From an optimization exercise on the open Yosys and OpenROAD flow, aimed at small area; shortcuts taken in it are not production practice. RTL that was checked went through simulation tests only; none was proved equivalent to the original. Not every run is shown, and edits may drop behaviour that the tests do not exercise. For runs 2 to 8, only the layout was checked, not whether the RTL still works. No activity file was given, so power comes from the tool's default toggle rates.

`design.v`:
```
module udma_adc_rx_top #(
  parameter L2_AWIDTH_NOAL  = 12,
  parameter UDMA_TRANS_SIZE = 16,
  parameter TRANS_SIZE      = 16,
  parameter ADC_DATA_WIDTH  = 32,
  parameter ADC_NUM_CHS     = 8,
  parameter CH_ID_LSB       = 28,
  parameter CH_ID_WIDTH     = 4  )
(
  input  logic                      sys_clk_i,
  input  logic                      rst_ni,
  input  logic               [31:0] cfg_data_i,
  input  logic                [7:0] cfg_addr_i,
  input  logic                      cfg_valid_i,
  input  logic                      cfg_rwn_i,
  output logic               [31:0] cfg_data_o,
  output logic                      cfg_ready_o,
  output logic [ADC_NUM_CHS-1:0] [L2_AWIDTH_NOAL-1:0] cfg_rx_startaddr_o,
  output logic [ADC_NUM_CHS-1:0][UDMA_TRANS_SIZE-1:0] cfg_rx_size_o,
  output logic [ADC_NUM_CHS-1:0]                      cfg_rx_continuous_o,
  output logic [ADC_NUM_CHS-1:0]                      cfg_rx_en_o,
  output logic [ADC_NUM_CHS-1:0]                      cfg_rx_clr_o,
  input  logic [ADC_NUM_CHS-1:0]                      cfg_rx_en_i,
  input  logic [ADC_NUM_CHS-1:0]                      cfg_rx_pending_i,
  input  logic [ADC_NUM_CHS-1:0] [L2_AWIDTH_NOAL-1:0] cfg_rx_curr_addr_i,
  input  logic [ADC_NUM_CHS-1:0][UDMA_TRANS_SIZE-1:0] cfg_rx_bytes_left_i,
  output logic [ADC_NUM_CHS-1:0]                [1:0] data_rx_datasize_o,
  output logic [ADC_NUM_CHS-1:0]               [31:0] data_rx_o,
  output logic [ADC_NUM_CHS-1:0]                      data_rx_valid_o,
  input  logic [ADC_NUM_CHS-1:0]                      data_rx_ready_i,
  input  logic                      adc_rx_valid_async_i,
  output logic                      adc_rx_valid_sync_o,
  input  logic [ADC_DATA_WIDTH-1:0] adc_rx_data_i,
  output logic [ADC_DATA_WIDTH-1:0] adc_rx_data_reg_o
);
  logic [2:0] reg_sel;
  logic [2:0] ch_sel;
  logic       ch_ok;       
  logic       wr;
  assign reg_sel = cfg_addr_i[2:0];
  assign ch_sel  = cfg_addr_i[5:3];
  assign ch_ok   = ~cfg_addr_i[7] & ~cfg_addr_i[6];
  assign wr      = cfg_valid_i & ~cfg_rwn_i;
  logic [ADC_NUM_CHS-1:0][L2_AWIDTH_NOAL-1:0] r_rx_startaddr;
  logic [ADC_NUM_CHS-1:0]    [TRANS_SIZE-1:0] r_rx_size;
  logic [ADC_NUM_CHS-1:0]                     r_rx_continuous;
  logic                                       r_single_ch_mode;
  logic       r_en_pulse, r_clr_pulse;
  logic [2:0] r_pulse_ch;
  always_ff @(posedge sys_clk_i, negedge rst_ni) begin
    if (~rst_ni) begin
      r_rx_startaddr   <= '0;
      r_rx_size        <= '0;
      r_rx_continuous  <= '0;
      r_single_ch_mode <= 1'b0;
    end else begin
      for (int i = 0; i < ADC_NUM_CHS; i++) begin
        if (wr && ch_ok && ch_sel == i && reg_sel == 3'd0)
          r_rx_startaddr[i] <= cfg_data_i[L2_AWIDTH_NOAL-1:0];
        if (wr && ch_ok && ch_sel == i && reg_sel == 3'd1)
          r_rx_size[i] <= cfg_data_i[TRANS_SIZE-1:0];
        if (wr && ch_ok && ch_sel == i && reg_sel == 3'd2)
          r_rx_continuous[i] <= cfg_data_i[0];
      end
      if (wr && reg_sel == 3'd4)
        r_single_ch_mode <= cfg_data_i[0];
    end
  end
  always_ff @(posedge sys_clk_i, negedge rst_ni) begin
    if (~rst_ni) begin
      r_en_pulse  <= 1'b0;
      r_clr_pulse <= 1'b0;
      r_pulse_ch  <= '0;
    end else begin
      r_en_pulse  <= wr & ch_ok & (reg_sel == 3'd2) & cfg_data_i[4];
      r_clr_pulse <= wr & ch_ok & (reg_sel == 3'd2) & cfg_data_i[5];
      r_pulse_ch  <= ch_sel;
    end
  end
  always_comb begin
    for (int i = 0; i < ADC_NUM_CHS; i++) begin
      cfg_rx_en_o[i]  = r_en_pulse  & (r_pulse_ch == i);
      cfg_rx_clr_o[i] = r_clr_pulse & (r_pulse_ch == i);
    end
  end
  assign cfg_rx_startaddr_o  = r_rx_startaddr;
  assign cfg_rx_continuous_o = r_rx_continuous;
  assign cfg_ready_o         = 1'b1;
  always_comb begin
    for (int i = 0; i < ADC_NUM_CHS; i++) begin
      cfg_rx_size_o[i]      = r_rx_size[i];
      data_rx_datasize_o[i] = 2'b10;
    end
  end
  logic [ADC_NUM_CHS-1:0] rd_saddr, rd_size, rd_cfg;
  logic [ADC_NUM_CHS*L2_AWIDTH_NOAL-1:0]  curr_addr_flat;
  logic [ADC_NUM_CHS*UDMA_TRANS_SIZE-1:0] bytes_left_flat;
  assign curr_addr_flat  = cfg_rx_curr_addr_i;
  assign bytes_left_flat = cfg_rx_bytes_left_i;
  always_comb begin
    for (int i = 0; i < ADC_NUM_CHS; i++) begin
      rd_saddr[i] = ch_ok & (ch_sel == i) & (reg_sel == 3'd0);
      rd_size[i]  = ch_ok & (ch_sel == i) & (reg_sel == 3'd1);
      rd_cfg[i]   = ch_ok & (ch_sel == i) & (reg_sel == 3'd2);
    end
    cfg_data_o = '0;
    for (int i = 0; i < ADC_NUM_CHS; i++) begin
      for (int k = 0; k < L2_AWIDTH_NOAL; k++)
        cfg_data_o[k] = cfg_data_o[k] | (rd_saddr[i] & curr_addr_flat[i*L2_AWIDTH_NOAL+k]);
      for (int k = 0; k < UDMA_TRANS_SIZE; k++)
        cfg_data_o[k] = cfg_data_o[k] | (rd_size[i] & bytes_left_flat[i*UDMA_TRANS_SIZE+k]);
      cfg_data_o[0] = cfg_data_o[0] | (rd_cfg[i] & r_rx_continuous[i]);
      cfg_data_o[2] = cfg_data_o[2] | rd_cfg[i];
      cfg_data_o[4] = cfg_data_o[4] | (rd_cfg[i] & cfg_rx_en_i[i]);
      cfg_data_o[5] = cfg_data_o[5] | (rd_cfg[i] & cfg_rx_pending_i[i]);
    end
    cfg_data_o[0] = cfg_data_o[0] | ((reg_sel == 3'd4) & r_single_ch_mode);
  end
  logic r_vld_s0, r_vld_s1, r_vld_edge, r_vld_del;
  logic [ADC_DATA_WIDTH-1:0] r_adc_data;
  logic [ADC_NUM_CHS-1:0]    r_udma_valid;
  logic [CH_ID_WIDTH-1:0]    adc_id;
  assign adc_id = adc_rx_data_i[CH_ID_LSB+CH_ID_WIDTH-1:CH_ID_LSB];
  always_ff @(posedge sys_clk_i, negedge rst_ni) begin
    if (~rst_ni) begin
      r_vld_s0     <= 1'b0;
      r_vld_s1     <= 1'b0;
      r_vld_edge   <= 1'b0;
      r_vld_del    <= 1'b0;
      r_adc_data   <= '0;
      r_udma_valid <= '0;
    end else begin
      r_vld_s0   <= adc_rx_valid_async_i;
      r_vld_s1   <= r_vld_s0;
      r_vld_edge <= r_vld_s0 & ~r_vld_s1;
      r_vld_del  <= r_vld_edge;
      if (r_vld_edge) r_adc_data <= adc_rx_data_i;
      for (int i = 0; i < ADC_NUM_CHS; i++) begin
        if (r_vld_edge && (r_single_ch_mode ? (i == 0) : (adc_id == i)))
          r_udma_valid[i] <= 1'b1;
        else if (data_rx_ready_i[i] && (!r_single_ch_mode || i == 0))
          r_udma_valid[i] <= 1'b0;
      end
    end
  end
  assign adc_rx_valid_sync_o = r_vld_del;
  assign adc_rx_data_reg_o   = r_adc_data;
  assign data_rx_valid_o     = r_udma_valid;
  always_comb begin
    for (int i = 0; i < ADC_NUM_CHS; i++) data_rx_o[i] = r_adc_data;
  end
endmodule
```
`flow/run.sh`:
```
#!/bin/bash
# Own layout flow: the standard flow with
#  - synthesis as standard.sh's, but with an area-oriented ABC mapping script
#    (flow/area.abc) in place of ORFS's (flow/synth_wrap.tcl);
#  - port buffers made of the smallest buffer cell;
#  - a clock tree of small buffers without dummy loads;
#  - one tie cell per constant instead of one per constant output.
# Output of make goes to flow_make.log; ORFS keeps each step's full log
# under orfs/logs/.
set -euo pipefail
here=$(pwd)
export FLOW_ABC_SCRIPT="$here/flow/area.abc"
export BUFFER_PORTS_ARGS="-buffer_cell sky130_fd_sc_hd__buf_1"
export CTS_ARGS="-sink_clustering_enable -repair_clock_nets -dont_use_dummy_load -sink_clustering_size 8 -sink_clustering_max_diameter 40 -buf_list {sky130_fd_sc_hd__clkbuf_4}"
export SKIP_REPAIR_TIE_FANOUT=1
grep -q "SYNTH_SCRIPT=$here/synth_recipe.tcl" standard.sh
sed "s#SYNTH_SCRIPT=$here/synth_recipe.tcl#SYNTH_SCRIPT=$here/flow/synth_wrap.tcl#" standard.sh > own.sh
bash own.sh finish > flow_make.log 2>&1
```
`flow/area.abc`:
```
strash
dch
map -a
strash
dch
map -a
strash
dch
map -a
```
`flow/synth_wrap.tcl`:
```
# Same synthesis as synth_recipe.tcl (ORFS synth.tcl, synth -nofsm -noshare,
# flatten, rename), except that the ABC mapping script is FLOW_ABC_SCRIPT,
# an area-oriented one. Registers are mapped exactly as in the standard
# synthesis; only the combinational mapping differs.
proc synth {args} { yosys synth -nofsm -noshare {*}$args }
set fh [open $::env(SCRIPTS_DIR)/synth.tcl]
set body [read $fh]
close $fh
set hook "source \$::env(SCRIPTS_DIR)/synth_preamble.tcl"
if { [string first $hook $body] < 0 } { error "synth.tcl hook not found" }
set body [string map [list $hook "$hook\nset abc_args \[lreplace \$abc_args 1 1 $::env(FLOW_ABC_SCRIPT)\]"] $body]
eval $body
# left out here: clear keep_hierarchy, flatten, clean up, hide names made inside functions, write 1_2_yosys.v
```
`standard.sh`:
```
#!/bin/bash
# synth_recipe.tcl (not shown) runs the flow's synth.tcl, then flattens the netlist and writes it again
# the make line also repeats each setting of config.mk as NAME=value (left out here)
make -C /OpenROAD-flow-scripts/flow DESIGN_CONFIG=/design/flow/config.mk WORK_HOME=/design/flow/orfs CLKGATE_MAP_FILE= SYNTH_SCRIPT=/design/flow/synth_recipe.tcl "${@:-finish}"
```
`config.mk`:
```
export PLATFORM = sky130hd
export DESIGN_NAME = udma_adc_rx_top
export DESIGN_NICKNAME = udma_adc_rx_top
export VERILOG_FILES = /design/flow/design.v
export SDC_FILE = /design/flow/constraint.sdc
export NUM_CORES = 4
export LEC_CHECK = 0
export ABC_AREA = 1
export CAP_MARGIN = 0
export CORE_AREA = 10 10 340 340
export DIE_AREA = 0 0 350 350
export SLEW_MARGIN = 0
```
`constraint.sdc`:
```
create_clock -name core_clock -period 10.0 [get_ports {sys_clk_i}]
set_input_delay 2.0000 -clock core_clock [delete_from_list [all_inputs] [get_ports {sys_clk_i}]]
set_output_delay 2.0000 -clock core_clock [all_outputs]
set_load 0.01 [all_outputs]
```
==> run_1/io_fan.png <==
(1.5 px per µm)
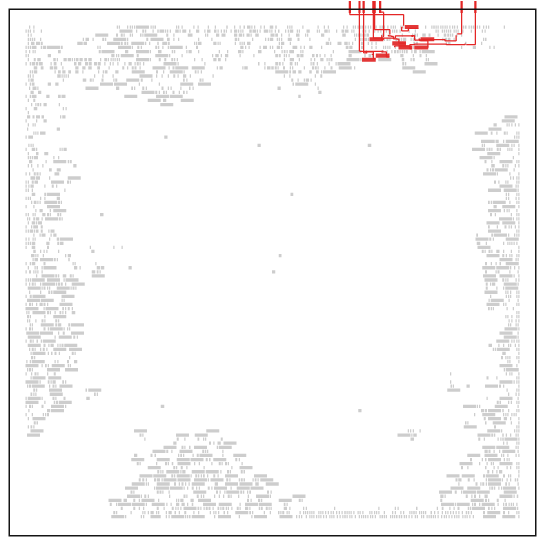
legend:
  red:
    port: data_rx_valid_o
    bits: 8
    direction: output
    end_cells: 8
    wire: 420 µm
IO Pins: 919
PortBufs: 869

==> run_1/clk_routes.png <==
(1.5 px per µm)
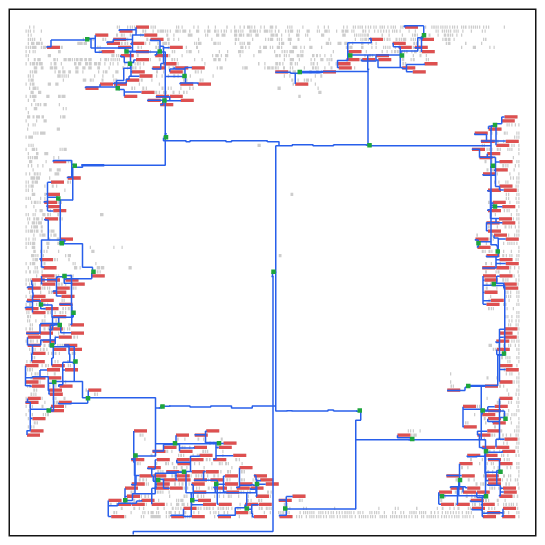
legend:
  blue:
    item: clock wires
    length: 4770 µm
  green:
    item: clock drivers
    count: 56
  red:
    item: flip-flops
    count: 282
flops lie: spread over the die
routed clock nets: 57
part of the power in the clock network: 28.6%
Worst Clk Skew: 0.07364 ns

==> run_1/layer_met3.png <==
(1.5 px per µm)
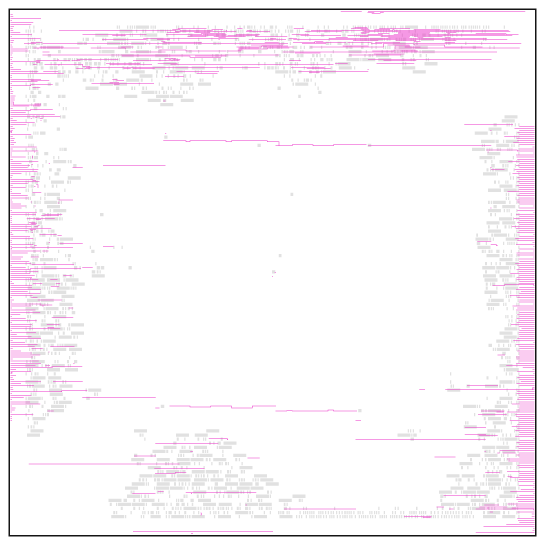
longest straight run: 163 µm
share of all routed wire: 11%
nets with wire on the layer: 553
main direction: horizontal
wire length on this layer: 9690 µm
routed via count: 13810
Total Wirelength: 84.89 mm
GR met3 Demand/Resource: 4.823%

==> summary.txt, run 1 <==
- In the routed design, unresolved DRC markers number 0.
- Global routing consumed, on the met2 layer, 20.81% of the routing resources.
- The layout has 12470 filler cells.
- The achievable clock frequency is 133.0 MHz.
- After synthesis, the cell types taking the most area are sky130_fd_sc_hd__dfrtp_1 52%, sky130_fd_sc_hd__buf_4 16%, sky130_fd_sc_hd__nand2_1 11%.
- Leaving out fill and tap cells, the most frequent cell in the layout is sky130_fd_sc_hd__buf_1.
- Cell internal power was estimated by the tool at 0.001563 W.
- The routed via count divided by cell count is 3.861.
- In this run the critical register-to-register path is launched from r_vld_edge.
- Traced cell by cell, the critical path runs through buf_1 > nor2_1 > clkinv_1 > nor2_1 > nand2_1 > nor2_2 > buf_4 > nand2_1 > nand2_1 > a221oi_1 > nand3_1 > a21oi_1 > nand4_1 > a221oi_1 > nand3_1 > a221oi_1 > nand3_1 > buf_1.
- The path type of the worst min-delay path is register to register.
- Once detail routing completed, the nets flagged for antenna violations numbered 0.
- Before antenna repair, the detailed router went through 5 iterations.
- For this block, the initial DRC count from the detailed router was 1328.
- The flow ran to the end and the layout has no timing, DRC or antenna violations.
- The die covers 122500 µm².
- The last element of the critical path is cfg_data_o[4].
- The die outline height is 350 µm.
- In this run, placement finished with an instance count of 3509.
- For this floorplan the total number of well-tap instances is 1414.
- Synthesis produced a netlist whose cell count is 1476.
- After global routing, the most crowded layer is met2.
- The post-cts repair resize count is 0.
- Counting both buffers and inverters, the worst setup path holds a total of 4.
- After synthesis, the share of flip-flops with an asynchronous set or reset is 100.0%.
- The post-synthesis instance area is 13540 µm².
- The initial antenna violation count came to 18.
- The largest area contributor in the netlist is sky130_fd_sc_hd__dfrtp_1.
- Across the whole layout, storage elements account for 7058 µm².
- The worst slew margin relative to its limit is 27.67%.
- In the global route stage, overall resource usage came out at 12.98%.
- For this configuration, the core starts out at a cell density of 12.47%.
- The fraction of the cycle the final worst path needs is 75.18%.
- In the final routed layout, each cell accounts on average for 23.73 µm.
- The warning count from the yosys run is 1.
- The number of hold violations in the final report was 0.
- Cells with a size suffix above 1 make up 6.090% of the layout.
- The post-synthesis sequential area ratio is 52.13%.
- Of all nets on the critical path, the largest fanout is 11.
- The commonest cells after synthesis are 382 x sky130_fd_sc_hd__nand2_1, 289 x sky130_fd_sc_hd__buf_4, 282 x sky130_fd_sc_hd__dfrtp_1.
- The total number of cells along the worst setup path is 18.
- The ratio of total power to cell area is 140.0 nW/µm².
- The library cells used most frequently in the layout, excluding fill and tap cells, are 868 x sky130_fd_sc_hd__buf_1, 378 x sky130_fd_sc_hd__nand2_1, 281 x sky130_fd_sc_hd__dfrtp_1, 234 x sky130_fd_sc_hd__o21ai_0, 77 x sky130_fd_sc_hd__a22oi_1.
- The final critical-path required period is 7.518 ns.
- The deepest clock path buffer count is 3.
- The core region area is 108600 µm².
- The count of hold-fix buffers inserted at cts is 0.
- After legalization and detailed placement, the total HPWL measured 67.85 mm.
- The count of non-CTS inverters in the layout is 41.
- Summing all multi-input logic gate instances after layout gives 4205 µm².
- In this run the register-to-register setup slack is 8.45 ns.
- The largest power group is sequential cells.
- Once routing completed, OpenROAD measured the worst setup slack at 2.482 ns.
- The floorplan has 121 rows.
- The worst-margin pin slew is 1.085 ns.
- Sequential cells burn 53.2% of the power.
- In this run, distinct cell masters in the synthesized netlist total 22.
- The design has 282 sequential cells.
- The final-layout setup total negative slack is 0 ns.
- The worst hold path terminates at r_vld_edge.
- The largest net degree at the start of global routing is 162.
- The cell with the biggest individual delay on the critical path is sky130_fd_sc_hd__nor2_2.
- Before CTS, the worst setup slack after placement is 2.643 ns.
- The reported net switching power is 0.0008458 W.
- In this run the most critical hold path is launched from r_vld_s1.
- Combinational cells consume a total of 0.000439 W.
- The sequential power is 0.00128 W.
- Non-clock buffering takes up 20.75% of total cell area after layout.
- The type of destination of the critical path is a primary output.
- Measured along the x axis, the die boundary spans 350 µm.
- At the later pin of the worst-skew pair, clock insertion delay measures 0.86 ns.
- Measured in cells, the most critical reg-to-reg path has a length of 5.
- For this run, global-route usage on met1 was measured as 16.12%.
- The leading register cell type out of synthesis is sky130_fd_sc_hd__dfrtp_1.
- The number of buffers other than clock buffers in the final layout is 908.
- Global routing finished with a remaining overflow of 0.
- The worst register-to-register path ends at r_adc_data[25].
- The net count of the finished layout is 2478.
- The count of cells in the finished layout, fillers not included, comes to 3577.
- The worst stage delay on the critical path is 0.68 ns.
- In this design, the largest share of critical-path delay is due to simple AND/OR/NAND/NOR gates.
- For the worst setup path, the data required time is 8.00 ns.
- Clock tree synthesis found a total of 282 sinks.
- The worst setup path startpoint is cfg_addr_i[6].
- The CTS tree is done.
- Clock-pin slew was measured on the worst setup and hold paths at 0.08 ns.
- In the final layout, multi-input gates take up 24.44% of the cell area.
- 864 cells are multi-input combinational gates.
- The number of pins with negative max-slew slack in the final report is 0.
- The mean instance size in the synthesized netlist is 9.172 µm².
- The via count of the first global-routing pass came to 13560.
- The repair_antennas step left the layout with diodes totalling 12.
- The area growth from synthesis to layout is 27.11%.
- Clock buffers in the final layout number 56.
- The type of element launching the critical path is an input pin.
- By instance count, the leading cell after synthesis is sky130_fd_sc_hd__nand2_1.
- For the worst setup path, the data arrival time is 5.52 ns.
- The critical path in this run is classified as input pin to primary output.
- In this run the post-CTS setup repair buffer count came out at 0.
- The peak ir drop on the vdd network is 0.07594 mV.
- Clock tree buffers and inverters occupy 2.443% of the routed design's cell area.
- The power consumed by the clock network is 0.000688 W.
- Setup violations remaining at the end of the flow were counted as 0.
- The leakage component of the power is 6.688 nW.
- The synthesized design devotes to its leading area cell type 52.13% of total area.
- The root buffer cell is sky130_fd_sc_hd__clkbuf_4.
- Buffers inserted during clock tree synthesis total 56.
- The most area-hungry cell class in the final design is sequential cells.
- In this run, synthesis produced a sequential element count of 282.
- The proportion of total power due to net switching is 35.12%.
- Setup repair after global routing left no endpoint under its margin.
- In this run the number of H-tree levels came out at 2.
- Across the whole layout, storage elements make up 41.02% of the cell area.
- The max-capacitance violation count is 0.
- Power comes to 0.002408 W.
- The last weighted congestion value of the routability-driven placer is 0.9094.
- Along the worst hold path, the cell count comes to 1.
- The wire length of the first global-routing pass is 112.3 mm.
- In this run, synthesis inferred 0 flip-flops with an integrated enable.
- Of the total power, combinational logic draws 18.2%.
==> run 1: cell families (layout without fill, tap and decap cells) <==
logic type | count (synthesis) | after routing | synth area share, %
buffers and inverters | 330 | 1005 | 17.16
flip-flops | 282 | 282 | 52.13
other | 2 | 14 | 0.05547
AND/OR/NAND/NOR | 494 | 494 | 14.56
AO/OA/AOI/OAI | 368 | 368 | 16.10
==> run 1: flip-flops by register name (all words and copies together), names as in the netlist <==
signal and count:
r_adc_data 32, r_rx_startaddr 96, r_pulse_ch 3, r_vld_s0 1, r_vld_s1 1, r_vld_del 1
r_udma_valid 8, r_rx_continuous 8, r_en_pulse 1, r_clr_pulse 1, r_single_ch_mode 1, r_vld_edge 1
r_rx_size 128
==> run 1: metrics by stage <==
stage                     utilization, %  area, µm²  hold slack, ns
final                              15.85      17210          0.3993
after global routing               15.84      17190          0.4165
after CTS                          15.82      17180          0.4037
after detailed placement           15.44      16760          0.3863
after global placement             15.44      16760          0.3721
after floorplan                        -      13540          0.3609
==> run 1: routing by layer <==
| metal | up-vias | routed length, µm |
|---|---|---|
| met4 | 18 | 2327 |
| li1 | 6111 | - |
| met1 | 6653 | 33920 |
| met2 | 901 | 38840 |
| met5 | - | 109 |
| met3 | 128 | 9692 |
==> run 1 -> run 2 <==
--- a/design.v
+++ b/design.v
@@ -93,10 +93,6 @@
     end
   end
   logic [ADC_NUM_CHS-1:0] rd_saddr, rd_size, rd_cfg;
-  logic [ADC_NUM_CHS*L2_AWIDTH_NOAL-1:0]  curr_addr_flat;
-  logic [ADC_NUM_CHS*UDMA_TRANS_SIZE-1:0] bytes_left_flat;
-  assign curr_addr_flat  = cfg_rx_curr_addr_i;
-  assign bytes_left_flat = cfg_rx_bytes_left_i;
   always_comb begin
     for (int i = 0; i < ADC_NUM_CHS; i++) begin
       rd_saddr[i] = ch_ok & (ch_sel == i) & (reg_sel == 3'd0);
@@ -106,9 +102,9 @@
     cfg_data_o = '0;
     for (int i = 0; i < ADC_NUM_CHS; i++) begin
       for (int k = 0; k < L2_AWIDTH_NOAL; k++)
-        cfg_data_o[k] = cfg_data_o[k] | (rd_saddr[i] & curr_addr_flat[i*L2_AWIDTH_NOAL+k]);
+        cfg_data_o[k] = cfg_data_o[k] | (rd_saddr[i] & cfg_rx_curr_addr_i[i][k]);
       for (int k = 0; k < UDMA_TRANS_SIZE; k++)
-        cfg_data_o[k] = cfg_data_o[k] | (rd_size[i] & bytes_left_flat[i*UDMA_TRANS_SIZE+k]);
+        cfg_data_o[k] = cfg_data_o[k] | (rd_size[i] & cfg_rx_bytes_left_i[i][k]);
       cfg_data_o[0] = cfg_data_o[0] | (rd_cfg[i] & r_rx_continuous[i]);
       cfg_data_o[2] = cfg_data_o[2] | rd_cfg[i];
       cfg_data_o[4] = cfg_data_o[4] | (rd_cfg[i] & cfg_rx_en_i[i]);
==> run_2/placement_by_type.png <==
(1 px per µm) Fill, decap, tap and diode cells in gray.
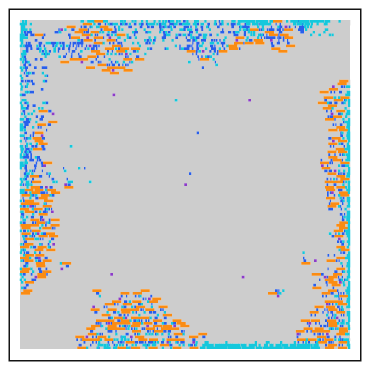
legend:
  purple:
    class: clock drivers
    cells: 56
    share_of_their_area: 2.7%
  cyan:
    class: remaining buffers and delay cells
    cells: 908
    share_of_their_area: 23%
  orange:
    class: sequential cells
    cells: 282
    share_of_their_area: 46%
  blue:
    class: combinational and other logic
    cells: 905
    share_of_their_area: 28%
row count: 121
Final Util: 15.85%
area of the placeable core: 108600 µm²
register fraction of the total cell area: 41.02%
final instance area: 17210 µm²

==> run 2 against run 1 <==
- still clean on timing, DRC and antenna
- cell area stayed put
- non-clock buffer count stayed put
- wire length stayed put
- worst setup slack stayed put
- highest routed layer unchanged
==> summary.txt, run 2 <==
- The largest area contributor in the netlist is sky130_fd_sc_hd__dfrtp_1.
- The setup slack at placement is 2.643 ns (unchanged).
- The routed via count divided by cell count came to 3.861 (unchanged).
- The area of the die was 122500 µm² (unchanged).
- The die outline height was 350 µm (unchanged).
- The total congestion overflow is 0 (unchanged).
- The last weighted congestion value of the routability-driven placer is 0.9094 (unchanged).
- The largest net degree at the start of global routing is 162 (unchanged).
- The mean instance size in the synthesized netlist is 9.172 µm² (unchanged).
- The ratio of total power to cell area is 140.0 nW/µm² (unchanged).
- The initial antenna violation count is 18 (unchanged).
- In the final layout, the registers with the most flip-flops are r_rx_size x128, r_rx_startaddr x96, r_adc_data x32.
- The count of cell types in the netlist is 22 (unchanged).
- The HPWL after detailed placement was 67.85 mm (unchanged).
- The warning count from the yosys run is 1 (unchanged).
- The type of destination of the critical path is a primary output.
- The post-synthesis to final-layout area growth is 27.11% (unchanged).
- The sequential cell fraction of total power is 53.2% (about the same).
- The count of hold-fix buffers inserted at cts is 0 (unchanged).
- The via count of the first global-routing pass is 13560 (unchanged).
- The run finished with no timing, DRC or antenna violations.
- The setup path with the least slack is of type input pin to primary output.
- The number of design rule violations left after detail routing came to 0 (unchanged).
- The largest delay contributor family on the critical path is simple AND/OR/NAND/NOR gates.
- The count of flip-flops with a built-in enable after synthesis came to 0 (unchanged).
- The post-synthesis sequential area ratio is 52.13% (unchanged).
- The worst-skew pair later-pin latency is 0.86 ns (about the same).
- The least setup slack across all paths after layout was 2.482 ns (unchanged).
- The number of hold violations in the final report is 0 (unchanged).
- The fraction of the cycle the final worst path needs is 75.18% (unchanged).
- The starting density of the core is 12.47% (unchanged).
- The count of clock tree sinks came to 282 (unchanged).
- The worst stage delay on the critical path came to 0.68 ns (about the same).
- By count the netlist is led by 382 x sky130_fd_sc_hd__nand2_1, 289 x sky130_fd_sc_hd__buf_4, 282 x sky130_fd_sc_hd__dfrtp_1.
- The parity-gate share of the synthesized area counting xor and xnor cells is 0% (unchanged).
- The share of post-route cells with drive strength above 1 is 6.090% (unchanged).
- The internal power of the cells is 0.001563 W (unchanged).
- The final instance count without filler cells came to 3577 (unchanged).
- The overall power came to 0.002408 W (unchanged).
- The count of buffers inserted at the top-level ports is 869 (unchanged).
- The number of DRC violations after detailed-routing iteration 0 is 1328 (unchanged).
- TritonCTS built the clock tree.
- The count of placed standard cells including taps came to 3509 (unchanged).
- The setup clock skew after layout is 0.07364 ns (unchanged).
- The power consumed by the clock network is 0.000688 W (about the same).
- The power consumed by combinational cells is 0.000439 W (about the same).
- The leakage component of the power came to 6.688 nW (unchanged).
- The number of pins with negative max-slew slack in the final report is 0 (unchanged).
- The count of buffer and inverter cells on the critical path came to 4 (unchanged).
- The wire length of the first global-routing pass is 112.3 mm (unchanged).
- The number of optimization iterations in the first detailed-route pass came to 5 (unchanged).
- The proportion of total power due to net switching was 35.12% (unchanged).
- The adder-cell share of the synthesized area is 0% (unchanged).
- The final-layout setup total negative slack is 0 ns (unchanged).
- The count of mapped cells out of synthesis came to 1476 (unchanged).
- The horizontal extent of the die came to 350 µm (unchanged).
- In the layout the commonest cells are 868 x sky130_fd_sc_hd__buf_1, 378 x sky130_fd_sc_hd__nand2_1, 281 x sky130_fd_sc_hd__dfrtp_1, 234 x sky130_fd_sc_hd__o21ai_0, 77 x sky130_fd_sc_hd__a22oi_1.
- The share of synthesized area spent on multiplexers is 0% (unchanged).
- The achievable clock frequency is 133.0 MHz (unchanged).
- Routed signal wires occupy layers up through met5.
- The worst-margin pin slew is 1.085 ns (unchanged).
- The clock-pin slew reported for the worst setup and hold paths after clock tree synthesis came to 0.08 ns (about the same).
- The arrival time at the worst endpoint is 5.52 ns (about the same).
- The number of synthesized register bits is 282 (unchanged).
- By area the synthesized netlist is led by sky130_fd_sc_hd__dfrtp_1 52%, sky130_fd_sc_hd__buf_4 16%, sky130_fd_sc_hd__nand2_1 11%.
- The total met2 wirelength after detailed routing is 38.84 mm (unchanged).
- The reported net switching power is 0.0008458 W (unchanged).
- The count of nets left with antenna violations after detail routing came to 0 (unchanged).
- The setup slack of the worst register-to-register path is 8.45 ns (about the same).
- The sequential power is 0.00128 W (about the same).
- Leaving out fill and tap cells, the most frequent cell in the layout is sky130_fd_sc_hd__buf_1.
- The deepest level of the CTS H-tree was 2 (unchanged).
- The complex-gate fraction of the synthesized area was 16.10% (unchanged).
- The global-route track usage on met3 came to 4.823% (unchanged).
- The post-cts repair resize count is 0 (unchanged).
- The worst slew margin relative to its limit is 27.67% (unchanged).
- The register ranked first by flip-flop count is r_rx_size.
==> run_2/congestion.png <==
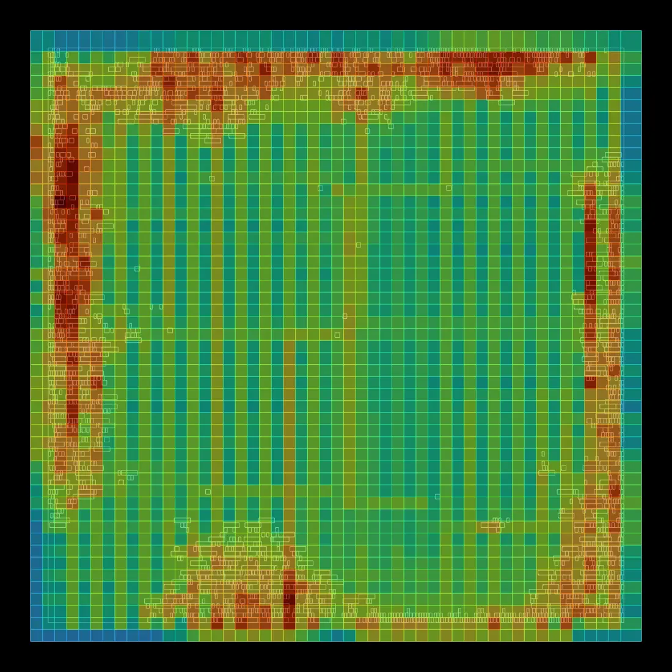
met1 layer usage reported by global route: 16.12%
routing layer with the top usage in global route: met2
total routing usage reported by global routing: 12.98%
Wirelength per Cell: 23.73 µm
Global Route met2 Usage: 20.81%

## run 2: cell counts in the layout (fill, tap and decap cells not counted)
Identical to the previous run, type by type.
## run 2: final cells by class
type / count / area (µm²) / share of cell area, %
inverter: 41 / 153.9 / 0.8944
timing repair buffer: 908 / 3571 / 20.75
antenna: 12 / 30.03 / 0.1745
multi-input combinational: 864 / 4205 / 24.44
clock buffer: 56 / 420.4 / 2.443
sequential: 282 / 7058 / 41.02
tap: 1414 / 1769 / 10.28
## run 2: final timing paths
check	start	to	cells after the start
min in group asynchronous	rst_ni	r_rx_size[81]	2
worst min-delay path	r_vld_s1	r_vld_edge	1
worst min register to register	r_vld_s1	r_vld_edge	1
worst max-delay path	cfg_addr_i[6]	cfg_data_o[4]	18
worst max register to register	r_vld_edge	r_adc_data[25]	5
max in group asynchronous	rst_ni	r_udma_valid[1]	3
## run 2: cell families (layout without fill, tap and decap cells)
kind of cell / Yosys count / count (layout)
AOI/OAI and AO/OA: 368 / 368
other: 2 / 14
buffers and inverters: 330 / 1005
and+or+nand+nor: 494 / 494
DFF: 282 / 282
==> run 2 -> run 3 <==
--- a/design.v
+++ b/design.v
@@ -92,25 +92,21 @@
       data_rx_datasize_o[i] = 2'b10;
     end
   end
-  logic [ADC_NUM_CHS-1:0] rd_saddr, rd_size, rd_cfg;
   always_comb begin
-    for (int i = 0; i < ADC_NUM_CHS; i++) begin
-      rd_saddr[i] = ch_ok & (ch_sel == i) & (reg_sel == 3'd0);
-      rd_size[i]  = ch_ok & (ch_sel == i) & (reg_sel == 3'd1);
-      rd_cfg[i]   = ch_ok & (ch_sel == i) & (reg_sel == 3'd2);
-    end
     cfg_data_o = '0;
     for (int i = 0; i < ADC_NUM_CHS; i++) begin
-      for (int k = 0; k < L2_AWIDTH_NOAL; k++)
-        cfg_data_o[k] = cfg_data_o[k] | (rd_saddr[i] & cfg_rx_curr_addr_i[i][k]);
-      for (int k = 0; k < UDMA_TRANS_SIZE; k++)
-        cfg_data_o[k] = cfg_data_o[k] | (rd_size[i] & cfg_rx_bytes_left_i[i][k]);
-      cfg_data_o[0] = cfg_data_o[0] | (rd_cfg[i] & r_rx_continuous[i]);
-      cfg_data_o[2] = cfg_data_o[2] | rd_cfg[i];
-      cfg_data_o[4] = cfg_data_o[4] | (rd_cfg[i] & cfg_rx_en_i[i]);
-      cfg_data_o[5] = cfg_data_o[5] | (rd_cfg[i] & cfg_rx_pending_i[i]);
+      if (ch_ok && ch_sel == i) begin
+        if (reg_sel == 3'd0)
+          cfg_data_o[L2_AWIDTH_NOAL-1:0] = cfg_data_o[L2_AWIDTH_NOAL-1:0] | cfg_rx_curr_addr_i[i];
+        if (reg_sel == 3'd1)
+          cfg_data_o[UDMA_TRANS_SIZE-1:0] = cfg_data_o[UDMA_TRANS_SIZE-1:0] | cfg_rx_bytes_left_i[i];
+        if (reg_sel == 3'd2)
+          cfg_data_o[5:0] = cfg_data_o[5:0] |
+                            {cfg_rx_pending_i[i], cfg_rx_en_i[i], 1'b0, 2'b10, r_rx_continuous[i]};
+      end
     end
-    cfg_data_o[0] = cfg_data_o[0] | ((reg_sel == 3'd4) & r_single_ch_mode);
+    if (reg_sel == 3'd4)
+      cfg_data_o[0] = cfg_data_o[0] | r_single_ch_mode;
   end
   logic r_vld_s0, r_vld_s1, r_vld_edge, r_vld_del;
   logic [ADC_DATA_WIDTH-1:0] r_adc_data;
==> flow/run.sh (replaced) <==
#!/bin/bash
# Own layout flow: the standard flow with
#  - synthesis as standard.sh's, but with an area-oriented ABC mapping script
#    (flow/area.abc) in place of ORFS's (flow/synth_wrap.tcl);
#  - port buffers made of the smallest buffer cell;
#  - a clock tree without dummy loads.
# Output of make goes to flow_make.log; ORFS keeps each step's full log
# under orfs/logs/.
set -euo pipefail
here=$(pwd)
export FLOW_ABC_SCRIPT="$here/flow/area.abc"
export BUFFER_PORTS_ARGS="-buffer_cell sky130_fd_sc_hd__buf_1"
export CTS_ARGS="-sink_clustering_enable -repair_clock_nets -dont_use_dummy_load -buf_list {sky130_fd_sc_hd__clkbuf_4 sky130_fd_sc_hd__clkbuf_8}"
grep -q "SYNTH_SCRIPT=$here/synth_recipe.tcl" standard.sh
sed "s#SYNTH_SCRIPT=$here/synth_recipe.tcl#SYNTH_SCRIPT=$here/flow/synth_wrap.tcl#" standard.sh > own.sh
bash own.sh finish > flow_make.log 2>&1
==> flow/area.abc (replaced) <==
strash
dc2
dch -f
map -a
--- a/config.mk
+++ b/config.mk
@@ -6,7 +6,7 @@
 export NUM_CORES = 4
 export LEC_CHECK = 0
 export ABC_AREA = 1
-export CAP_MARGIN = 0
+export CAP_MARGIN = 20
 export CORE_AREA = 10 10 340 340
 export DIE_AREA = 0 0 350 350
-export SLEW_MARGIN = 0
+export SLEW_MARGIN = 20
==> run_3/congestion.png <==
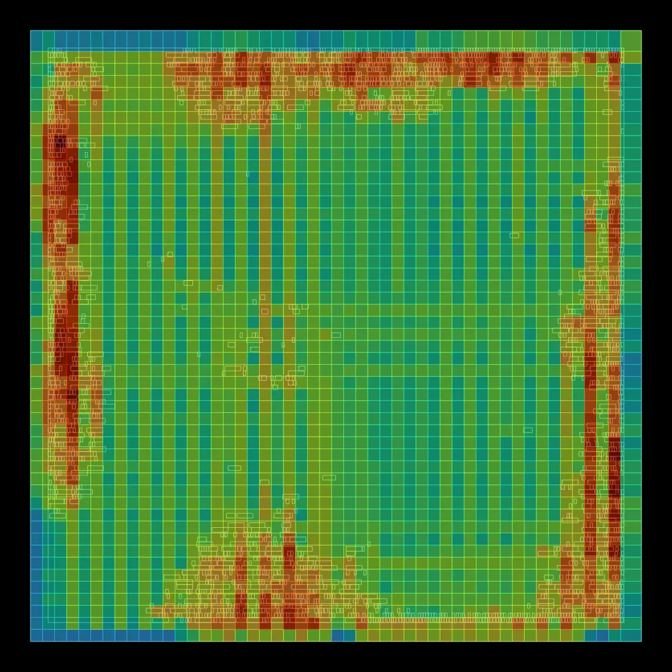
met1 layer usage reported by global route: 15.00%
Wirelength per Cell: 22.77 µm
Global Route met2 Usage: 20.49%
total routing usage reported by global routing: 12.57%

==> run_3/layer_met3.png <==
(1.5 px per µm)
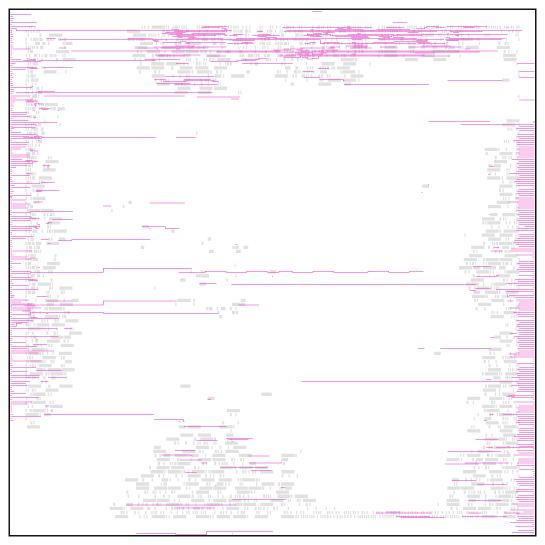
nets with wire on the layer: 549
main direction: horizontal
GR met3 Demand/Resource: 4.632%
routed via count: 14030
Total Wirelength: 82.56 mm

==> run 3 against run 2 <==
- worst setup slack gained 0.055 ns
- sequential power is essentially flat
- clock skew shrank 0.035 ns
- non-clock buffer count shrank 13
- critical path type unchanged
- largest cell class unchanged
- largest power group unchanged
==> summary.txt, run 3 <==
- Setup repair after global routing left no endpoint under its margin.
- STA classifies the critical path endpoint as a primary output.
- The setup clock skew after layout was 0.03823 ns (-0.03542 ns).
- The number of synthesized register bits is 282 (unchanged).
- The cell sitting at the root of the clock tree is a sky130_fd_sc_hd__clkbuf_8.
- The wire length of the first global-routing pass is 109.7 mm (-2.3%).
- On the critical path the largest part of the delay comes from simple AND/OR/NAND/NOR gates.
- After clock tree synthesis, the setup repair step added 0 buffers.
- The final core utilization was 16.32% (+0.47 points).
- The total congestion overflow is 0 (unchanged).
- The post-synthesis sequential area ratio is 51.44% (-0.69 points).
- For this run, the post-layout net count is 2531.
- The path type of the worst min-delay path is register to register.
- The number of pins with negative max-slew slack in the final report is 0 (unchanged).
- The leakage component of the power was 6.823 nW (+2.0%).
- The count of buffer and inverter cells on the critical path is 4 (unchanged).
- The worst stage delay on the critical path was 0.96 ns (+0.28 ns).
- The final instance count without filler cells came to 3625 (+1.3%).
- The achievable clock frequency is 134.0 MHz (+0.74%).
- The number of hold violations in the final report came to 0 (unchanged).
- The horizontal extent of the die is 350 µm (unchanged).
- The least setup slack across all paths after layout was 2.537 ns (+0.05525 ns).
- IR analysis of the VDD net gives a maximum drop of 0.08201 mV.
- The HPWL after detailed placement is 62.87 mm (-7.3%).
- The worst-skew pair later-pin latency is 0.66 ns (-0.20 ns).
- The number of optimization iterations in the first detailed-route pass is 8 (+3).
- The routed via count divided by cell count is 3.870 (+0.23%).
- The deepest clock path buffer count is 3.
- The library cell used most frequently in the layout, excluding fill and tap cells, is sky130_fd_sc_hd__buf_1.
- The slowest stage of the critical path belongs to the cell sky130_fd_sc_hd__nor4_1.
- The biggest fanout along the worst timing path is 9.
- The last element of the critical path is cfg_data_o[0].
- The type of element launching the critical path is an input pin.
- Across the run, the number of max-cap violations was 0.
- The start of the worst register-to-register path is r_vld_edge.
- The depth of the worst register-to-register path came to 3 (-2).
- The worst hold path terminates at r_vld_edge.
- The largest registers in the layout are r_rx_size x128, r_rx_startaddr x96, r_adc_data x32.
- The count of cell types in the netlist is 23 (+4.5%).
- The design area came to 17720 µm² (+3.0%).
- The final-layout setup total negative slack is 0 ns (unchanged).
- In the layout the commonest cells are 868 x sky130_fd_sc_hd__buf_1, 393 x sky130_fd_sc_hd__nand2_1, 282 x sky130_fd_sc_hd__dfrtp_1, 234 x sky130_fd_sc_hd__o21ai_0, 93 x sky130_fd_sc_hd__a22oi_1.
- The count of placed standard cells including taps came to 3565 (+1.6%).
- The deepest level of the CTS H-tree is 2 (unchanged).
- Among all flip-flop cells after synthesis, the most frequent one is sky130_fd_sc_hd__dfrtp_1.
- The last weighted congestion value of the routability-driven placer is 0.9097 (about the same).
- By area the synthesized netlist is led by sky130_fd_sc_hd__dfrtp_1 51%, sky130_fd_sc_hd__buf_4 16%, sky130_fd_sc_hd__nand2_1 11%.
- The count of mapped cells out of synthesis is 1514 (+2.6%).
- The area of the die is 122500 µm² (unchanged).
- The number of buffers added by the clock tree synthesis step is 53.
- In this run the biggest area consumer among cell types represents 51.44% of the synthesized area.
- The total number of cells along the worst setup path is 9 (-9).
- The via count of the first global-routing pass is 13820 (+1.9%).
- The share of post-route cells with drive strength above 1 came to 4.764% (-1.3 points).
- The starting density of the core is 12.64% (+0.17 points).
- The critical path is of the input pin to primary output type.
- The register with the most flip-flops in the layout has 128 of them.
- The mean instance size in the synthesized netlist is 9.062 µm² (-1.2%).
- The count of clock tree sinks was 282 (unchanged).
- The number of stages on the worst hold path came to 1 (unchanged).
- The number of design rule violations left after detail routing is 0 (unchanged).
- The number of core rows was 121 (unchanged).
- The die outline height was 350 µm (unchanged).
- Summed over all instances, the cell type with the most area after synthesis is sky130_fd_sc_hd__dfrtp_1.
- In this run the critical register-to-register path is captured at r_udma_valid[4].
- The fraction of the cycle the final worst path needs is 74.63% (-0.55 points).
- The count of hold-fix buffers inserted at cts is 0 (unchanged).
- The worst-margin pin slew is 1.084 ns (-0.0007205 ns).
- The setup slack of the worst register-to-register path was 8.47 ns (+0.02 ns).
- The largest net degree at the start of global routing is 120 (-26%).
- The count of flip-flops with a built-in enable after synthesis is 0 (unchanged).
- The post-synthesis to final-layout area growth is 29.15%.
- The warning count from the yosys run was 1 (unchanged).
- The clock-pin slew reported for the worst setup and hold paths after clock tree synthesis is 0.05 ns (-0.03 ns).
- The count of buffers inserted at the top-level ports was 869 (unchanged).
- The worst setup path startpoint is cfg_addr_i[2].
- The setup slack at placement came to 2.775 ns (+0.1315 ns).
- The synthesized netlist occupies a cell area of 13720 µm².
- The arrival time at the worst endpoint is 5.46 ns (-0.06 ns).
- The post-cts repair resize count is 0 (unchanged).
- The worst path required time is 8.00 ns.
- TritonCTS built the clock tree.
- After synthesis, the most frequently instantiated cells are 393 x sky130_fd_sc_hd__nand2_1, 289 x sky130_fd_sc_hd__buf_4, 282 x sky130_fd_sc_hd__dfrtp_1.
- The final critical-path required period is 7.463 ns.
- The dominant cell by count in the synthesized netlist is sky130_fd_sc_hd__nand2_1.
- The proportion of register bits with asynchronous set or reset after synthesis is 100.0%.
- Hold timing on the final database bottoms out at a slack of 0.3947 ns.
- The initial antenna violation count is 25 (+7).
- The top-level port count is 919.
- The worst slew margin relative to its limit was 27.71% (+0.048 points).
- The critical path goes through buf_1 > clkinv_1 > nand3_1 > clkinv_1 > a22oi_1 > a21oi_1 > nor4_1 > nand3_1 > buf_1.
- The number of DRC violations after detailed-routing iteration 0 came to 1276 (-3.9%).
- The count of endpoints failing setup in the final report is 0.
- The ratio of total power to cell area came to 152.0 nW/µm² (+8.6%).
- The core region area is 108600 µm² (unchanged).
- The placed cell area is 16970 µm².
- The overall power is 0.002693 W (+12%).
- The count of nets left with antenna violations after detail routing is 0 (unchanged).
- The register ranked first by flip-flop count is r_rx_size.
- In this run the most critical hold path is launched from r_vld_s1.
- The flow ran to the end and the layout has no timing, DRC or antenna violations.
==> run_3/clk_routes.png <==
(1.5 px per µm)
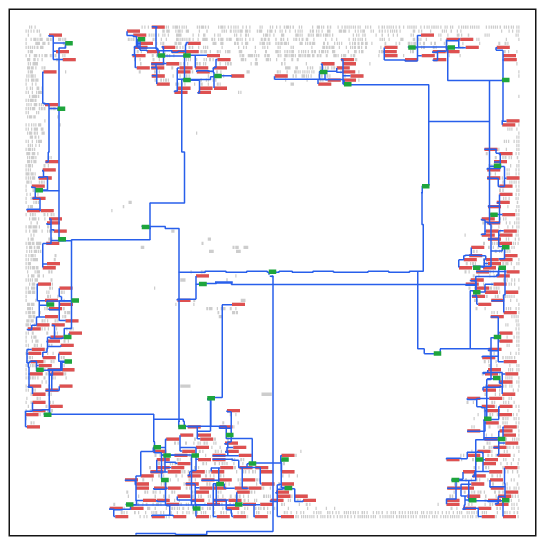
legend:
  blue:
    item: clock wires
    length: 5320 µm
  green:
    item: clock drivers
    count: 53
  red:
    item: flip-flops
    count: 282
flops lie: spread over the die
part of the power in the clock network: 35.0%
clock-net power: 0.000944 W

==> run_3/io_fan.png <==
(1.5 px per µm)
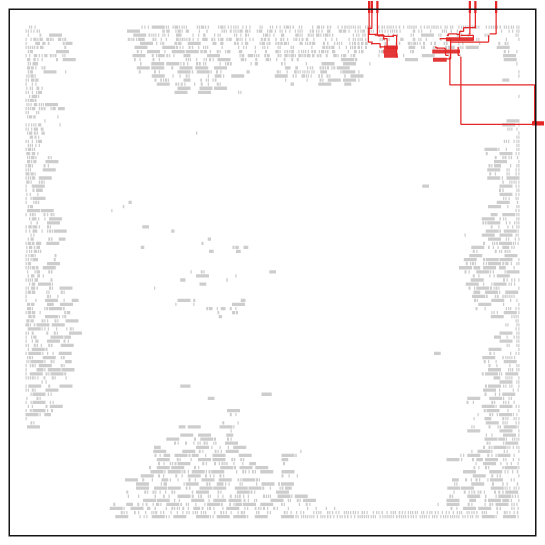
legend:
  red:
    port: data_rx_valid_o
    bits: 8
    direction: output
    end_cells: 8
    wire: 498 µm

-- run 3: metal layers --
metal / up-vias / GRT usage (%) / routed length [µm]
li1: 6233 / - / -
met1: 6712 / 15.00 / 31800
met2: 909 / 20.49 / 38250
met3: 151 / 4.632 / 9610
met4: 24 / 4.646 / 2734
met5: - / 0 / 161
-- run 3: layout make-up --
cell class,count,area [µm²]
Sequential cell,282,7057
Multi-Input combinational cell,925,4476
Tap cell,1414,1769
Timing Repair Buffer,895,3486
Antenna cell,7,17.52
Fill cell,12480,90830
Inverter,49,183.9
Clock buffer,53,729.5
-- run 3: cell families (layout without fill, tap and decap cells) --
family | Yosys count | after routing | share of synthesized area [%]
other | 2 | 40 | 0.05474
buffers and inverters | 338 | 997 | 17.15
AOI/OAI and AO/OA | 403 | 403 | 17.20
and+or+nand+nor | 489 | 489 | 14.15
DFF | 282 | 282 | 51.44
-- run 3: where the power goes --
group / internal, W / total, W / switching [W]
combinational: 0.000134 / 0.000469 / 0.000335
sequential: 0.00119 / 0.00128 / 0.0000929
clock: 0.000461 / 0.000944 / 0.000483
total: 0.00178 / 0.00269 / 0.000911
==> run 3 -> run 4 <==
--- a/config.mk
+++ b/config.mk
@@ -7,6 +7,6 @@
 export LEC_CHECK = 0
 export ABC_AREA = 1
 export CAP_MARGIN = 20
-export CORE_AREA = 10 10 340 340
-export DIE_AREA = 0 0 350 350
+export CORE_AREA = 5 5 195 195
+export DIE_AREA = 0 0 200 200
 export SLEW_MARGIN = 20
==> run 4 against run 3 <==
- the flow now stops in 3_2_place_iop
- synthesized area unchanged
- synthesized cell count did not move
==> summary.txt, run 4 <==
- After synthesis, the cell types taking the most area are sky130_fd_sc_hd__dfrtp_1 51%, sky130_fd_sc_hd__buf_4 16%, sky130_fd_sc_hd__nand2_1 11%.
- The post-synthesis sequential area ratio came to 51.44% (unchanged).
- The starting density of the core is 38.57% (+26 points).
- The tool reported: "[ERROR PPL-0024] Number of IO pins (919) exceeds maximum number of available positions (718). Increase the die perimeter from 800.00um to 1249.84um".
- The proportion of register bits with asynchronous set or reset after synthesis is 100.0% (unchanged).
- The die outline height was 200 µm (-43%).
- The fraction of synthesized cell area taken by the top area cell type is 51.44% (unchanged).
- The count of cell types in the netlist came to 23 (unchanged).
- The count of flip-flops with a built-in enable after synthesis is 0 (unchanged).
- The flow did not finish.
- The mean instance size in the synthesized netlist is 9.062 µm² (unchanged).
- The stage where the run came to a stop is 3_2_place_iop.
- The commonest cells after synthesis are 393 x sky130_fd_sc_hd__nand2_1, 289 x sky130_fd_sc_hd__buf_4, 282 x sky130_fd_sc_hd__dfrtp_1.
- The horizontal extent of the die was 200 µm (-43%).
- The number of core rows is 69 (-43%).
- The leading register cell type out of synthesis is sky130_fd_sc_hd__dfrtp_1.
- The number of synthesized register bits is 282 (unchanged).
- The post-synthesis instance area was 13720 µm² (unchanged).
- The count of mapped cells out of synthesis came to 1514 (unchanged).
- The dominant cell by count in the synthesized netlist is sky130_fd_sc_hd__nand2_1.
- The warning count from the yosys run is 1 (unchanged).
- The synthesized design spends more area on one cell type than any other, namely sky130_fd_sc_hd__dfrtp_1.
==> run 4: logic make-up after synthesis <==
logic type             share of synthesized area, %
and+or+nand+nor                               14.15
AOI/OAI and AO/OA                             17.20
buffers and inverters                         17.15
DFF                                           51.44
other                                       0.05474
==> run 4 -> run 5 <==
--- a/config.mk
+++ b/config.mk
@@ -7,6 +7,6 @@
 export LEC_CHECK = 0
 export ABC_AREA = 1
 export CAP_MARGIN = 20
-export CORE_AREA = 5 5 195 195
-export DIE_AREA = 0 0 200 200
+export CORE_AREA = 5 5 165 165
+export DIE_AREA = 0 0 170 170
 export SLEW_MARGIN = 20
==> run 5 against run 4 <==
- the flow again stops in 3_2_place_iop
- synthesized area stayed put
- synthesized cell count is the same
==> summary.txt, run 5 <==
- The first error in the log reads "[ERROR PPL-0024] Number of IO pins (919) exceeds maximum number of available positions (608). Increase the die perimeter from 680.00um to 1249.84um".
- The count of cell types in the netlist was 23 (unchanged).
- The leading register cell type out of synthesis is sky130_fd_sc_hd__dfrtp_1.
- The horizontal extent of the die is 170 µm (-15%).
- The run stopped with a tool error.
- The last stage the flow got to is 3_2_place_iop.
- The proportion of register bits with asynchronous set or reset after synthesis came to 100.0% (unchanged).
- The post-synthesis sequential area ratio is 51.44% (unchanged).
- The fraction of synthesized cell area taken by the top area cell type is 51.44% (unchanged).
- sky130_fd_sc_hd__dfrtp_1 takes more of the synthesized area than any other cell.
- The post-synthesis instance area is 13720 µm² (unchanged).
- In the synthesized netlist, the cells that appear most often are 393 x sky130_fd_sc_hd__nand2_1, 289 x sky130_fd_sc_hd__buf_4, 282 x sky130_fd_sc_hd__dfrtp_1.
- The count of flip-flops with a built-in enable after synthesis was 0 (unchanged).
- The dominant cell by count in the synthesized netlist is sky130_fd_sc_hd__nand2_1.
- The number of core rows is 58 (-16%).
- The warning count from the yosys run is 1 (unchanged).
- The mean instance size in the synthesized netlist was 9.062 µm² (unchanged).
- The starting density of the core is 54.48% (+16 points).
- The number of synthesized register bits is 282 (unchanged).
- The die outline height is 170 µm (-15%).
- In the post-synthesis netlist, the biggest area contributors are sky130_fd_sc_hd__dfrtp_1 51%, sky130_fd_sc_hd__buf_4 16%, sky130_fd_sc_hd__nand2_1 11%.
- The count of mapped cells out of synthesis is 1514 (unchanged).
run 5: cell counts after synthesis:
No cell type changed its count.
run 5: cells by family after synthesis:
kind of cell	count (synthesis)	synth area share, %
other	2	0.05474
AOI/OAI and AO/OA	403	17.20
buffers and inverters	338	17.15
DFF	282	51.44
and+or+nand+nor	489	14.15
==> run 5 -> run 6 <==
==> flow/run.sh (replaced) <==
#!/bin/bash
# Own layout flow: the standard flow (standard synthesis unchanged), with
# the port buffers made of the smallest buffer cell and a clock tree without
# dummy loads. The make output goes to flow_make.log; ORFS keeps each step's
# full log under orfs/logs/.
set -euo pipefail
export BUFFER_PORTS_ARGS="-buffer_cell sky130_fd_sc_hd__buf_1"
export CTS_ARGS="-sink_clustering_enable -repair_clock_nets -dont_use_dummy_load -buf_list {sky130_fd_sc_hd__clkbuf_4 sky130_fd_sc_hd__clkbuf_8}"
bash standard.sh finish > flow_make.log 2>&1
--- a/config.mk
+++ b/config.mk
@@ -7,6 +7,6 @@
 export LEC_CHECK = 0
 export ABC_AREA = 1
 export CAP_MARGIN = 20
-export CORE_AREA = 5 5 165 165
-export DIE_AREA = 0 0 170 170
+export CORE_AREA = 10 10 340 340
+export DIE_AREA = 0 0 350 350
 export SLEW_MARGIN = 20
removed: flow/area.abc
removed: flow/synth_wrap.tcl
==> run_6/io_fan.png <==
(1.5 px per µm)
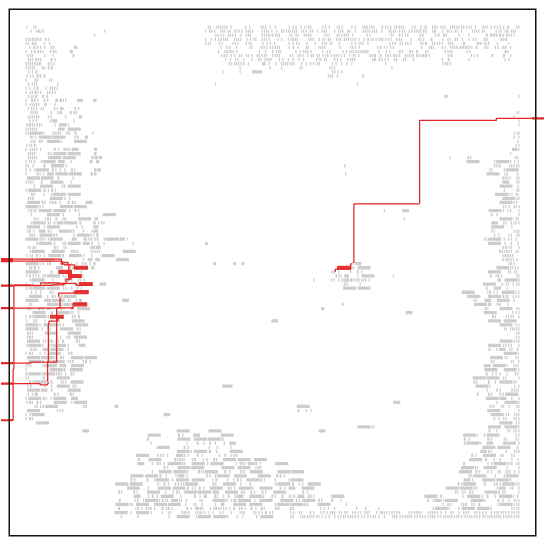
legend:
  red:
    port: data_rx_valid_o
    bits: 8
    direction: output
    end_cells: 8
    wire: 787 µm

==> run_6/placement_by_type.png <==
(1 px per µm) Fill, decap, tap and diode cells in gray.
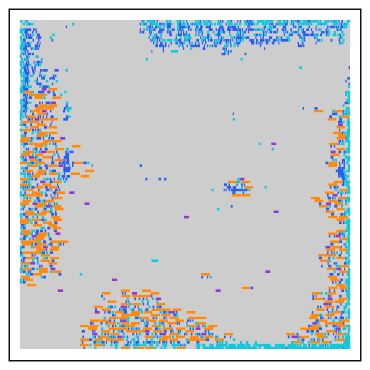
legend:
  orange:
    class: sequential cells
    cells: 282
    share_of_their_area: 42%
  cyan:
    class: remaining buffers and delay cells
    cells: 895
    share_of_their_area: 21%
  blue:
    class: combinational and other logic
    cells: 1302
    share_of_their_area: 33%
  purple:
    class: clock drivers
    cells: 50
    share_of_their_area: 4.1%
final instance area: 18490 µm²
Final Util: 17.03%

==> run 6 against run 5 <==
- the run now finishes clean
- synthesized cell count rose by 28%
- synthesized area is 8.9% higher
==> summary.txt, run 6 <==
- The run finished with no timing, DRC or antenna violations.
- The warning count from the yosys run is 1 (unchanged).
- In this run, CTS created clock tree buffers numbering 50.
- The worst slew margin relative to its limit is 31.86%.
- The count of hold-fix buffers inserted at cts is 0.
- For this run, design rule violations remaining after detail routing come to 0.
- The clock drives 282 sinks.
- In the final layout, the registers with the most flip-flops are r_rx_size x128, r_rx_startaddr x96, r_adc_data x32.
- The critical path goes through clkbuf_2 > nand2_1 > inv_2 > buf_12 > nand2_1 > nand2_1 > nand2_1 > nand2_1 > nor2_1 > nand2_1 > buf_1.
- The overall power is 0.002667 W.
- The largest net degree at the start of global routing is 125.
- The via count of the first global-routing pass came to 14580.
- STA classifies the critical path startpoint as an input pin.
- The slowest stage of the critical path belongs to the cell sky130_fd_sc_hd__inv_2.
- The final-layout setup total negative slack is 0 ns.
- Summed over all layers, the global routing overflow is 0.
- The number of hold violations in the final report was 0.
- The achievable clock frequency is 145.3 MHz.
- The count of cell types in the netlist is 22 (-4.3%).
- Following the worst setup path forward leads to its endpoint at cfg_data_o[11].
- In this design, the stage delay of the slowest critical-path cell is 0.66 ns.
- The reported net switching power is 0.0009061 W.
- Ranked by total cell area, the synthesized netlist is headed by sky130_fd_sc_hd__dfrtp_1 47%, sky130_fd_sc_hd__nand2_1 20%, sky130_fd_sc_hd__buf_4 15%.
- The max-capacitance violation count is 0.
- The area of the die is 122500 µm².
- After clock tree synthesis, the clock-pin slew on the worst setup and hold paths is 0.06 ns.
- The worst path meets setup with 3.117 ns of slack.
- The capture endpoint of the worst hold path is r_vld_s1.
- Yosys instantiated no cell more often than sky130_fd_sc_hd__nand2_1.
- Counting instances in the post-synthesis netlist gives the leading cell types as 798 x sky130_fd_sc_hd__nand2_1, 290 x sky130_fd_sc_hd__buf_4, 282 x sky130_fd_sc_hd__dfrtp_1.
- The CTS tree is done.
- Of the available clock period, the critical path in the final layout requires 68.83%.
- The starting density of the core is 13.76% (-41 points).
- Setup violations remaining at the end of the flow were counted as 0.
- The die outline height came to 350 µm (+110%).
- The final net count is 2856.
- The worst path required time is 8.00 ns.
- The top-level port count is 919.
- The startpoint identified for the worst register-to-register timing path is r_vld_edge.
- The most common cell after layout, fill and taps aside is sky130_fd_sc_hd__buf_1.
- The HPWL after detailed placement is 69.87 mm.
- The root buffer cell is sky130_fd_sc_hd__clkbuf_8.
- The register with the most flip-flops in the layout has 128 of them.
- The largest part of the power goes to sequential cells.
- The number of pins with negative max-slew slack in the final report is 0.
- sky130_fd_sc_hd__dfrtp_1 takes more of the synthesized area than any other cell.
- The core region area is 108600 µm².
- The final layout contains routed wiring with a total length of 86.17 mm.
- The finished layout holds 3952 standard cells, fillers aside.
- The peak ir drop on the vdd network is 0.1082 mV.
- The count of placed standard cells including taps is 3893.
- The leading register cell type out of synthesis is sky130_fd_sc_hd__dfrtp_1.
- By startpoint and endpoint, the worst setup path is classified as input pin to primary output.
- The post-synthesis instance area came to 14940 µm² (+8.9%).
- The worst hold path was traced through 0 stages.
- For flop-to-flop paths, the worst setup slack is 7.87 ns.
- The post-synthesis sequential area ratio is 47.24% (-4.2 points).
- The worst-margin pin slew is 1.020 ns.
- The proportion of total power due to net switching is 33.97%.
- The count of buffers inserted at the top-level ports is 869.
- The sequential cell fraction of total power is 48.5%.
- The total number of vias is 15150.
- The H-tree was split into 2 levels.
- The count of nets left with antenna violations after detail routing is 0.
- The worst path needs 6.883 ns of the cycle, external delays included.
- The filler cell count in the final layout is 12490.
- Tracing the worst setup path back leads to its startpoint at cfg_addr_i[0].
- Among cell families on the critical path, the largest total delay comes from buffers and inverters.
- The fraction of synthesized cell area taken by the top area cell type came to 47.24% (-4.2 points).
- STA puts the critical path data arrival time at 4.88 ns.
- The first global-routing pass estimated 114.2 mm of wire.
- Across the whole layout, storage elements account for 7057 µm².
- The setup slack at placement is 3.079 ns.
- The total number of cells along the worst setup path is 11.
- The area growth from synthesis to layout is 23.78%.
- The ratio of total power to cell area is 144.2 nW/µm².
- The share of post-route cells with drive strength above 1 is 4.350%.
- In this run the static leakage power is 8.069 nW.
- The path type of the worst min-delay path is register to register.
- Setup repair after global routing left no endpoint under its margin.
- Together, buffers and inverters on the worst path number 4.
- The number of core rows is 121 (+110%).
- The mean instance size in the synthesized netlist is 7.697 µm² (-15%).
- In the layout the commonest cells are 867 x sky130_fd_sc_hd__buf_1, 793 x sky130_fd_sc_hd__nand2_1, 282 x sky130_fd_sc_hd__dfrtp_1, 241 x sky130_fd_sc_hd__o21ai_0, 94 x sky130_fd_sc_hd__nand3_1.
- The worst register-to-register path has a depth of 5.
- The first detailed-routing pass ran for 5 iterations.
- The deepest clock path buffer count is 3.
- The internal power of the cells is 0.001761 W.
- The biggest fanout along the worst timing path is 57.
- The post-CTS setup-driven buffer insertion count is 0.
- After detailed placement, the total cell area comes to 17770 µm².
- The startpoint identified for the worst hold timing path is r_vld_s0.
- The proportion of register bits with asynchronous set or reset after synthesis is 100.0% (unchanged).
- The number of synthesized register bits is 282 (unchanged).
- The logic gate share of total power is 18.2%.
- In this run the critical register-to-register path is captured at r_udma_valid[4].
- The number of DRC violations after detailed-routing iteration 0 is 1218.
- The count of flip-flops with a built-in enable after synthesis is 0 (unchanged).
- Post-CTS repair changed the size of 0 cells.
- The area taken by multi-input logic gates is 5306 µm².
- Among the stages of the critical path, the cell type that occurs most often is sky130_fd_sc_hd__nand2_1.
- The power consumed by combinational cells is 0.000485 W.
- The count of mapped cells out of synthesis was 1941 (+28%).
- The register ranked first by flip-flop count is r_rx_size.
- The initial antenna violation count is 20.
- The final worst hold slack is 0.3746 ns.
- The horizontal extent of the die is 350 µm (+110%).
- The type of destination of the critical path is a primary output.
- The last weighted congestion value of the routability-driven placer is 0.9204.
- The routed via count divided by cell count is 3.834.
- For the sequential group, total power comes out at 0.00129 W.
==> run_6/clk_routes.png <==
(1.5 px per µm)
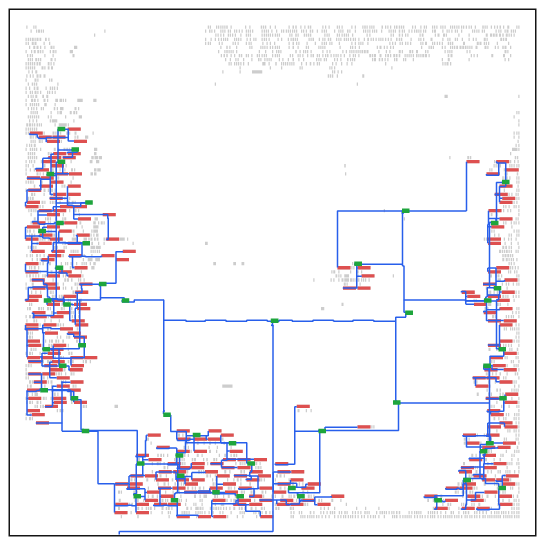
legend:
  blue:
    item: clock wires
    length: 4740 µm
  green:
    item: clock drivers
    count: 50
  red:
    item: flip-flops
    count: 282
routed clock nets: 51
part of the power in the clock network: 33.3%
Worst Clk Skew: 0.07988 ns
clock-net power: 0.000888 W
clock latency on the worst-skew pair: 0.63 ns

==> run_6/congestion.png <==
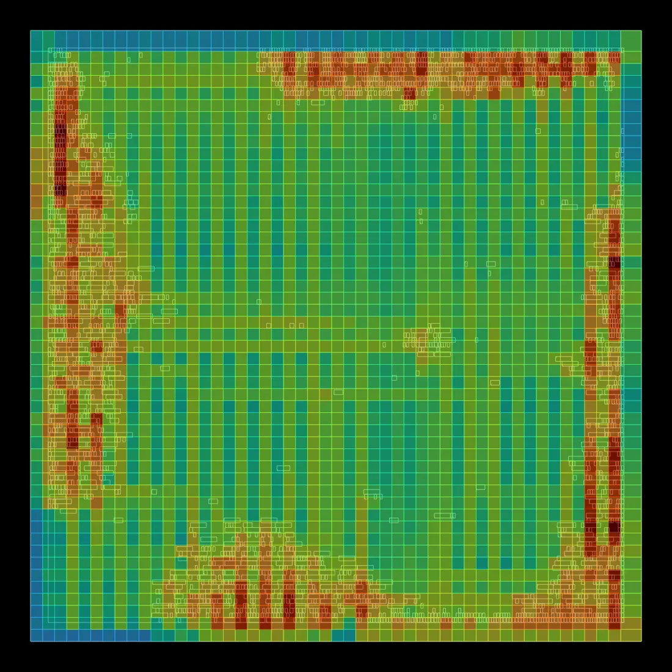
GR met3 Demand/Resource: 5.401%
Global Route met2 Usage: 19.77%
total routing usage reported by global routing: 13.06%
Wirelength per Cell: 21.80 µm

[run 6: changes by cell type after synthesis, moves of 40 or more]
cell                       delta
sky130_fd_sc_hd__clkinv_1    -49
sky130_fd_sc_hd__nand3_1     +63
sky130_fd_sc_hd__nand2_1    +405
sky130_fd_sc_hd__a22oi_1     -93
sky130_fd_sc_hd__clkbuf_1    +56
sky130_fd_sc_hd__inv_1       +41
sky130_fd_sc_hd__buf_2       +40
[run 6: per-layer routing]
metal	wire [µm]	vias up	GRT usage, %
met5	99	-	0
met4	2143	16	3.746
met3	10780	133	5.401
met2	37280	945	19.77
met1	35860	7116	16.86
li1	-	6942	-
[run 6: cell families (layout without fill, tap and decap cells)]
group / after synthesis / in the layout / share of synthesized area, %
buffers and inverters: 431 / 988 / 18.45
other: 2 / 42 / 0.05027
AO/OA/AOI/OAI: 249 / 249 / 8.358
AND/OR/NAND/NOR: 977 / 977 / 25.90
flip-flops: 282 / 282 / 47.24
[run 6: cell type report]
cell class              instances  area share, %
repair buffers                895          18.86
clock buffers                  50          3.721
diodes                          9         0.1218
inverters                      43         0.8729
flip-flops and latches        282          38.16
well taps                    1414          9.568
multi-input cells            1259          28.70
==> run 6 -> run 7 <==
==> run.sh (new file) <==
#!/bin/bash
# synth_recipe.tcl (not shown) runs the flow's synth.tcl, then flattens the netlist and writes it again
# the make line also repeats each setting of config.mk as NAME=value (left out here)
make -C /OpenROAD-flow-scripts/flow DESIGN_CONFIG=/design/flow/config.mk WORK_HOME=/design/flow/orfs CLKGATE_MAP_FILE= SYNTH_SCRIPT=/design/flow/synth_recipe.tcl finish
removed: flow/run.sh
removed: standard.sh
==> run_7/io_fan.png <==
(1.5 px per µm)
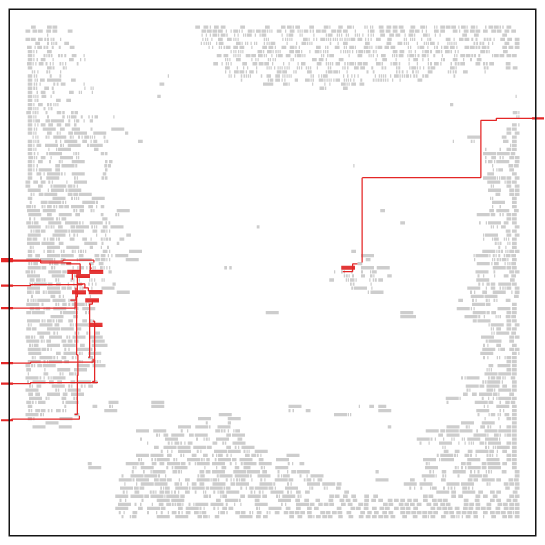
legend:
  red:
    port: data_rx_valid_o
    bits: 8
    direction: output
    end_cells: 8
    wire: 866 µm

==> run_7/layer_met3.png <==
(1.5 px per µm)
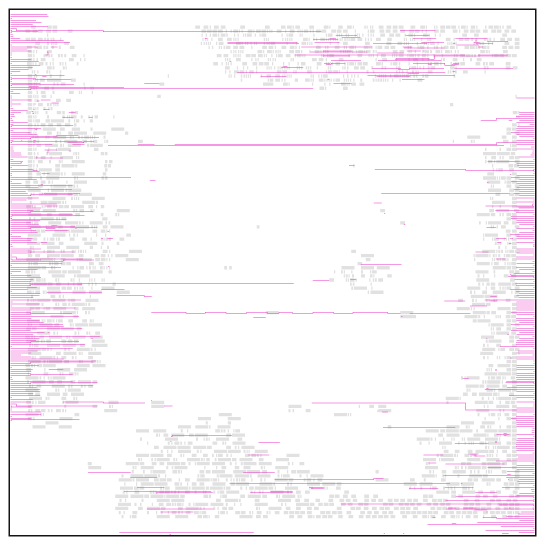
nets with wire on the layer: 521
main direction: horizontal
longest straight run: 264 µm
share of all routed wire: 12%
wire length on this layer: 10700 µm
routed via count: 14860
GR met3 Demand/Resource: 6.159%

==> run 7 against run 6 <==
- fmax is 5.1% lower
- non-clock buffer count is 1 higher
- core utilization is 5.5 points higher
- via count is 1.9% lower
- cell area is 32% higher
- highest routed layer unchanged
- still clean on timing, DRC and antenna
- sequential power hardly changed
- clock skew is 0.056 ns lower
- total power is 27% higher
==> summary.txt, run 7 <==
- The flow ran to the end and the layout has no timing, DRC or antenna violations.
- The parity-gate share of the synthesized area counting xor and xnor cells came to 0% (unchanged).
- The count of endpoints failing setup in the final report was 0 (unchanged).
- The max-capacitance violation count is 0 (unchanged).
- The worst slew margin relative to its limit is 21.59% (-10 points).
- The type of element launching the critical path is an input pin.
- The warning count from the yosys run is 1 (unchanged).
- The area of the die came to 122500 µm² (unchanged).
- Counting instances in the post-synthesis netlist gives the leading cell types as 798 x sky130_fd_sc_hd__nand2_1, 290 x sky130_fd_sc_hd__buf_4, 282 x sky130_fd_sc_hd__dfrtp_1.
- Setup repair after global routing left no endpoint under its margin.
- The total number of cells along the worst setup path was 11 (unchanged).
- The starting density of the core is 13.76% (unchanged).
- The count of placed standard cells including taps was 3893 (unchanged).
- The number of core rows is 121 (unchanged).
- The leading register cell type out of synthesis is sky130_fd_sc_hd__dfrtp_1.
- The last weighted congestion value of the routability-driven placer is 0.8540 (-7.2%).
- The worst-skew pair later-pin latency was 0.56 ns (-0.07 ns).
- The fraction of synthesized cell area taken by the top area cell type was 47.24% (unchanged).
- The count of cell types in the netlist is 22 (unchanged).
- By area, the combinational part of the netlist is dominated by simple AND/OR/NAND/NOR gates.
- The count of hold-fix buffers inserted at cts came to 0 (unchanged).
- The post-synthesis instance area was 14940 µm² (unchanged).
- The multi-input gate share of the layout cell area came to 21.67% (-7.0 points).
- The ratio of total power to cell area was 138.5 nW/µm² (-4.0%).
- The final worst hold slack is 0.3750 ns (+0.0003400 ns).
- The number of hold violations in the final report is 0 (unchanged).
- The worst stage delay on the critical path is 0.75 ns (+0.09 ns).
- The number of buffers other than clock buffers in the final layout is 896 (+0.11%).
- The count of buffer and inverter cells on the critical path is 4 (unchanged).
- The via count of the first global-routing pass is 14760 (+1.2%).
- The post-synthesis sequential area ratio is 47.24% (unchanged).
- The post-CTS setup-driven buffer insertion count came to 0 (unchanged).
- The area taken by multi-input logic gates is 5301 µm² (about the same).
- Leaving out fill and tap cells, the most frequent cells in the layout are 868 x sky130_fd_sc_hd__clkdlybuf4s50_1, 793 x sky130_fd_sc_hd__nand2_1, 282 x sky130_fd_sc_hd__dfrtp_1, 241 x sky130_fd_sc_hd__o21ai_0, 94 x sky130_fd_sc_hd__nand3_1.
- The final critical-path required period is 7.256 ns (+0.3723 ns).
- The complex-gate fraction of the synthesized area is 8.358% (unchanged).
- The arrival time at the worst endpoint is 5.26 ns (+0.38 ns).
- The type of destination of the critical path is a primary output.
- The register ranked first by flip-flop count is r_rx_size.
- The most area-hungry cell class in the final design is non-clock buffers.
- The share of synthesized area spent on multiplexers is 0% (unchanged).
- The total inserted antenna cells is 9 (unchanged).
- Summed over all instances, the cell type with the most area after synthesis is sky130_fd_sc_hd__dfrtp_1.
- Walking the worst path, the cells encountered are clkdlybuf4s50_1 > nand2_1 > inv_2 > buf_4 > nand2_1 > nand2_1 > nand2_1 > nand2_1 > nor2_1 > nand2_1 > clkdlybuf4s50_1.
- The final instance count without filler cells is 3966 (+0.35%).
- The total congestion overflow was 0 (unchanged).
- The setup clock skew after layout is 0.02391 ns (-0.05597 ns).
- In this run the worst hold path is classified as register to register.
- The routed via count divided by cell count is 3.746 (-2.3%).
- The least setup slack across all paths after layout is 2.744 ns (-0.3723 ns).
- The final net count came to 2843 (-0.46%).
- The number of pins with negative max-slew slack in the final report came to 0 (unchanged).
- By area the synthesized netlist is led by sky130_fd_sc_hd__dfrtp_1 47%, sky130_fd_sc_hd__nand2_1 20%, sky130_fd_sc_hd__buf_4 15%.
- The core region area is 108600 µm² (unchanged).
- The deepest clock path buffer count was 3 (unchanged).
- The mean instance size in the synthesized netlist came to 7.697 µm² (unchanged).
- The top-level port count is 919 (unchanged).
- The worst hold path terminates at r_vld_s1.
- The leakage component of the power was 10.50 nW (+30%).
- The largest registers in the layout are r_rx_size x128, r_rx_startaddr x96, r_adc_data x32.
- The largest net degree at the start of global routing is 125 (unchanged).
- The share of post-route cells with drive strength above 1 is 4.601% (+0.25 points).
- The most common cell after layout, fill and taps aside is sky130_fd_sc_hd__clkdlybuf4s50_1.
- The cell with the biggest individual delay on the critical path is sky130_fd_sc_hd__clkdlybuf4s50_1.
- The count of non-CTS inverters in the layout is 43 (unchanged).
- The overall track demand over capacity in global routing is 13.99% (+0.92 points).
- Compared with the post-synthesis result, the final layout area differs by 63.77%.
- The worst-margin pin slew is 1.167 ns (+0.1476 ns).
- The setup slack of the worst register-to-register path was 7.50 ns (-0.37 ns).
- The dominant cell by count in the synthesized netlist is sky130_fd_sc_hd__nand2_1.
- The number of flip-flops under the largest register name is 128 (unchanged).
- The count of flip-flops with a built-in enable after synthesis is 0 (unchanged).
- The die outline height is 350 µm (unchanged).
- The detailed-route wire length is 91.09 mm (+5.7%).
==> run_7/clk_routes.png <==
(1.5 px per µm)
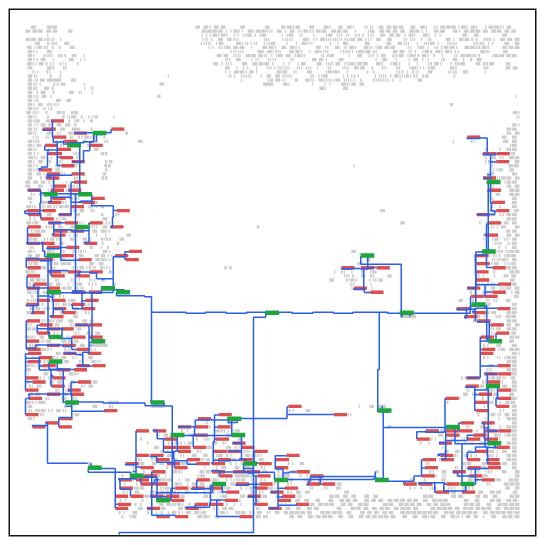
legend:
  red:
    item: flip-flops
    count: 282
  green:
    item: clock drivers
    count: 36
  blue:
    item: clock wires
    length: 4760 µm
routed clock nets: 37
part of the power in the clock network: 38.6%
clock-net power: 0.00131 W

==> run_7/placement_by_type.png <==
(1 px per µm) Fill, decap, tap and diode cells in gray.
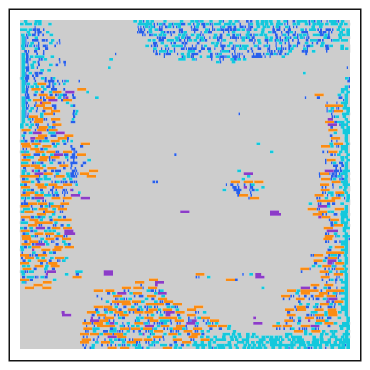
legend:
  cyan:
    class: remaining buffers and delay cells
    cells: 896
    share_of_their_area: 40%
  orange:
    class: sequential cells
    cells: 282
    share_of_their_area: 31%
  blue:
    class: combinational and other logic
    cells: 1302
    share_of_their_area: 24%
  purple:
    class: clock drivers and dummy loads
    cells: 63
    share_of_their_area: 5.2%
final instance area: 24470 µm²
register fraction of the total cell area: 28.84%
Final Util: 22.54%

## run 7: cell counts after synthesis
No cell type changed its count.
## run 7: where the power goes
| part | internal, W | leakage [nW] | switching [W] | total, W |
|---|---|---|---|---|
| Clock | 0.000757 | 0.579 | 0.000550 | 0.00131 |
| Combinational | 0.000434 | 6.08 | 0.000355 | 0.000788 |
| Sequential | 0.00119 | 3.85 | 0.000108 | 0.00129 |
## run 7: worst max-delay path by stage
| stage | from | end |
|---|---|---|
| global route | cfg_addr_i[2] | cfg_data_o[9] |
| finish | cfg_addr_i[0] | cfg_data_o[9] |
| detailed placement | cfg_addr_i[0] | cfg_data_o[9] |
| CTS | cfg_addr_i[0] | cfg_data_o[9] |
| global placement | cfg_addr_i[0] | cfg_data_o[9] |
| floorplan | cfg_addr_i[6] | cfg_data_o[8] |
## run 7: per-layer routing
metal / track usage, % / vias to the layer above / part of all wire (%)
met5: 0 / - / 0.12
met2: 21.31 / 735 / 44
met3: 6.159 / 113 / 12
met1: 17.62 / 7039 / 42
li1: - / 6954 / -
met4: 4.248 / 16 / 2.9
==> run_7/congestion.png <==
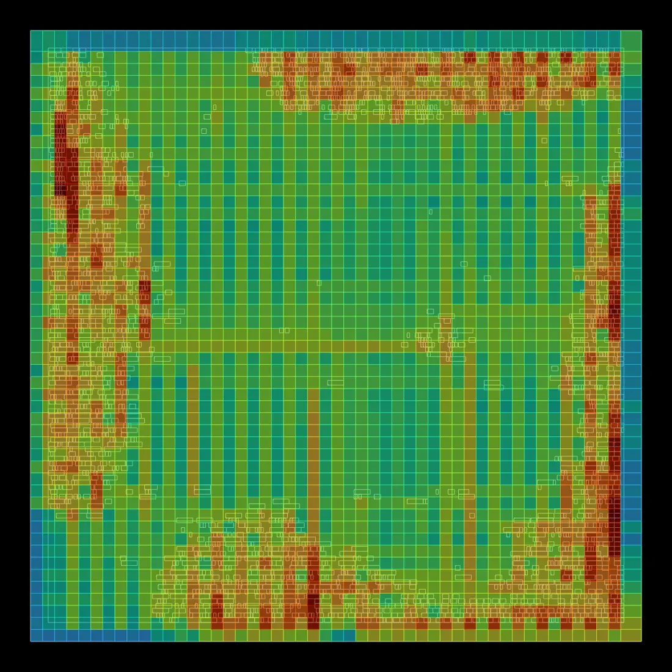

## Run 8: files that changed since run 7, shown whole
==> design.v <==
module udma_adc_rx_reg_if #(
    parameter L2_AWIDTH_NOAL  = 12,
    parameter UDMA_TRANS_SIZE = 16,
    parameter TRANS_SIZE      = 16,
    parameter ADC_NUM_CHS     = 8
) (
	input  logic 	                  clk_i,
	input  logic   	                  rstn_i,
	input  logic               [31:0] cfg_data_i,
	input  logic                [7:0] cfg_addr_i,
	input  logic                      cfg_valid_i,
	input  logic                      cfg_rwn_i,
    output logic               [31:0] cfg_data_o,
	output logic                      cfg_ready_o,
    output logic [ADC_NUM_CHS-1:0] [L2_AWIDTH_NOAL-1:0] cfg_rx_startaddr_o,
    output logic [ADC_NUM_CHS-1:0][UDMA_TRANS_SIZE-1:0] cfg_rx_size_o,
    output logic [ADC_NUM_CHS-1:0]                [1:0] cfg_rx_datasize_o,
    output logic [ADC_NUM_CHS-1:0]                      cfg_rx_continuous_o,
    output logic [ADC_NUM_CHS-1:0]                      cfg_rx_en_o,
    output logic [ADC_NUM_CHS-1:0]                      cfg_rx_clr_o,
    input  logic [ADC_NUM_CHS-1:0]                      cfg_rx_en_i,
    input  logic [ADC_NUM_CHS-1:0]                      cfg_rx_pending_i,
    input  logic [ADC_NUM_CHS-1:0] [L2_AWIDTH_NOAL-1:0] cfg_rx_curr_addr_i,
    input  logic [ADC_NUM_CHS-1:0][UDMA_TRANS_SIZE-1:0] cfg_rx_bytes_left_i,
    output logic cfg_single_ch_mode_o
);
    logic [ADC_NUM_CHS-1:0][L2_AWIDTH_NOAL-1:0] r_rx_startaddr;
    logic [ADC_NUM_CHS-1:0]    [TRANS_SIZE-1:0] r_rx_size;
    logic [ADC_NUM_CHS-1:0]                     r_rx_continuous;
    logic [ADC_NUM_CHS-1:0]                     r_rx_en;
    logic [ADC_NUM_CHS-1:0]                     r_rx_clr;
    logic        r_single_ch_mode;
    logic  [2:0] s_reg_sel_w, s_reg_sel_r;
    logic  [4:0] s_ch_sel_w, s_ch_sel_r;
    assign s_reg_sel_w = (cfg_valid_i & ~cfg_rwn_i) ? cfg_addr_i[2:0] : 'h0;
    assign s_reg_sel_r = (cfg_valid_i &  cfg_rwn_i) ? cfg_addr_i[2:0] : 'h0;
    assign s_ch_sel_w  = (cfg_valid_i & ~cfg_rwn_i) ? cfg_addr_i[7:3] : 'h0;
    assign s_ch_sel_r  = (cfg_valid_i &  cfg_rwn_i) ? cfg_addr_i[7:3] : 'h0;
    assign cfg_rx_startaddr_o   = r_rx_startaddr;
    assign cfg_rx_datasize_o    = {ADC_NUM_CHS{2'b10}};
    assign cfg_rx_continuous_o  = r_rx_continuous;
    assign cfg_rx_en_o          = r_rx_en;
    assign cfg_rx_clr_o         = r_rx_clr;
    assign cfg_single_ch_mode_o = r_single_ch_mode;
    generate
        for (genvar I=0; I<ADC_NUM_CHS; I++) begin
            assign cfg_rx_size_o[I][TRANS_SIZE-1:0] = r_rx_size[I];
            if (UDMA_TRANS_SIZE > TRANS_SIZE)
                assign cfg_rx_size_o[I][UDMA_TRANS_SIZE-1:TRANS_SIZE] = '0;
        end
    endgenerate
    always_ff @(posedge clk_i, negedge rstn_i) begin
        if(~rstn_i) begin
            r_rx_startaddr  <=  'h0;
            r_rx_size       <=  'h0;
            r_rx_continuous <=  'h0;
            r_rx_en         <=  'h0;
            r_rx_clr        <=  'h0;
            r_single_ch_mode <= 1'b0;
        end 
        else begin
            r_rx_en         <=  'h0;
            r_rx_clr        <=  'h0;
            if (cfg_valid_i & ~cfg_rwn_i) begin
               case (s_reg_sel_w)
                    3'b000:
                      if (s_ch_sel_w < ADC_NUM_CHS)
                        r_rx_startaddr[s_ch_sel_w]   <= cfg_data_i[L2_AWIDTH_NOAL-1:0];
                    3'b001:
                      if (s_ch_sel_w < ADC_NUM_CHS)
                        r_rx_size[s_ch_sel_w]        <= cfg_data_i[TRANS_SIZE-1:0];
                    3'b010:
                      if (s_ch_sel_w < ADC_NUM_CHS)
                    begin
                        r_rx_clr[s_ch_sel_w]         <= cfg_data_i[5];
                        r_rx_en[s_ch_sel_w]          <= cfg_data_i[4];
                        r_rx_continuous[s_ch_sel_w]  <= cfg_data_i[0];
                    end
                    3'b100:
                        r_single_ch_mode             <= cfg_data_i[0];
               endcase
            end
        end
    end  
    always_comb begin
        cfg_data_o = '0;
        case (s_reg_sel_r)
            3'b000:
              if (s_ch_sel_r < ADC_NUM_CHS)
                cfg_data_o = cfg_rx_curr_addr_i[s_ch_sel_r];
            3'b001:
              if (s_ch_sel_r < ADC_NUM_CHS)
                cfg_data_o[UDMA_TRANS_SIZE-1:0] = cfg_rx_bytes_left_i[s_ch_sel_r];
            3'b010:
              if (s_ch_sel_r < ADC_NUM_CHS)
                cfg_data_o = {26'h0,cfg_rx_pending_i[s_ch_sel_r],cfg_rx_en_i[s_ch_sel_r],1'b0,2'b10,r_rx_continuous[s_ch_sel_r]};
            3'b100:
                cfg_data_o = {31'h0,r_single_ch_mode};
            default:
                cfg_data_o = '0;
        endcase
    end
    assign cfg_ready_o  = 1'b1;
endmodule 
module udma_adc_rx_top #(
  parameter L2_AWIDTH_NOAL  = 12,
  parameter UDMA_TRANS_SIZE = 16,
  parameter TRANS_SIZE      = 16,
  parameter ADC_DATA_WIDTH  = 32,
  parameter ADC_NUM_CHS     = 8,
  parameter CH_ID_LSB       = 28,
  parameter CH_ID_WIDTH     = 4  )
(
  input  logic                      sys_clk_i,       
  input  logic                      rst_ni,          
  input  logic               [31:0] cfg_data_i,
  input  logic                [7:0] cfg_addr_i,
  input  logic                      cfg_valid_i,
  input  logic                      cfg_rwn_i,
  output logic               [31:0] cfg_data_o,
  output logic                      cfg_ready_o,
  output logic [ADC_NUM_CHS-1:0] [L2_AWIDTH_NOAL-1:0] cfg_rx_startaddr_o,
  output logic [ADC_NUM_CHS-1:0][UDMA_TRANS_SIZE-1:0] cfg_rx_size_o,
  output logic [ADC_NUM_CHS-1:0]                      cfg_rx_continuous_o,
  output logic [ADC_NUM_CHS-1:0]                      cfg_rx_en_o,
  output logic [ADC_NUM_CHS-1:0]                      cfg_rx_clr_o,
  input  logic [ADC_NUM_CHS-1:0]                      cfg_rx_en_i,
  input  logic [ADC_NUM_CHS-1:0]                      cfg_rx_pending_i,
  input  logic [ADC_NUM_CHS-1:0] [L2_AWIDTH_NOAL-1:0] cfg_rx_curr_addr_i,
  input  logic [ADC_NUM_CHS-1:0][UDMA_TRANS_SIZE-1:0] cfg_rx_bytes_left_i,
  output logic [ADC_NUM_CHS-1:0]                [1:0] data_rx_datasize_o,
  output logic [ADC_NUM_CHS-1:0]               [31:0] data_rx_o,
  output logic [ADC_NUM_CHS-1:0]                      data_rx_valid_o,
  input  logic [ADC_NUM_CHS-1:0]                      data_rx_ready_i,
  input  logic                      adc_rx_valid_async_i,
  output logic                      adc_rx_valid_sync_o,
  input  logic [ADC_DATA_WIDTH-1:0] adc_rx_data_i,
  output logic [ADC_DATA_WIDTH-1:0] adc_rx_data_reg_o
);
  logic                 [2:0] adc_data_valid_sync;
  logic  [ADC_DATA_WIDTH-1:0] adc_data_sync;
  logic     [ADC_NUM_CHS-1:0] adc_udma_valid_SP, adc_udma_valid_SN;
  logic     adc_vld_edge, adc_vld_edge_del;
  logic     single_ch_mode;
  assign adc_rx_valid_sync_o = adc_vld_edge_del;
  assign adc_rx_data_reg_o   = adc_data_sync;
  assign data_rx_valid_o     = adc_udma_valid_SP;
  always_comb begin
    for (int i=0; i<ADC_NUM_CHS; i++) data_rx_o[i] = {{(32-ADC_DATA_WIDTH){1'b0}}, adc_data_sync};
  end
  always_ff @(posedge sys_clk_i, negedge rst_ni) begin
    if ( rst_ni == 1'b0 ) begin
      adc_data_valid_sync    <= '0;
      adc_data_sync          <= '0;
      adc_vld_edge_del       <= '0;
      adc_udma_valid_SP      <= '0;
    end
    else begin
      adc_data_valid_sync[0] <= adc_rx_valid_async_i;
      adc_data_valid_sync[1] <= adc_data_valid_sync[0];
      adc_data_valid_sync[2] <= adc_data_valid_sync[1];
      adc_vld_edge_del       <= adc_vld_edge;
      adc_udma_valid_SP      <= adc_udma_valid_SN;
      if (adc_vld_edge) adc_data_sync <= adc_rx_data_i;
    end
  end
  assign adc_vld_edge = adc_data_valid_sync[1] & ~adc_data_valid_sync[2];
  generate
    if (ADC_NUM_CHS == 1) begin
      always_comb begin
        adc_udma_valid_SN = adc_udma_valid_SP;
        if (adc_vld_edge)
          adc_udma_valid_SN[0] = 1'b1;
        else if (data_rx_ready_i[0])
          adc_udma_valid_SN[0] = 1'b0;
      end
    end
    else begin
      always_comb begin
        adc_udma_valid_SN = adc_udma_valid_SP;
        if (single_ch_mode) begin
          if (adc_vld_edge)
            adc_udma_valid_SN[0] = 1'b1;
          else if (data_rx_ready_i[0])
            adc_udma_valid_SN[0] = 1'b0;
        end
        else begin
          for (int i=0; i<ADC_NUM_CHS; i++) begin
            if ( (adc_vld_edge) && (adc_rx_data_i[CH_ID_LSB+CH_ID_WIDTH-1:CH_ID_LSB] == i) )
              adc_udma_valid_SN[i] = 1'b1;
            else if (data_rx_ready_i[i])
              adc_udma_valid_SN[i] = 1'b0;
          end
        end
      end
    end
  endgenerate
  udma_adc_rx_reg_if #(
    .L2_AWIDTH_NOAL  ( L2_AWIDTH_NOAL  ),
    .UDMA_TRANS_SIZE ( UDMA_TRANS_SIZE ),
    .TRANS_SIZE      ( TRANS_SIZE      ),
    .ADC_NUM_CHS     ( ADC_NUM_CHS     )
  ) udma_adc_rx_reg_if_i
  (
    .clk_i               ( sys_clk_i            ),
    .rstn_i              ( rst_ni               ),
    .cfg_data_i          ( cfg_data_i           ),
    .cfg_addr_i          ( cfg_addr_i           ),
    .cfg_valid_i         ( cfg_valid_i          ),
    .cfg_rwn_i           ( cfg_rwn_i            ),
    .cfg_data_o          ( cfg_data_o           ),
    .cfg_ready_o         ( cfg_ready_o          ),
    .cfg_rx_startaddr_o  ( cfg_rx_startaddr_o   ),
    .cfg_rx_size_o       ( cfg_rx_size_o        ),
    .cfg_rx_datasize_o   ( data_rx_datasize_o   ),
    .cfg_rx_continuous_o ( cfg_rx_continuous_o  ),
    .cfg_rx_en_o         ( cfg_rx_en_o          ),
    .cfg_rx_clr_o        ( cfg_rx_clr_o         ),
    .cfg_rx_en_i         ( cfg_rx_en_i          ),
    .cfg_rx_pending_i    ( cfg_rx_pending_i     ),
    .cfg_rx_curr_addr_i  ( cfg_rx_curr_addr_i   ),
    .cfg_rx_bytes_left_i ( cfg_rx_bytes_left_i  ),
    .cfg_single_ch_mode_o( single_ch_mode       )
  );
endmodule
==> config.mk <==
export PLATFORM = sky130hd
export DESIGN_NAME = udma_adc_rx_top
export DESIGN_NICKNAME = udma_adc_rx_top
export VERILOG_FILES = /design/flow/design.v
export SDC_FILE = /design/flow/constraint.sdc
export NUM_CORES = 4
export LEC_CHECK = 0
export CAP_MARGIN = 20
export CORE_AREA = 10 10 340 340
export DIE_AREA = 0 0 350 350
export SLEW_MARGIN = 20
==> run_8/congestion.png <==
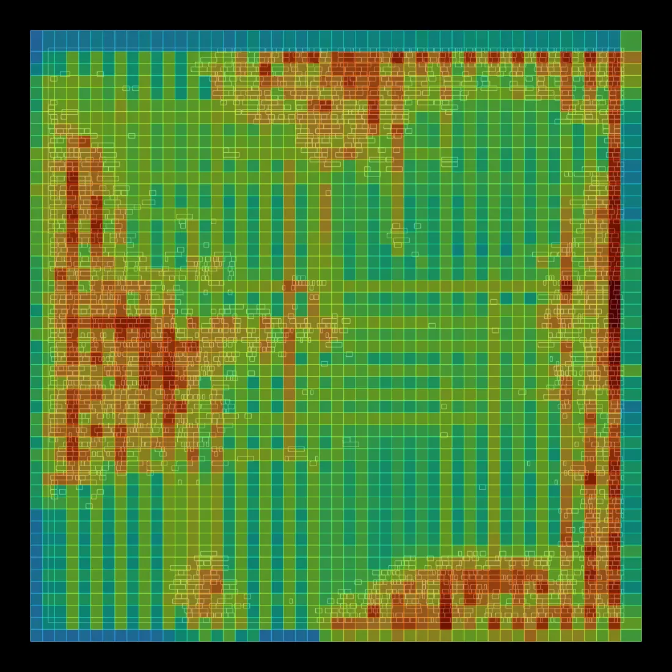
total routing usage reported by global routing: 16.39%
Global Route met2 Usage: 25.40%
met1 layer usage reported by global route: 21.14%
GR met3 Demand/Resource: 6.568%
Final Util: 24.67%

==> run_8/layer_met3.png <==
(1.5 px per µm)
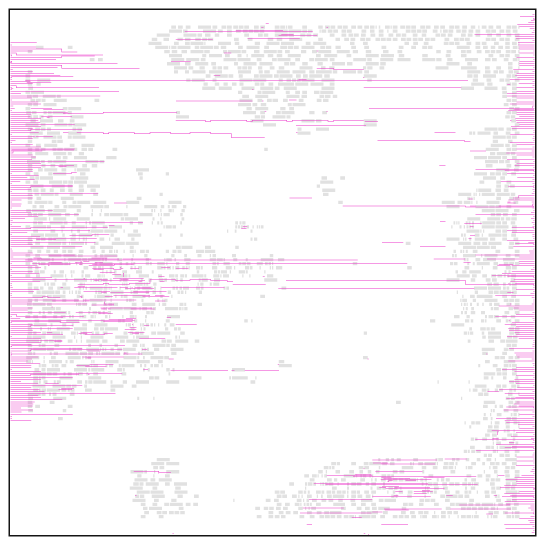
nets with wire on the layer: 569
share of all routed wire: 11%
wire length on this layer: 11500 µm
Total Wirelength: 105.9 mm
routed via count: 15900

==> run 8 against run 7 <==
- largest power group unchanged
- critical endpoint is now udma_adc_rx_reg_if_i.r_rx_startaddr[74]
- synthesized area rose by 14%
- clock power grew 11%
- worst setup slack worse by 0.25 ns
- still clean on timing, DRC and antenna
- fmax shrank 3.3%
- register-to-register slack gained 0.56 ns
==> summary.txt, run 8 <==
- The area taken by multi-input logic gates came to 7227 µm² (+36%).
- The filler cell count in the final layout is 11620.
- The fraction of synthesized cell area taken by the top area cell type was 42.87% (-4.4 points).
- The arrival time at the worst endpoint is 7.97 ns (+2.71 ns).
- The largest delay contributor family on the critical path is simple AND/OR/NAND/NOR gates.
- Summing all placed instances gives a cell area of 25450 µm².
- The least setup slack across all paths after layout is 2.498 ns (-0.2463 ns).
- The worst-margin pin slew came to 1.062 ns (-0.1051 ns).
- The type of destination of the critical path is a register.
- The count of clock tree sinks is 293.
- For the worst setup path, the data required time is 10.47 ns.
- The achievable clock frequency is 133.3 MHz.
- VDD sags by at most 0.1144 mV.
- Setup repair after global routing left no endpoint under its margin.
- The post-CTS setup-driven buffer insertion count is 0 (unchanged).
- The top-level port count is 919 (unchanged).
- The final worst hold slack is 0.3541 ns (-0.02088 ns).
- OpenSTA, run right after detailed placement, puts the worst setup slack at 1.947 ns.
- The initial antenna violation count came to 13.
- The count of placed standard cells including taps is 3615 (-7.1%).
- The number of core rows was 121 (unchanged).
- The ratio of total power to cell area is 145.7 nW/µm² (+5.2%).
- In this run the remaining antenna-violating nets after routing total 0.
- The highest layer touched by signal routing is met5.
- In the synthesized netlist the async set-or-reset flop fraction comes to 100.0%.
- Port buffering added 869 buffers.
- In the layout the commonest cells are 865 x sky130_fd_sc_hd__clkdlybuf4s50_1, 293 x sky130_fd_sc_hd__dfrtp_1, 120 x sky130_fd_sc_hd__nand2_1, 107 x sky130_fd_sc_hd__o21ai_0, 104 x sky130_fd_sc_hd__mux2_2.
- The post-synthesis to final-layout area growth is 56.60%.
- The share of synthesized area spent on multiplexers is 12.31% (+12 points).
- The last weighted congestion value of the routability-driven placer is 0.9019 (+5.6%).
- The parity-gate share of the synthesized area counting xor and xnor cells is 0.6876% (+0.69 points).
- sky130_fd_sc_hd__dfrtp_1 takes more of the synthesized area than any other cell.
- The number of flip-flops under the largest register name was 128 (unchanged).
- Buffers inserted during clock tree synthesis total 37.
- The wire length of the first global-routing pass is 141.7 mm.
- The mean instance size in the synthesized netlist came to 10.35 µm² (+35%).
- STA classifies the critical path startpoint as an input pin.
- Counting instances in the post-synthesis netlist gives the leading cell types as 293 x sky130_fd_sc_hd__dfrtp_1, 289 x sky130_fd_sc_hd__buf_4, 120 x sky130_fd_sc_hd__nand2_1.
- The slowest stage of the critical path is the sky130_fd_sc_hd__inv_2 cell.
- The count of hold-fix buffers inserted at cts is 0 (unchanged).
- Registers take 7332 µm².
- The library cell used most frequently in the layout, excluding fill and tap cells, is sky130_fd_sc_hd__clkdlybuf4s50_1.
- The path type of the worst min-delay path is register to register.
- The cell sitting at the root of the clock tree is a sky130_fd_sc_hd__clkbuf_16.
- The final-layout setup total negative slack is 0 ns.
- The largest registers in the layout are udma_adc_rx_reg_if_i.r_rx_size x128, udma_adc_rx_reg_if_i.r_rx_startaddr x96, adc_data_sync x32.
- The worst stage delay on the critical path is 0.77 ns (+0.02 ns).
- The final instance count without filler cells came to 3693 (-6.9%).
- The worst slew margin relative to its limit is 28.72% (+7.1 points).
- By area, the combinational part of the netlist is dominated by compound AO/OA/AOI/OAI gates.
- The number of pins with negative max-slew slack in the final report was 0 (unchanged).
- The worst min-delay path startpoint is adc_data_valid_sync[0].
- The post-synthesis sequential area ratio is 42.87% (-4.4 points).
- The number of hold violations in the final report is 0 (unchanged).
- The count of endpoints failing setup in the final report is 0 (unchanged).
- The number of optimization iterations in the first detailed-route pass is 5.
- Detailed placement ended at an HPWL of 85.05 mm.
- The detailed-routing wirelength on met1 was 45.30 mm (+19%).
- The warning count from the yosys run is 2 (+1).
- The total congestion overflow came to 0 (unchanged).
- The met3 wirelength from detailed routing is 11.53 mm (+8.2%).
- The setup clock skew after layout came to 0.02022 ns (-0.003688 ns).
- The critical path goes through clkdlybuf4s50_1 > nor2b_2 > nand2_4 > inv_2 > ha_1 > fa_1 > nand3_1 > a21o_1 > nand2_1 > nand3_1 > ha_1 > nand2b_1 > nor2_1 > o211ai_1 > a311oi_1 > a21oi_1 > a32o_1.
- Of the available clock period, the critical path in the final layout requires 75.02%.
- The die outline height is 350 µm (unchanged).
- The horizontal extent of the die is 350 µm.
- The CTS tree is done.
- The dominant cell by count in the synthesized netlist is sky130_fd_sc_hd__dfrtp_1.
- In this run, the number of DRC markers left after iteration 0 of detailed routing was 1080.
- The area of the die is 122500 µm² (unchanged).
- The leakage component of the power was 10.62 nW (+1.1%).
- In this run the critical register-to-register path is launched from adc_data_valid_sync[2].
- The deepest clock path buffer count is 3 (unchanged).
- The complex-gate fraction of the synthesized area is 17.88% (+9.5 points).
- The share of post-route cells with drive strength above 1 is 11.99% (+7.4 points).
- The number of design rule violations left after detail routing is 0.
- In the post-synthesis netlist, the biggest area contributors are sky130_fd_sc_hd__dfrtp_1 43%, sky130_fd_sc_hd__buf_4 13%, sky130_fd_sc_hd__mux2_2 6.8%.
- Once the clock tree was built, the resizer swapped 0 gates to a different size.
- The count of buffer and inverter cells on the critical path came to 2 (-2).
- The clock-pin slew reported for the worst setup and hold paths after clock tree synthesis is 0.06 ns.
- The count of mapped cells out of synthesis is 1652.
- The core region area is 108600 µm² (unchanged).
- After Yosys synthesis, and, or, nand and nor cells account for 9.210% of the synthesized area.
- The routed via count divided by cell count is 4.305 (+15%).
- In this run the worst path has a maximum fanout of 30.
- The post-synthesis instance area is 17100 µm² (+14%).
- The largest net degree at the start of global routing was 159 (+27%).
- The final net count is 2583 (-9.1%).
- The total met2 wirelength after detailed routing was 46.79 mm (+18%).
- The leading register cell type out of synthesis is sky130_fd_sc_hd__dfrtp_1.
- The overall power is 0.003902 W.
- The max-capacitance violation count came to 0 (unchanged).
- In this run the worst setup path begins at cfg_valid_i.
- The run finished with no timing, DRC or antenna violations.
- The wire length per cell after detailed routing is 28.68 µm.
- The starting density of the core is 15.76% (+2.0 points).
- The via count of the first global-routing pass is 16550 (+12%).
- The adder-cell share of the synthesized area is 1.214%.
- The count of flip-flops with a built-in enable after synthesis is 0 (unchanged).
- The deepest level of the CTS H-tree is 2.
- The register ranked first by flip-flop count is udma_adc_rx_reg_if_i.r_rx_size.
- After synthesis the netlist holds a flip-flop and latch count of 293.
- The critical path class is input pin to register.
- The count of cell types in the netlist is 82 (+270%).
- The final critical-path required period is 7.502 ns (+0.2463 ns).
==> run_8/placement_by_type.png <==
(1 px per µm) Fill, decap, tap and diode cells in gray.
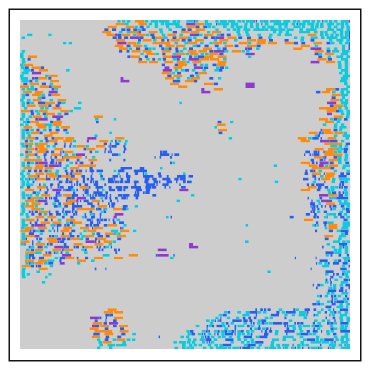
legend:
  blue:
    class: combinational and other logic
    cells: 996
    share_of_their_area: 29%
  purple:
    class: clock drivers and dummy loads
    cells: 66
    share_of_their_area: 5.2%
  orange:
    class: sequential cells
    cells: 293
    share_of_their_area: 29%
  cyan:
    class: remaining buffers and delay cells
    cells: 914
    share_of_their_area: 36%
final instance area: 26780 µm²
register fraction of the total cell area: 27.37%

==> run_8/clk_routes.png <==
(1.5 px per µm)
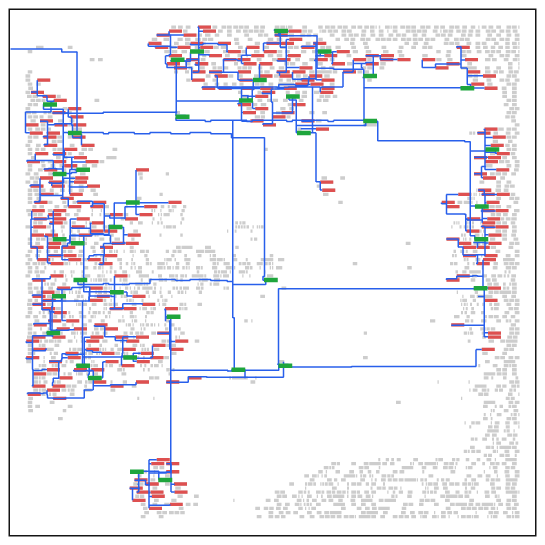
legend:
  blue:
    item: clock wires
    length: 5460 µm
  green:
    item: clock drivers
    count: 37
  red:
    item: flip-flops
    count: 293
routed clock nets: 38
clock latency on the worst-skew pair: 0.59 ns
clock-net power: 0.00145 W
part of the power in the clock network: 37.2%

-- run 8: path summary, 6_finish.rpt --
check	endpoint	slack [ns]	cells after the start
min in group asynchronous	udma_adc_rx_reg_if_i.r_rx_size[91]	1.38	1
max in group asynchronous	adc_data_sync[23]	7.18	2
min	adc_data_valid_sync[1]	0.35	0
max	udma_adc_rx_reg_if_i.r_rx_startaddr[74]	2.50	17
min reg2reg	adc_data_valid_sync[1]	0.35	0
max reg2reg	adc_udma_valid_SP[2]	8.06	5
-- run 8: layout make-up --
| type | instances | share of cell area [%] |
|---|---|---|
| Timing Repair Buffer | 914 | 33.76 |
| Sequential cell | 293 | 27.37 |
| Multi-Input combinational cell | 971 | 26.98 |
| Tap cell | 1414 | 6.605 |
| Clock buffer | 54 | 4.036 |
| Clock inverter | 12 | 0.7988 |
| Inverter | 25 | 0.3504 |
| Antenna cell | 10 | 0.09343 |
-- run 8: power by group --
part	internal [W]	switching, W	leakage, nW
Clock	0.000865	0.000588	0.623
Combinational	0.000552	0.000521	6.01
Sequential	0.00123	0.000148	3.98
-- run 8: per-layer routing --
metal	track usage, %	up-vias
met2	25.40	850
met1	21.14	8035
li1	-	6909
met5	0	-
met3	6.568	97
met4	3.798	6
## Run 9: large edit since run 8, in outline
design.v: 225 -> 171 lines; modules unchanged: 0
  udma_adc_rx_rdmux: new, 33 lines
  udma_adc_rx_top: edited, 121 -> 138 lines
  removed: udma_adc_rx_reg_if
==> module udma_adc_rx_rdmux as of run 9 <==
module udma_adc_rx_rdmux (
  input  logic [7:0]   addr,
  input  logic [95:0]  curr_addr,
  input  logic [127:0] bytes_left,
  input  logic [7:0]   rx_en,
  input  logic [7:0]   pending,
  input  logic [7:0]   continuous,
  input  logic         single,
  output logic [31:0]  rdata
);
  logic       ch_ok;
  logic [7:0] sel_saddr, sel_size, sel_cfg;
  assign ch_ok = ~addr[7] & ~addr[6];
  always_comb begin
    for (int i = 0; i < 8; i++) begin
      sel_saddr[i] = ch_ok & (addr[5:3] == i) & (addr[2:0] == 3'd0);
      sel_size[i]  = ch_ok & (addr[5:3] == i) & (addr[2:0] == 3'd1);
      sel_cfg[i]   = ch_ok & (addr[5:3] == i) & (addr[2:0] == 3'd2);
    end
    rdata = '0;
    for (int i = 0; i < 8; i++) begin
      for (int k = 0; k < 12; k++)
        rdata[k] = rdata[k] | (sel_saddr[i] & curr_addr[i*12+k]);
      for (int k = 0; k < 16; k++)
        rdata[k] = rdata[k] | (sel_size[i] & bytes_left[i*16+k]);
      rdata[0] = rdata[0] | (sel_cfg[i] & continuous[i]);
      rdata[2] = rdata[2] | sel_cfg[i];
      rdata[4] = rdata[4] | (sel_cfg[i] & rx_en[i]);
      rdata[5] = rdata[5] | (sel_cfg[i] & pending[i]);
    end
    rdata[0] = rdata[0] | ((addr[2:0] == 3'd4) & single);
  end
endmodule
new, not shown: flow/run.sh
new, not shown: flow/area.abc
new, not shown: flow/rdmux_cells.v
new, not shown: flow/synth_wrap.tcl
new, not shown: standard.sh
removed: run.sh
--- a/config.mk
+++ b/config.mk
@@ -6,6 +6,7 @@
 export NUM_CORES = 4
 export LEC_CHECK = 0
-export CAP_MARGIN = 20
+export ABC_AREA = 1
+export CAP_MARGIN = 0
 export CORE_AREA = 10 10 340 340
 export DIE_AREA = 0 0 350 350
-export SLEW_MARGIN = 20
+export SLEW_MARGIN = 0
==> run 9 against run 8 <==
- cell area decreased by 37%
- total power decreased by 39%
- sequential power decreased by 6%
- clock power decreased by 55%
- wire length decreased by 24%
- critical path depth decreased by 10
- core utilization decreased by 9.1 points
- cell count decreased by 5.1%
- via count decreased by 16%
- sequential cell count decreased by 11
==> summary.txt, run 9 <==
- The count of non-CTS inverters in the layout is 42 (+68%).
- The largest net degree at the start of global routing is 106 (-33%).
- The fraction of synthesized cell area taken by the top area cell type is 52.68% (+9.8 points).
- The number of pins with negative max-slew slack in the final report came to 0 (unchanged).
- The count of flip-flops with a built-in enable after synthesis is 0 (unchanged).
- The number of buffers added by the clock tree synthesis step is 52 (+41%).
- The clock distribution area overhead in the final layout is 2.303% (-2.5 points).
- The overall power is 0.002392 W (-39%).
- The biggest fanout along the worst timing path was 12 (-60%).
- The path type of the worst min-delay path is register to register.
- The achievable clock frequency is 146.2 MHz (+9.7%).
- The wire length of the first global-routing pass is 105.7 mm (-25%).
- The setup slack at placement came to 3.276 ns (+1.329 ns).
- The number of core rows was 121 (unchanged).
- The fraction of the cycle the final worst path needs is 68.42% (-6.6 points).
- Walking the worst path, the cells encountered are buf_1 > nand3_1 > nor2_1 > a222oi_1 > and3_1 > nand4_1 > buf_1.
- The count of endpoints failing setup in the final report came to 0 (unchanged).
- In the final layout, the registers with the most flip-flops are r_rx_size x128, r_rx_startaddr x96, r_adc_data x32.
- The cell with the biggest individual delay on the critical path is sky130_fd_sc_hd__nor2_1.
- The last weighted congestion value of the routability-driven placer is 0.9183 (+1.8%).
- The total congestion overflow was 0 (unchanged).
- The parity-gate share of the synthesized area counting xor and xnor cells is 0% (-0.69 points).
- After synthesis, the most frequently instantiated cells are 289 x sky130_fd_sc_hd__buf_4, 287 x sky130_fd_sc_hd__nand2_1, 282 x sky130_fd_sc_hd__dfrtp_1.
- The largest delay contributor family on the critical path is simple AND/OR/NAND/NOR gates.
- The total inserted antenna cells is 11 (+1).
- The final worst hold slack is 0.3972 ns (+0.04310 ns).
- The multi-input gate share of the layout cell area was 23.90% (-3.1 points).
- The final sequential cell count is 282 (-3.8%).
- The final net count is 2407 (-6.8%).
- The area taken by multi-input logic gates is 4050 µm² (-44%).
- The library cells used most frequently in the layout, excluding fill and tap cells, are 868 x sky130_fd_sc_hd__buf_1, 284 x sky130_fd_sc_hd__nand2_1, 281 x sky130_fd_sc_hd__dfrtp_1, 175 x sky130_fd_sc_hd__o21ai_0, 96 x sky130_fd_sc_hd__nor2_1.
- The area growth from synthesis to layout is 26.52%.
- The clock-pin slew reported for the worst setup and hold paths after clock tree synthesis is 0.08 ns (+0.02 ns).
- The number of tap cells inserted is 1414 (unchanged).
- The count of hold-fix buffers inserted at cts came to 0 (unchanged).
- The number of optimization iterations in the first detailed-route pass was 10 (+5).
- The adder-cell share of the synthesized area is 0% (-1.2 points).
- The CTS tree is done.
- In the final design, more cell area goes to sequential cells than to any other class.
- The number of DRC violations after detailed-routing iteration 0 is 1512 (+40%).
- The least setup slack across all paths after layout is 3.158 ns (+0.6603 ns).
- The clock buffer count is 52 (-3.7%).
- The HPWL after detailed placement came to 65.60 mm (-23%).
- The leakage component of the power is 6.574 nW (-38%).
- The proportion of register bits with asynchronous set or reset after synthesis is 100.0% (unchanged).
- The simple-gate portion of the synthesized area was 14.11% (+4.9 points).
- The deepest clock path buffer count is 3 (unchanged).
- The number of design rule violations left after detail routing was 0 (unchanged).
- For this run, the leading register cell type out of synthesis is sky130_fd_sc_hd__dfrtp_1.
- The warning count from the yosys run was 2 (unchanged).
- The filler cell count in the final layout is 12430 (+6.9%).
- The via count of the first global-routing pass is 12850 (-22%).
- The register ranked first by flip-flop count is r_rx_size.
- The run finished with no timing, DRC or antenna violations.
- The number of hold violations in the final report came to 0 (unchanged).
- The top-level port count is 919 (unchanged).
- The worst slew margin relative to its limit is 18.07% (-11 points).
- The count of buffers inserted at the top-level ports was 869 (unchanged).
- The sequential cell area share is 41.64% (+14 points).
- The storage element area is 7058 µm² (-3.7%).
- In the post-synthesis netlist, the biggest area contributors are sky130_fd_sc_hd__dfrtp_1 53%, sky130_fd_sc_hd__buf_4 16%, sky130_fd_sc_hd__nand2_1 8.0%.
- The dominant cell by count in the synthesized netlist is sky130_fd_sc_hd__buf_4.
- The worst stage delay on the critical path is 0.93 ns (+0.16 ns).
- The dominant combinational cell family by area after synthesis is buffers and inverters.
- The die outline height is 350 µm (unchanged).
- The count of buffer and inverter cells on the critical path came to 2 (unchanged).
- The core region area came to 108600 µm² (unchanged).
- The count of nets left with antenna violations after detail routing is 0 (unchanged).
- The number of flip-flops under the largest register name came to 128 (unchanged).
- The count of mapped cells out of synthesis was 1419 (-14%).
- The peak ir drop on the vdd network was 0.09535 mV (-17%).
- The tree is rooted in a sky130_fd_sc_hd__clkbuf_4.
- The final-layout setup total negative slack was 0 ns (unchanged).
- The count of clock tree sinks is 282 (-3.8%).
- The final instance count without filler cells is 3505 (-5.1%).
- The initial antenna violation count is 22 (+9).
-- run 9: power by group --
group	switching, W	total, W	leakage [nW]	internal, W
clock	0.000415	0.000650	0.239	0.000235
sequential	0.000109	0.00130	3.84	0.00119
combinational	0.000313	0.000444	2.50	0.000130
-- run 9: layer usage --
| metal | routed length, µm | global-route usage [%] | vias up |
|---|---|---|---|
| li1 | - | - | 5982 |
| met1 | 35130 | 16.52 | 6421 |
| met2 | 34650 | 17.95 | 811 |
| met3 | 8612 | 4.080 | 114 |
| met4 | 1955 | 3.547 | 4 |
| met5 | 27 | 0 | - |
-- run 9: path summary, 6_finish.rpt --
kind                               start                  to  cells past startpoint  slack [ns]
setup / recovery           cfg_addr_i[4]       cfg_data_o[5]                      7        3.16
hold / removal                  r_vld_s0            r_vld_s1                      0        0.40
setup reg to reg              r_vld_edge      r_adc_data[25]                      5        8.25
hold reg to reg                 r_vld_s0            r_vld_s1                      0        0.40
max in group asynchronous         rst_ni  r_rx_startaddr[60]                      3        6.99
min in group asynchronous         rst_ni      r_rx_size[124]                      1        1.20
==> run_9/congestion.png <==
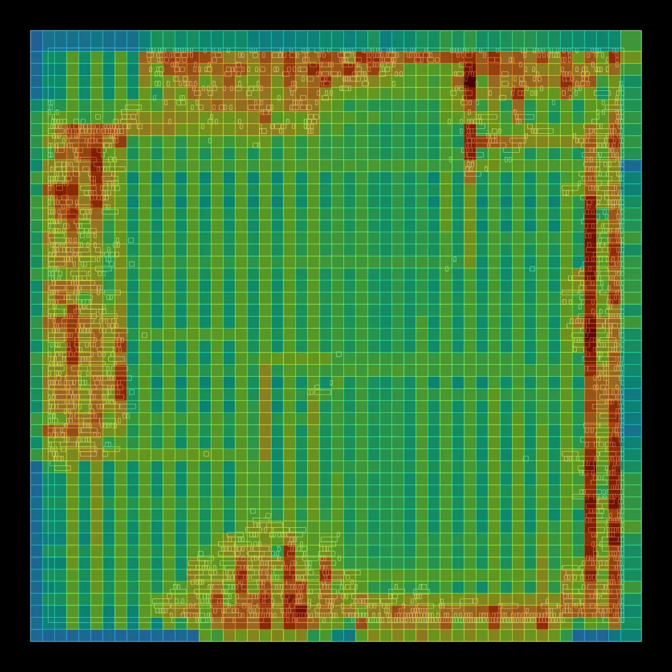
GR met3 Demand/Resource: 4.080%
met1 layer usage reported by global route: 16.52%
Wirelength per Cell: 22.93 µm

==> run_9/layer_met3.png <==
(1.5 px per µm)
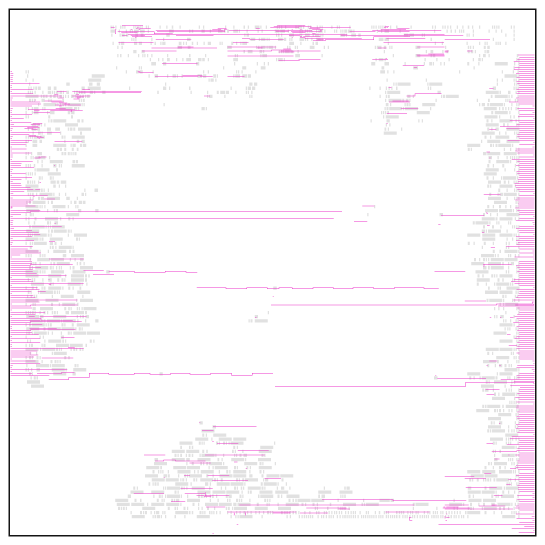
longest straight run: 215 µm
wire length on this layer: 8610 µm
main direction: horizontal
share of all routed wire: 11%
nets with wire on the layer: 533
routed via count: 13330
Total Wirelength: 80.37 mm

==> run_9/placement_by_type.png <==
(1 px per µm) Fill, decap, tap and diode cells in gray.
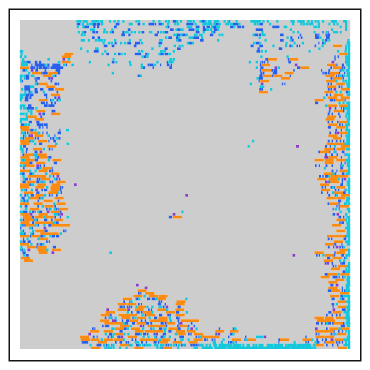
legend:
  purple:
    class: clock drivers
    cells: 52
    share_of_their_area: 2.6%
  orange:
    class: sequential cells
    cells: 282
    share_of_their_area: 47%
  cyan:
    class: remaining buffers and delay cells
    cells: 898
    share_of_their_area: 23%
  blue:
    class: combinational and other logic
    cells: 848
    share_of_their_area: 28%
Final Util: 15.61%
final instance area: 16950 µm²

==> run_9/clk_routes.png <==
(1.5 px per µm)
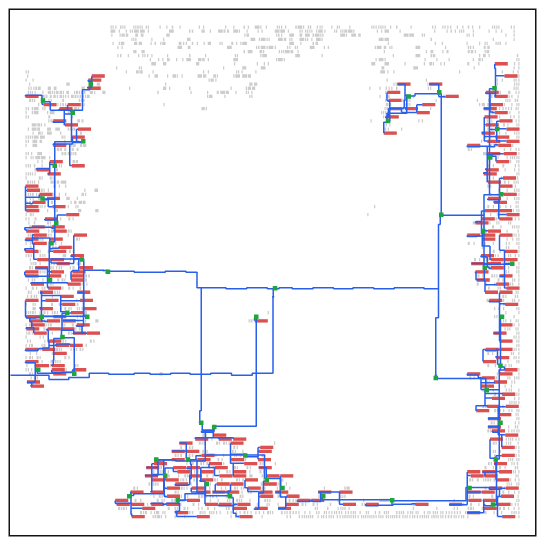
legend:
  blue:
    item: clock wires
    length: 4410 µm
  red:
    item: flip-flops
    count: 282
  green:
    item: clock drivers
    count: 52
flops lie: spread over the die
routed clock nets: 53
clock latency on the worst-skew pair: 0.84 ns
Worst Clk Skew: 0.08325 ns
clock-net power: 0.000650 W

==> run 9 -> run 10 <==
--- a/flow/run.sh
+++ b/flow/run.sh
@@ -2,7 +2,8 @@
 # Own layout flow: the standard flow with
 #  - synthesis as standard.sh's, but with an area-oriented ABC mapping script
 #    (flow/area.abc) in place of ORFS's, and the read multiplexer mapped by
-#    hand (flow/rdmux_cells.v, made by gen/gen_rdmux.py) (flow/synth_wrap.tcl);
+#    hand (flow/rdmux_cells.v, made by gen/gen_rdmux.py), and the sample
+#    register's load multiplexers as o22a cells (flow/synth_wrap.tcl);
 #  - port buffers made of the smallest buffer cell;
 #  - a clock tree of small buffers without dummy loads;
 #  - one tie cell per constant instead of one per constant output.
@@ -12,6 +13,7 @@
 here=$(pwd)
 export FLOW_ABC_SCRIPT="$here/flow/area.abc"
 export FLOW_RDMUX_CELLS="$here/flow/rdmux_cells.v"
+export FLOW_MUX_MAP="$here/flow/mux_o22a.v"
 export BUFFER_PORTS_ARGS="-buffer_cell sky130_fd_sc_hd__buf_1"
 export CTS_ARGS="-sink_clustering_enable -repair_clock_nets -dont_use_dummy_load -sink_clustering_size 8 -sink_clustering_max_diameter 40 -buf_list {sky130_fd_sc_hd__clkbuf_4}"
 export SKIP_REPAIR_TIE_FANOUT=1
==> flow/mux_o22a.v (new file) <==
// techmap: a 2:1 multiplexer as one o22a cell, (S | A) & (~S | B) = S ? B : A,
// with ~S shared by every multiplexer on the same select.
module \$_MUX_ (A, B, S, Y);
  input A, B, S;
  output Y;
  wire sn;
  \$_NOT_ inv (.A(S), .Y(sn));
  sky130_fd_sc_hd__o22a_1 g (.A1(S), .A2(A), .B1(sn), .B2(B), .X(Y));
endmodule
--- a/flow/synth_wrap.tcl
+++ b/flow/synth_wrap.tcl
@@ -2,7 +2,9 @@
 # flatten, rename), except that
 #  - the ABC mapping script is FLOW_ABC_SCRIPT, an area-oriented one;
 #  - the register read multiplexer (module udma_adc_rx_rdmux, no registers)
-#    is replaced by its gate-level implementation FLOW_RDMUX_CELLS.
+#    is replaced by its gate-level implementation FLOW_RDMUX_CELLS;
+#  - the load multiplexers of the ADC sample register (select r_vld_edge)
+#    are mapped to o22a cells sharing one inverted select (FLOW_MUX_MAP).
 # Registers are mapped exactly as in the standard synthesis; only the
 # combinational mapping differs.
 proc synth {args} { yosys synth -nofsm -noshare {*}$args }
@@ -15,5 +17,14 @@
 set hook "hierarchy -check -top \$::env(DESIGN_NAME)"
 if { [string first $hook $body] < 0 } { error "synth.tcl hierarchy hook not found" }
 set body [string map [list $hook "delete udma_adc_rx_rdmux\nread_verilog $::env(FLOW_RDMUX_CELLS)\n$hook"] $body]
+proc my_map_sample_mux {} {
+  select -set sample_mux {w:r_vld_edge} {%co1:+[S]} {t:$_MUX_} %i
+  techmap -map $::env(FLOW_MUX_MAP) {@sample_mux}
+  opt_merge
+  select -clear
+}
+set hook "log_cmd abc {*}\$abc_args"
+if { [string first $hook $body] < 0 } { error "synth.tcl abc hook not found" }
+set body [string map [list $hook "my_map_sample_mux\n$hook"] $body]
 eval $body
 # left out here: clear keep_hierarchy, flatten, clean up, hide names made inside functions, write 1_2_yosys.v
--- a/config.mk
+++ b/config.mk
@@ -7,6 +7,6 @@
 export LEC_CHECK = 0
 export ABC_AREA = 1
 export CAP_MARGIN = 0
-export CORE_AREA = 10 10 340 340
-export DIE_AREA = 0 0 350 350
+export CORE_AREA = 5 5 311 311
+export DIE_AREA = 0 0 316 316
 export SLEW_MARGIN = 0
==> run 10 against run 9 <==
- cell count fell by 6.2%
- first-iteration DRC count grew 3.4%
- critical path depth is 1 higher
- sequential power about the same
- highest routed layer unchanged
==> summary.txt, run 10 <==
- The final instance count without filler cells is 3288 (-6.2%).
- The count of buffers inserted at the top-level ports is 869 (unchanged).
- The final-layout setup total negative slack was 0 ns (unchanged).
- The start of the worst register-to-register path is r_vld_edge.
- The number of stages on the worst hold path is 1 (+1).
- The layer with the highest usage after global routing is met2.
- The largest net degree at the start of global routing is 136 (+28%).
- The worst hold path terminates at r_vld_edge.
- Sorting the synthesized cells by how often they occur yields 289 x sky130_fd_sc_hd__buf_4, 282 x sky130_fd_sc_hd__dfrtp_1, 200 x sky130_fd_sc_hd__nand2_1.
- The fraction of synthesized cell area taken by the top area cell type was 52.97% (+0.29 points).
- The least setup slack across all paths after layout is 3.017 ns (-0.1413 ns).
- The fraction of the cycle the final worst path needs was 69.83% (+1.4 points).
- The biggest fanout along the worst timing path came to 16 (+4).
- The number of buffers added by the clock tree synthesis step came to 50 (-3.8%).
- The deepest clock path buffer count is 3 (unchanged).
- The run finished with no timing, DRC or antenna violations.
- The proportion of register bits with asynchronous set or reset after synthesis is 100.0% (unchanged).
- The worst stage delay on the critical path is 1.14 ns (+0.21 ns).
- The count of endpoints failing setup in the final report came to 0 (unchanged).
- Relative to the synthesized area, the layout overhead comes to 24.88%.
- The via count of the first global-routing pass is 12470 (-3.0%).
- The path type of the worst min-delay path is register to register.
- The filler cell count in the final layout was 10560 (-15%).
- The sequential cell fraction of total power is 54.0% (-0.3 points).
- The power consumed by combinational cells was 0.000464 W (+4.5%).
run 10: routing by layer:
layer / share of wire [%] / vias to the layer above
met5: 0.26 / -
met1: 43 / 6398
met2: 41 / 899
met4: 2.9 / 8
met3: 13 / 151
li1: - / 5869
run 10: cell type report:
class	instances	area (µm²)	area share [%]
inverter	41	153.9	0.9250
clock buffer	50	375.4	2.256
timing repair buffer	896	3481	20.92
antenna	19	47.55	0.2858
sequential	282	7058	42.42
tap	1254	1569	9.431
multi-input combinational	746	3953	23.76
run 10: cells by family (layout without fill, tap and decap cells):
logic type / after synthesis / count (layout) / synth area share (%)
simple gates: 374 / 374 / 11.67
buf+inv: 330 / 987 / 17.44
compound gates: 370 / 370 / 17.86
flops: 282 / 282 / 52.97
other cells: 2 / 21 / 0.05637
run 10: how the worst max path moves through the flow:
stage                          to          start  slack (ns)
floorplan           cfg_data_o[4]  cfg_addr_i[7]        4.48
global placement    cfg_data_o[0]  cfg_addr_i[7]        3.14
detailed placement  cfg_data_o[0]  cfg_addr_i[7]        3.12
CTS                 cfg_data_o[0]  cfg_addr_i[7]        3.12
global route        cfg_data_o[0]  cfg_addr_i[7]        2.77
finish              cfg_data_o[4]  cfg_addr_i[7]        3.02
==> run_10/layer_met3.png <==
(1.5 px per µm)
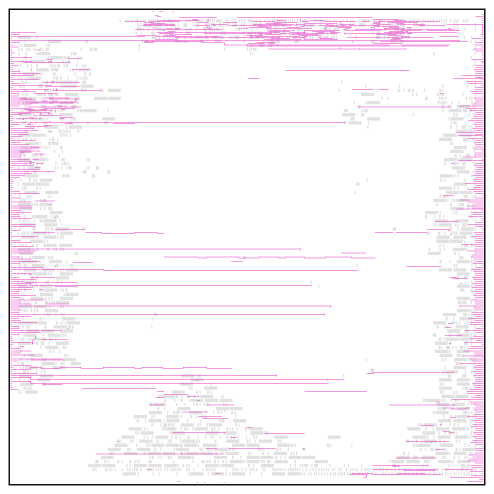
main direction: horizontal
wire length on this layer: 9790 µm
nets with wire on the layer: 570
Total Wirelength: 75.24 mm
GR met3 Demand/Resource: 6.790%

==> run_10/placement_by_type.png <==
(1 px per µm) Fill, decap, tap and diode cells in gray.
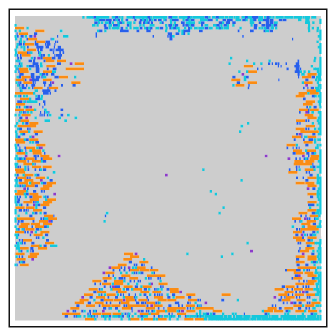
legend:
  blue:
    class: combinational and other logic
    cells: 787
    share_of_their_area: 27%
  orange:
    class: sequential cells
    cells: 282
    share_of_their_area: 47%
  purple:
    class: clock drivers
    cells: 50
    share_of_their_area: 2.5%
  cyan:
    class: remaining buffers and delay cells
    cells: 896
    share_of_their_area: 23%
register fraction of the total cell area: 42.42%
Final Util: 17.85%
area of the placeable core: 93190 µm²

==> run_10/clk_routes.png <==
(2 px per µm)
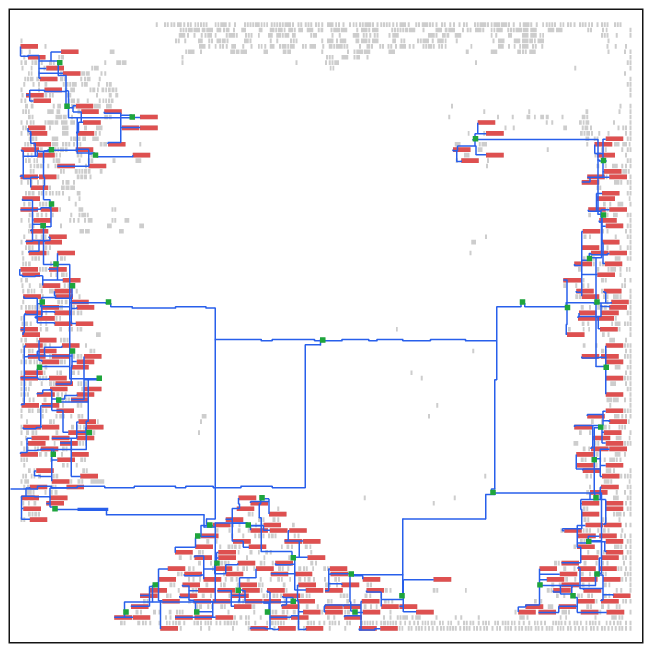
legend:
  blue:
    item: clock wires
    length: 4320 µm
  green:
    item: clock drivers
    count: 50
  red:
    item: flip-flops
    count: 282
routed clock nets: 51
Worst Clk Skew: 0.1384 ns
clock-net power: 0.000636 W
part of the power in the clock network: 26.6%
clock latency on the worst-skew pair: 0.85 ns

==> run_10/congestion.png <==
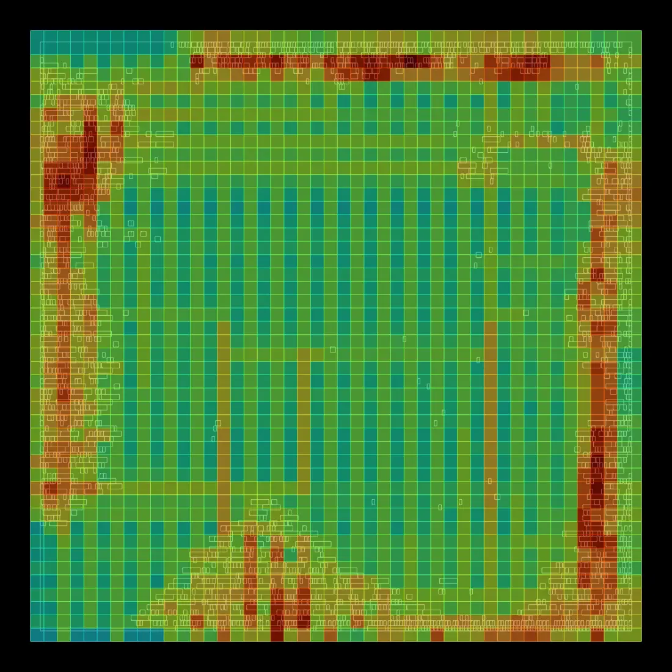
met1 layer usage reported by global route: 18.81%
Global Route met2 Usage: 19.38%
Wirelength per Cell: 22.88 µm
total routing usage reported by global routing: 13.95%


==> notes/layouts.md <==
Pictures saved along the way, in no particular order.

I/O nets highlighted.
Plate I
(2 px per µm)
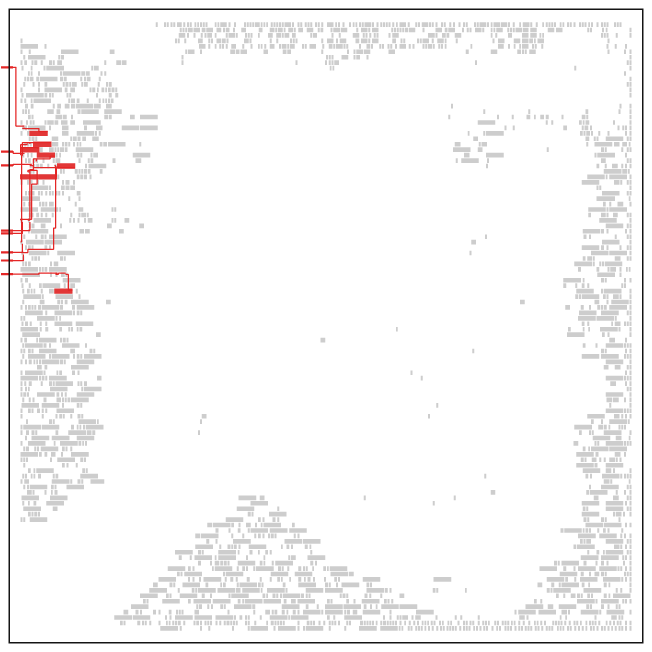
Plate II
(1.5 px per µm)
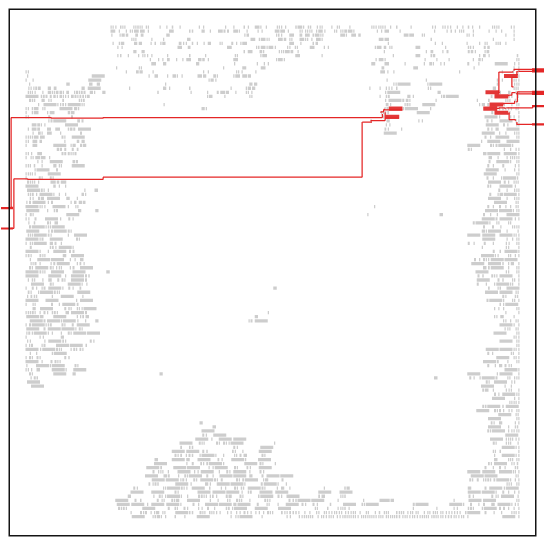
Plate III
(1.5 px per µm)
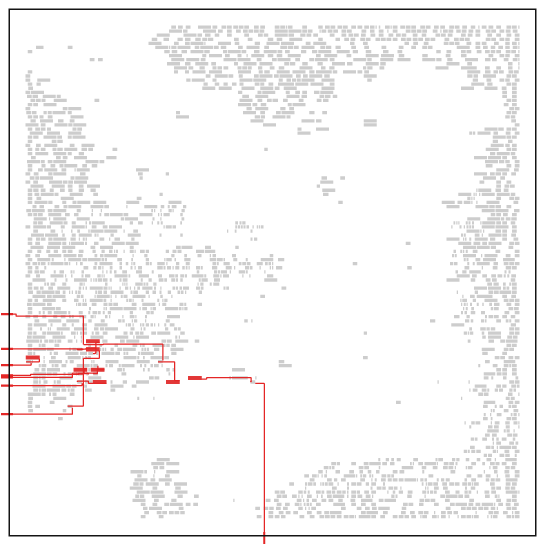
For run 9, see Plate II.
For run 8, see Plate III.
For run 10, see Plate I.

Key to Plate III:
legend:
  red:
    port: data_rx_valid_o
    bits: 8
    direction: output
    end_cells: 8
    wire: 712 µm

port drivers added, routing unchanged:
Ports are ideal in the flow. The routed layouts listed here were re-timed in OpenROAD.
Step 1 assumes that a clkbuf_16 drives the clock port and a buf_2 every other input.
Step 2 also shifts input and output timing later by t, the mid clock arrival at the registers, as if the neighbouring blocks saw the same clock.
a / b / c = ideal / step 1 / step 2; a / b = the first two.
run | t (ns) | setup WS [ns] | worst setup path at the end | pins driven straight from the clock port
run 1 | 0.891 | 2.482 / 2.397 / 2.397 | input to output | 1
run 2 | 0.891 | 2.482 / 2.397 / 2.397 | input to output | 1
run 3 | 0.714 | 2.537 / 2.506 / 2.506 | input to output | 1
run 6 | 0.639 | 3.117 / 3.019 / 3.019 | input to output | 1
run 7 | 0.605 | 2.744 / 2.630 / 2.630 | input to output | 1
run 8 | 0.655 | 2.498 / 2.524 / 1.869 | input to register | 1
run 9 | 0.848 | 3.158 / 3.105 / 3.105 | input to output | 1
run 10 | 0.817 | 3.017 / 2.969 / 2.969 | input to output | 1
After both steps every run listed still meets setup and hold. For run 8, which loses most, drivers alone change the setup slack by +0.026 ns; drivers and shift together by -0.629 ns.
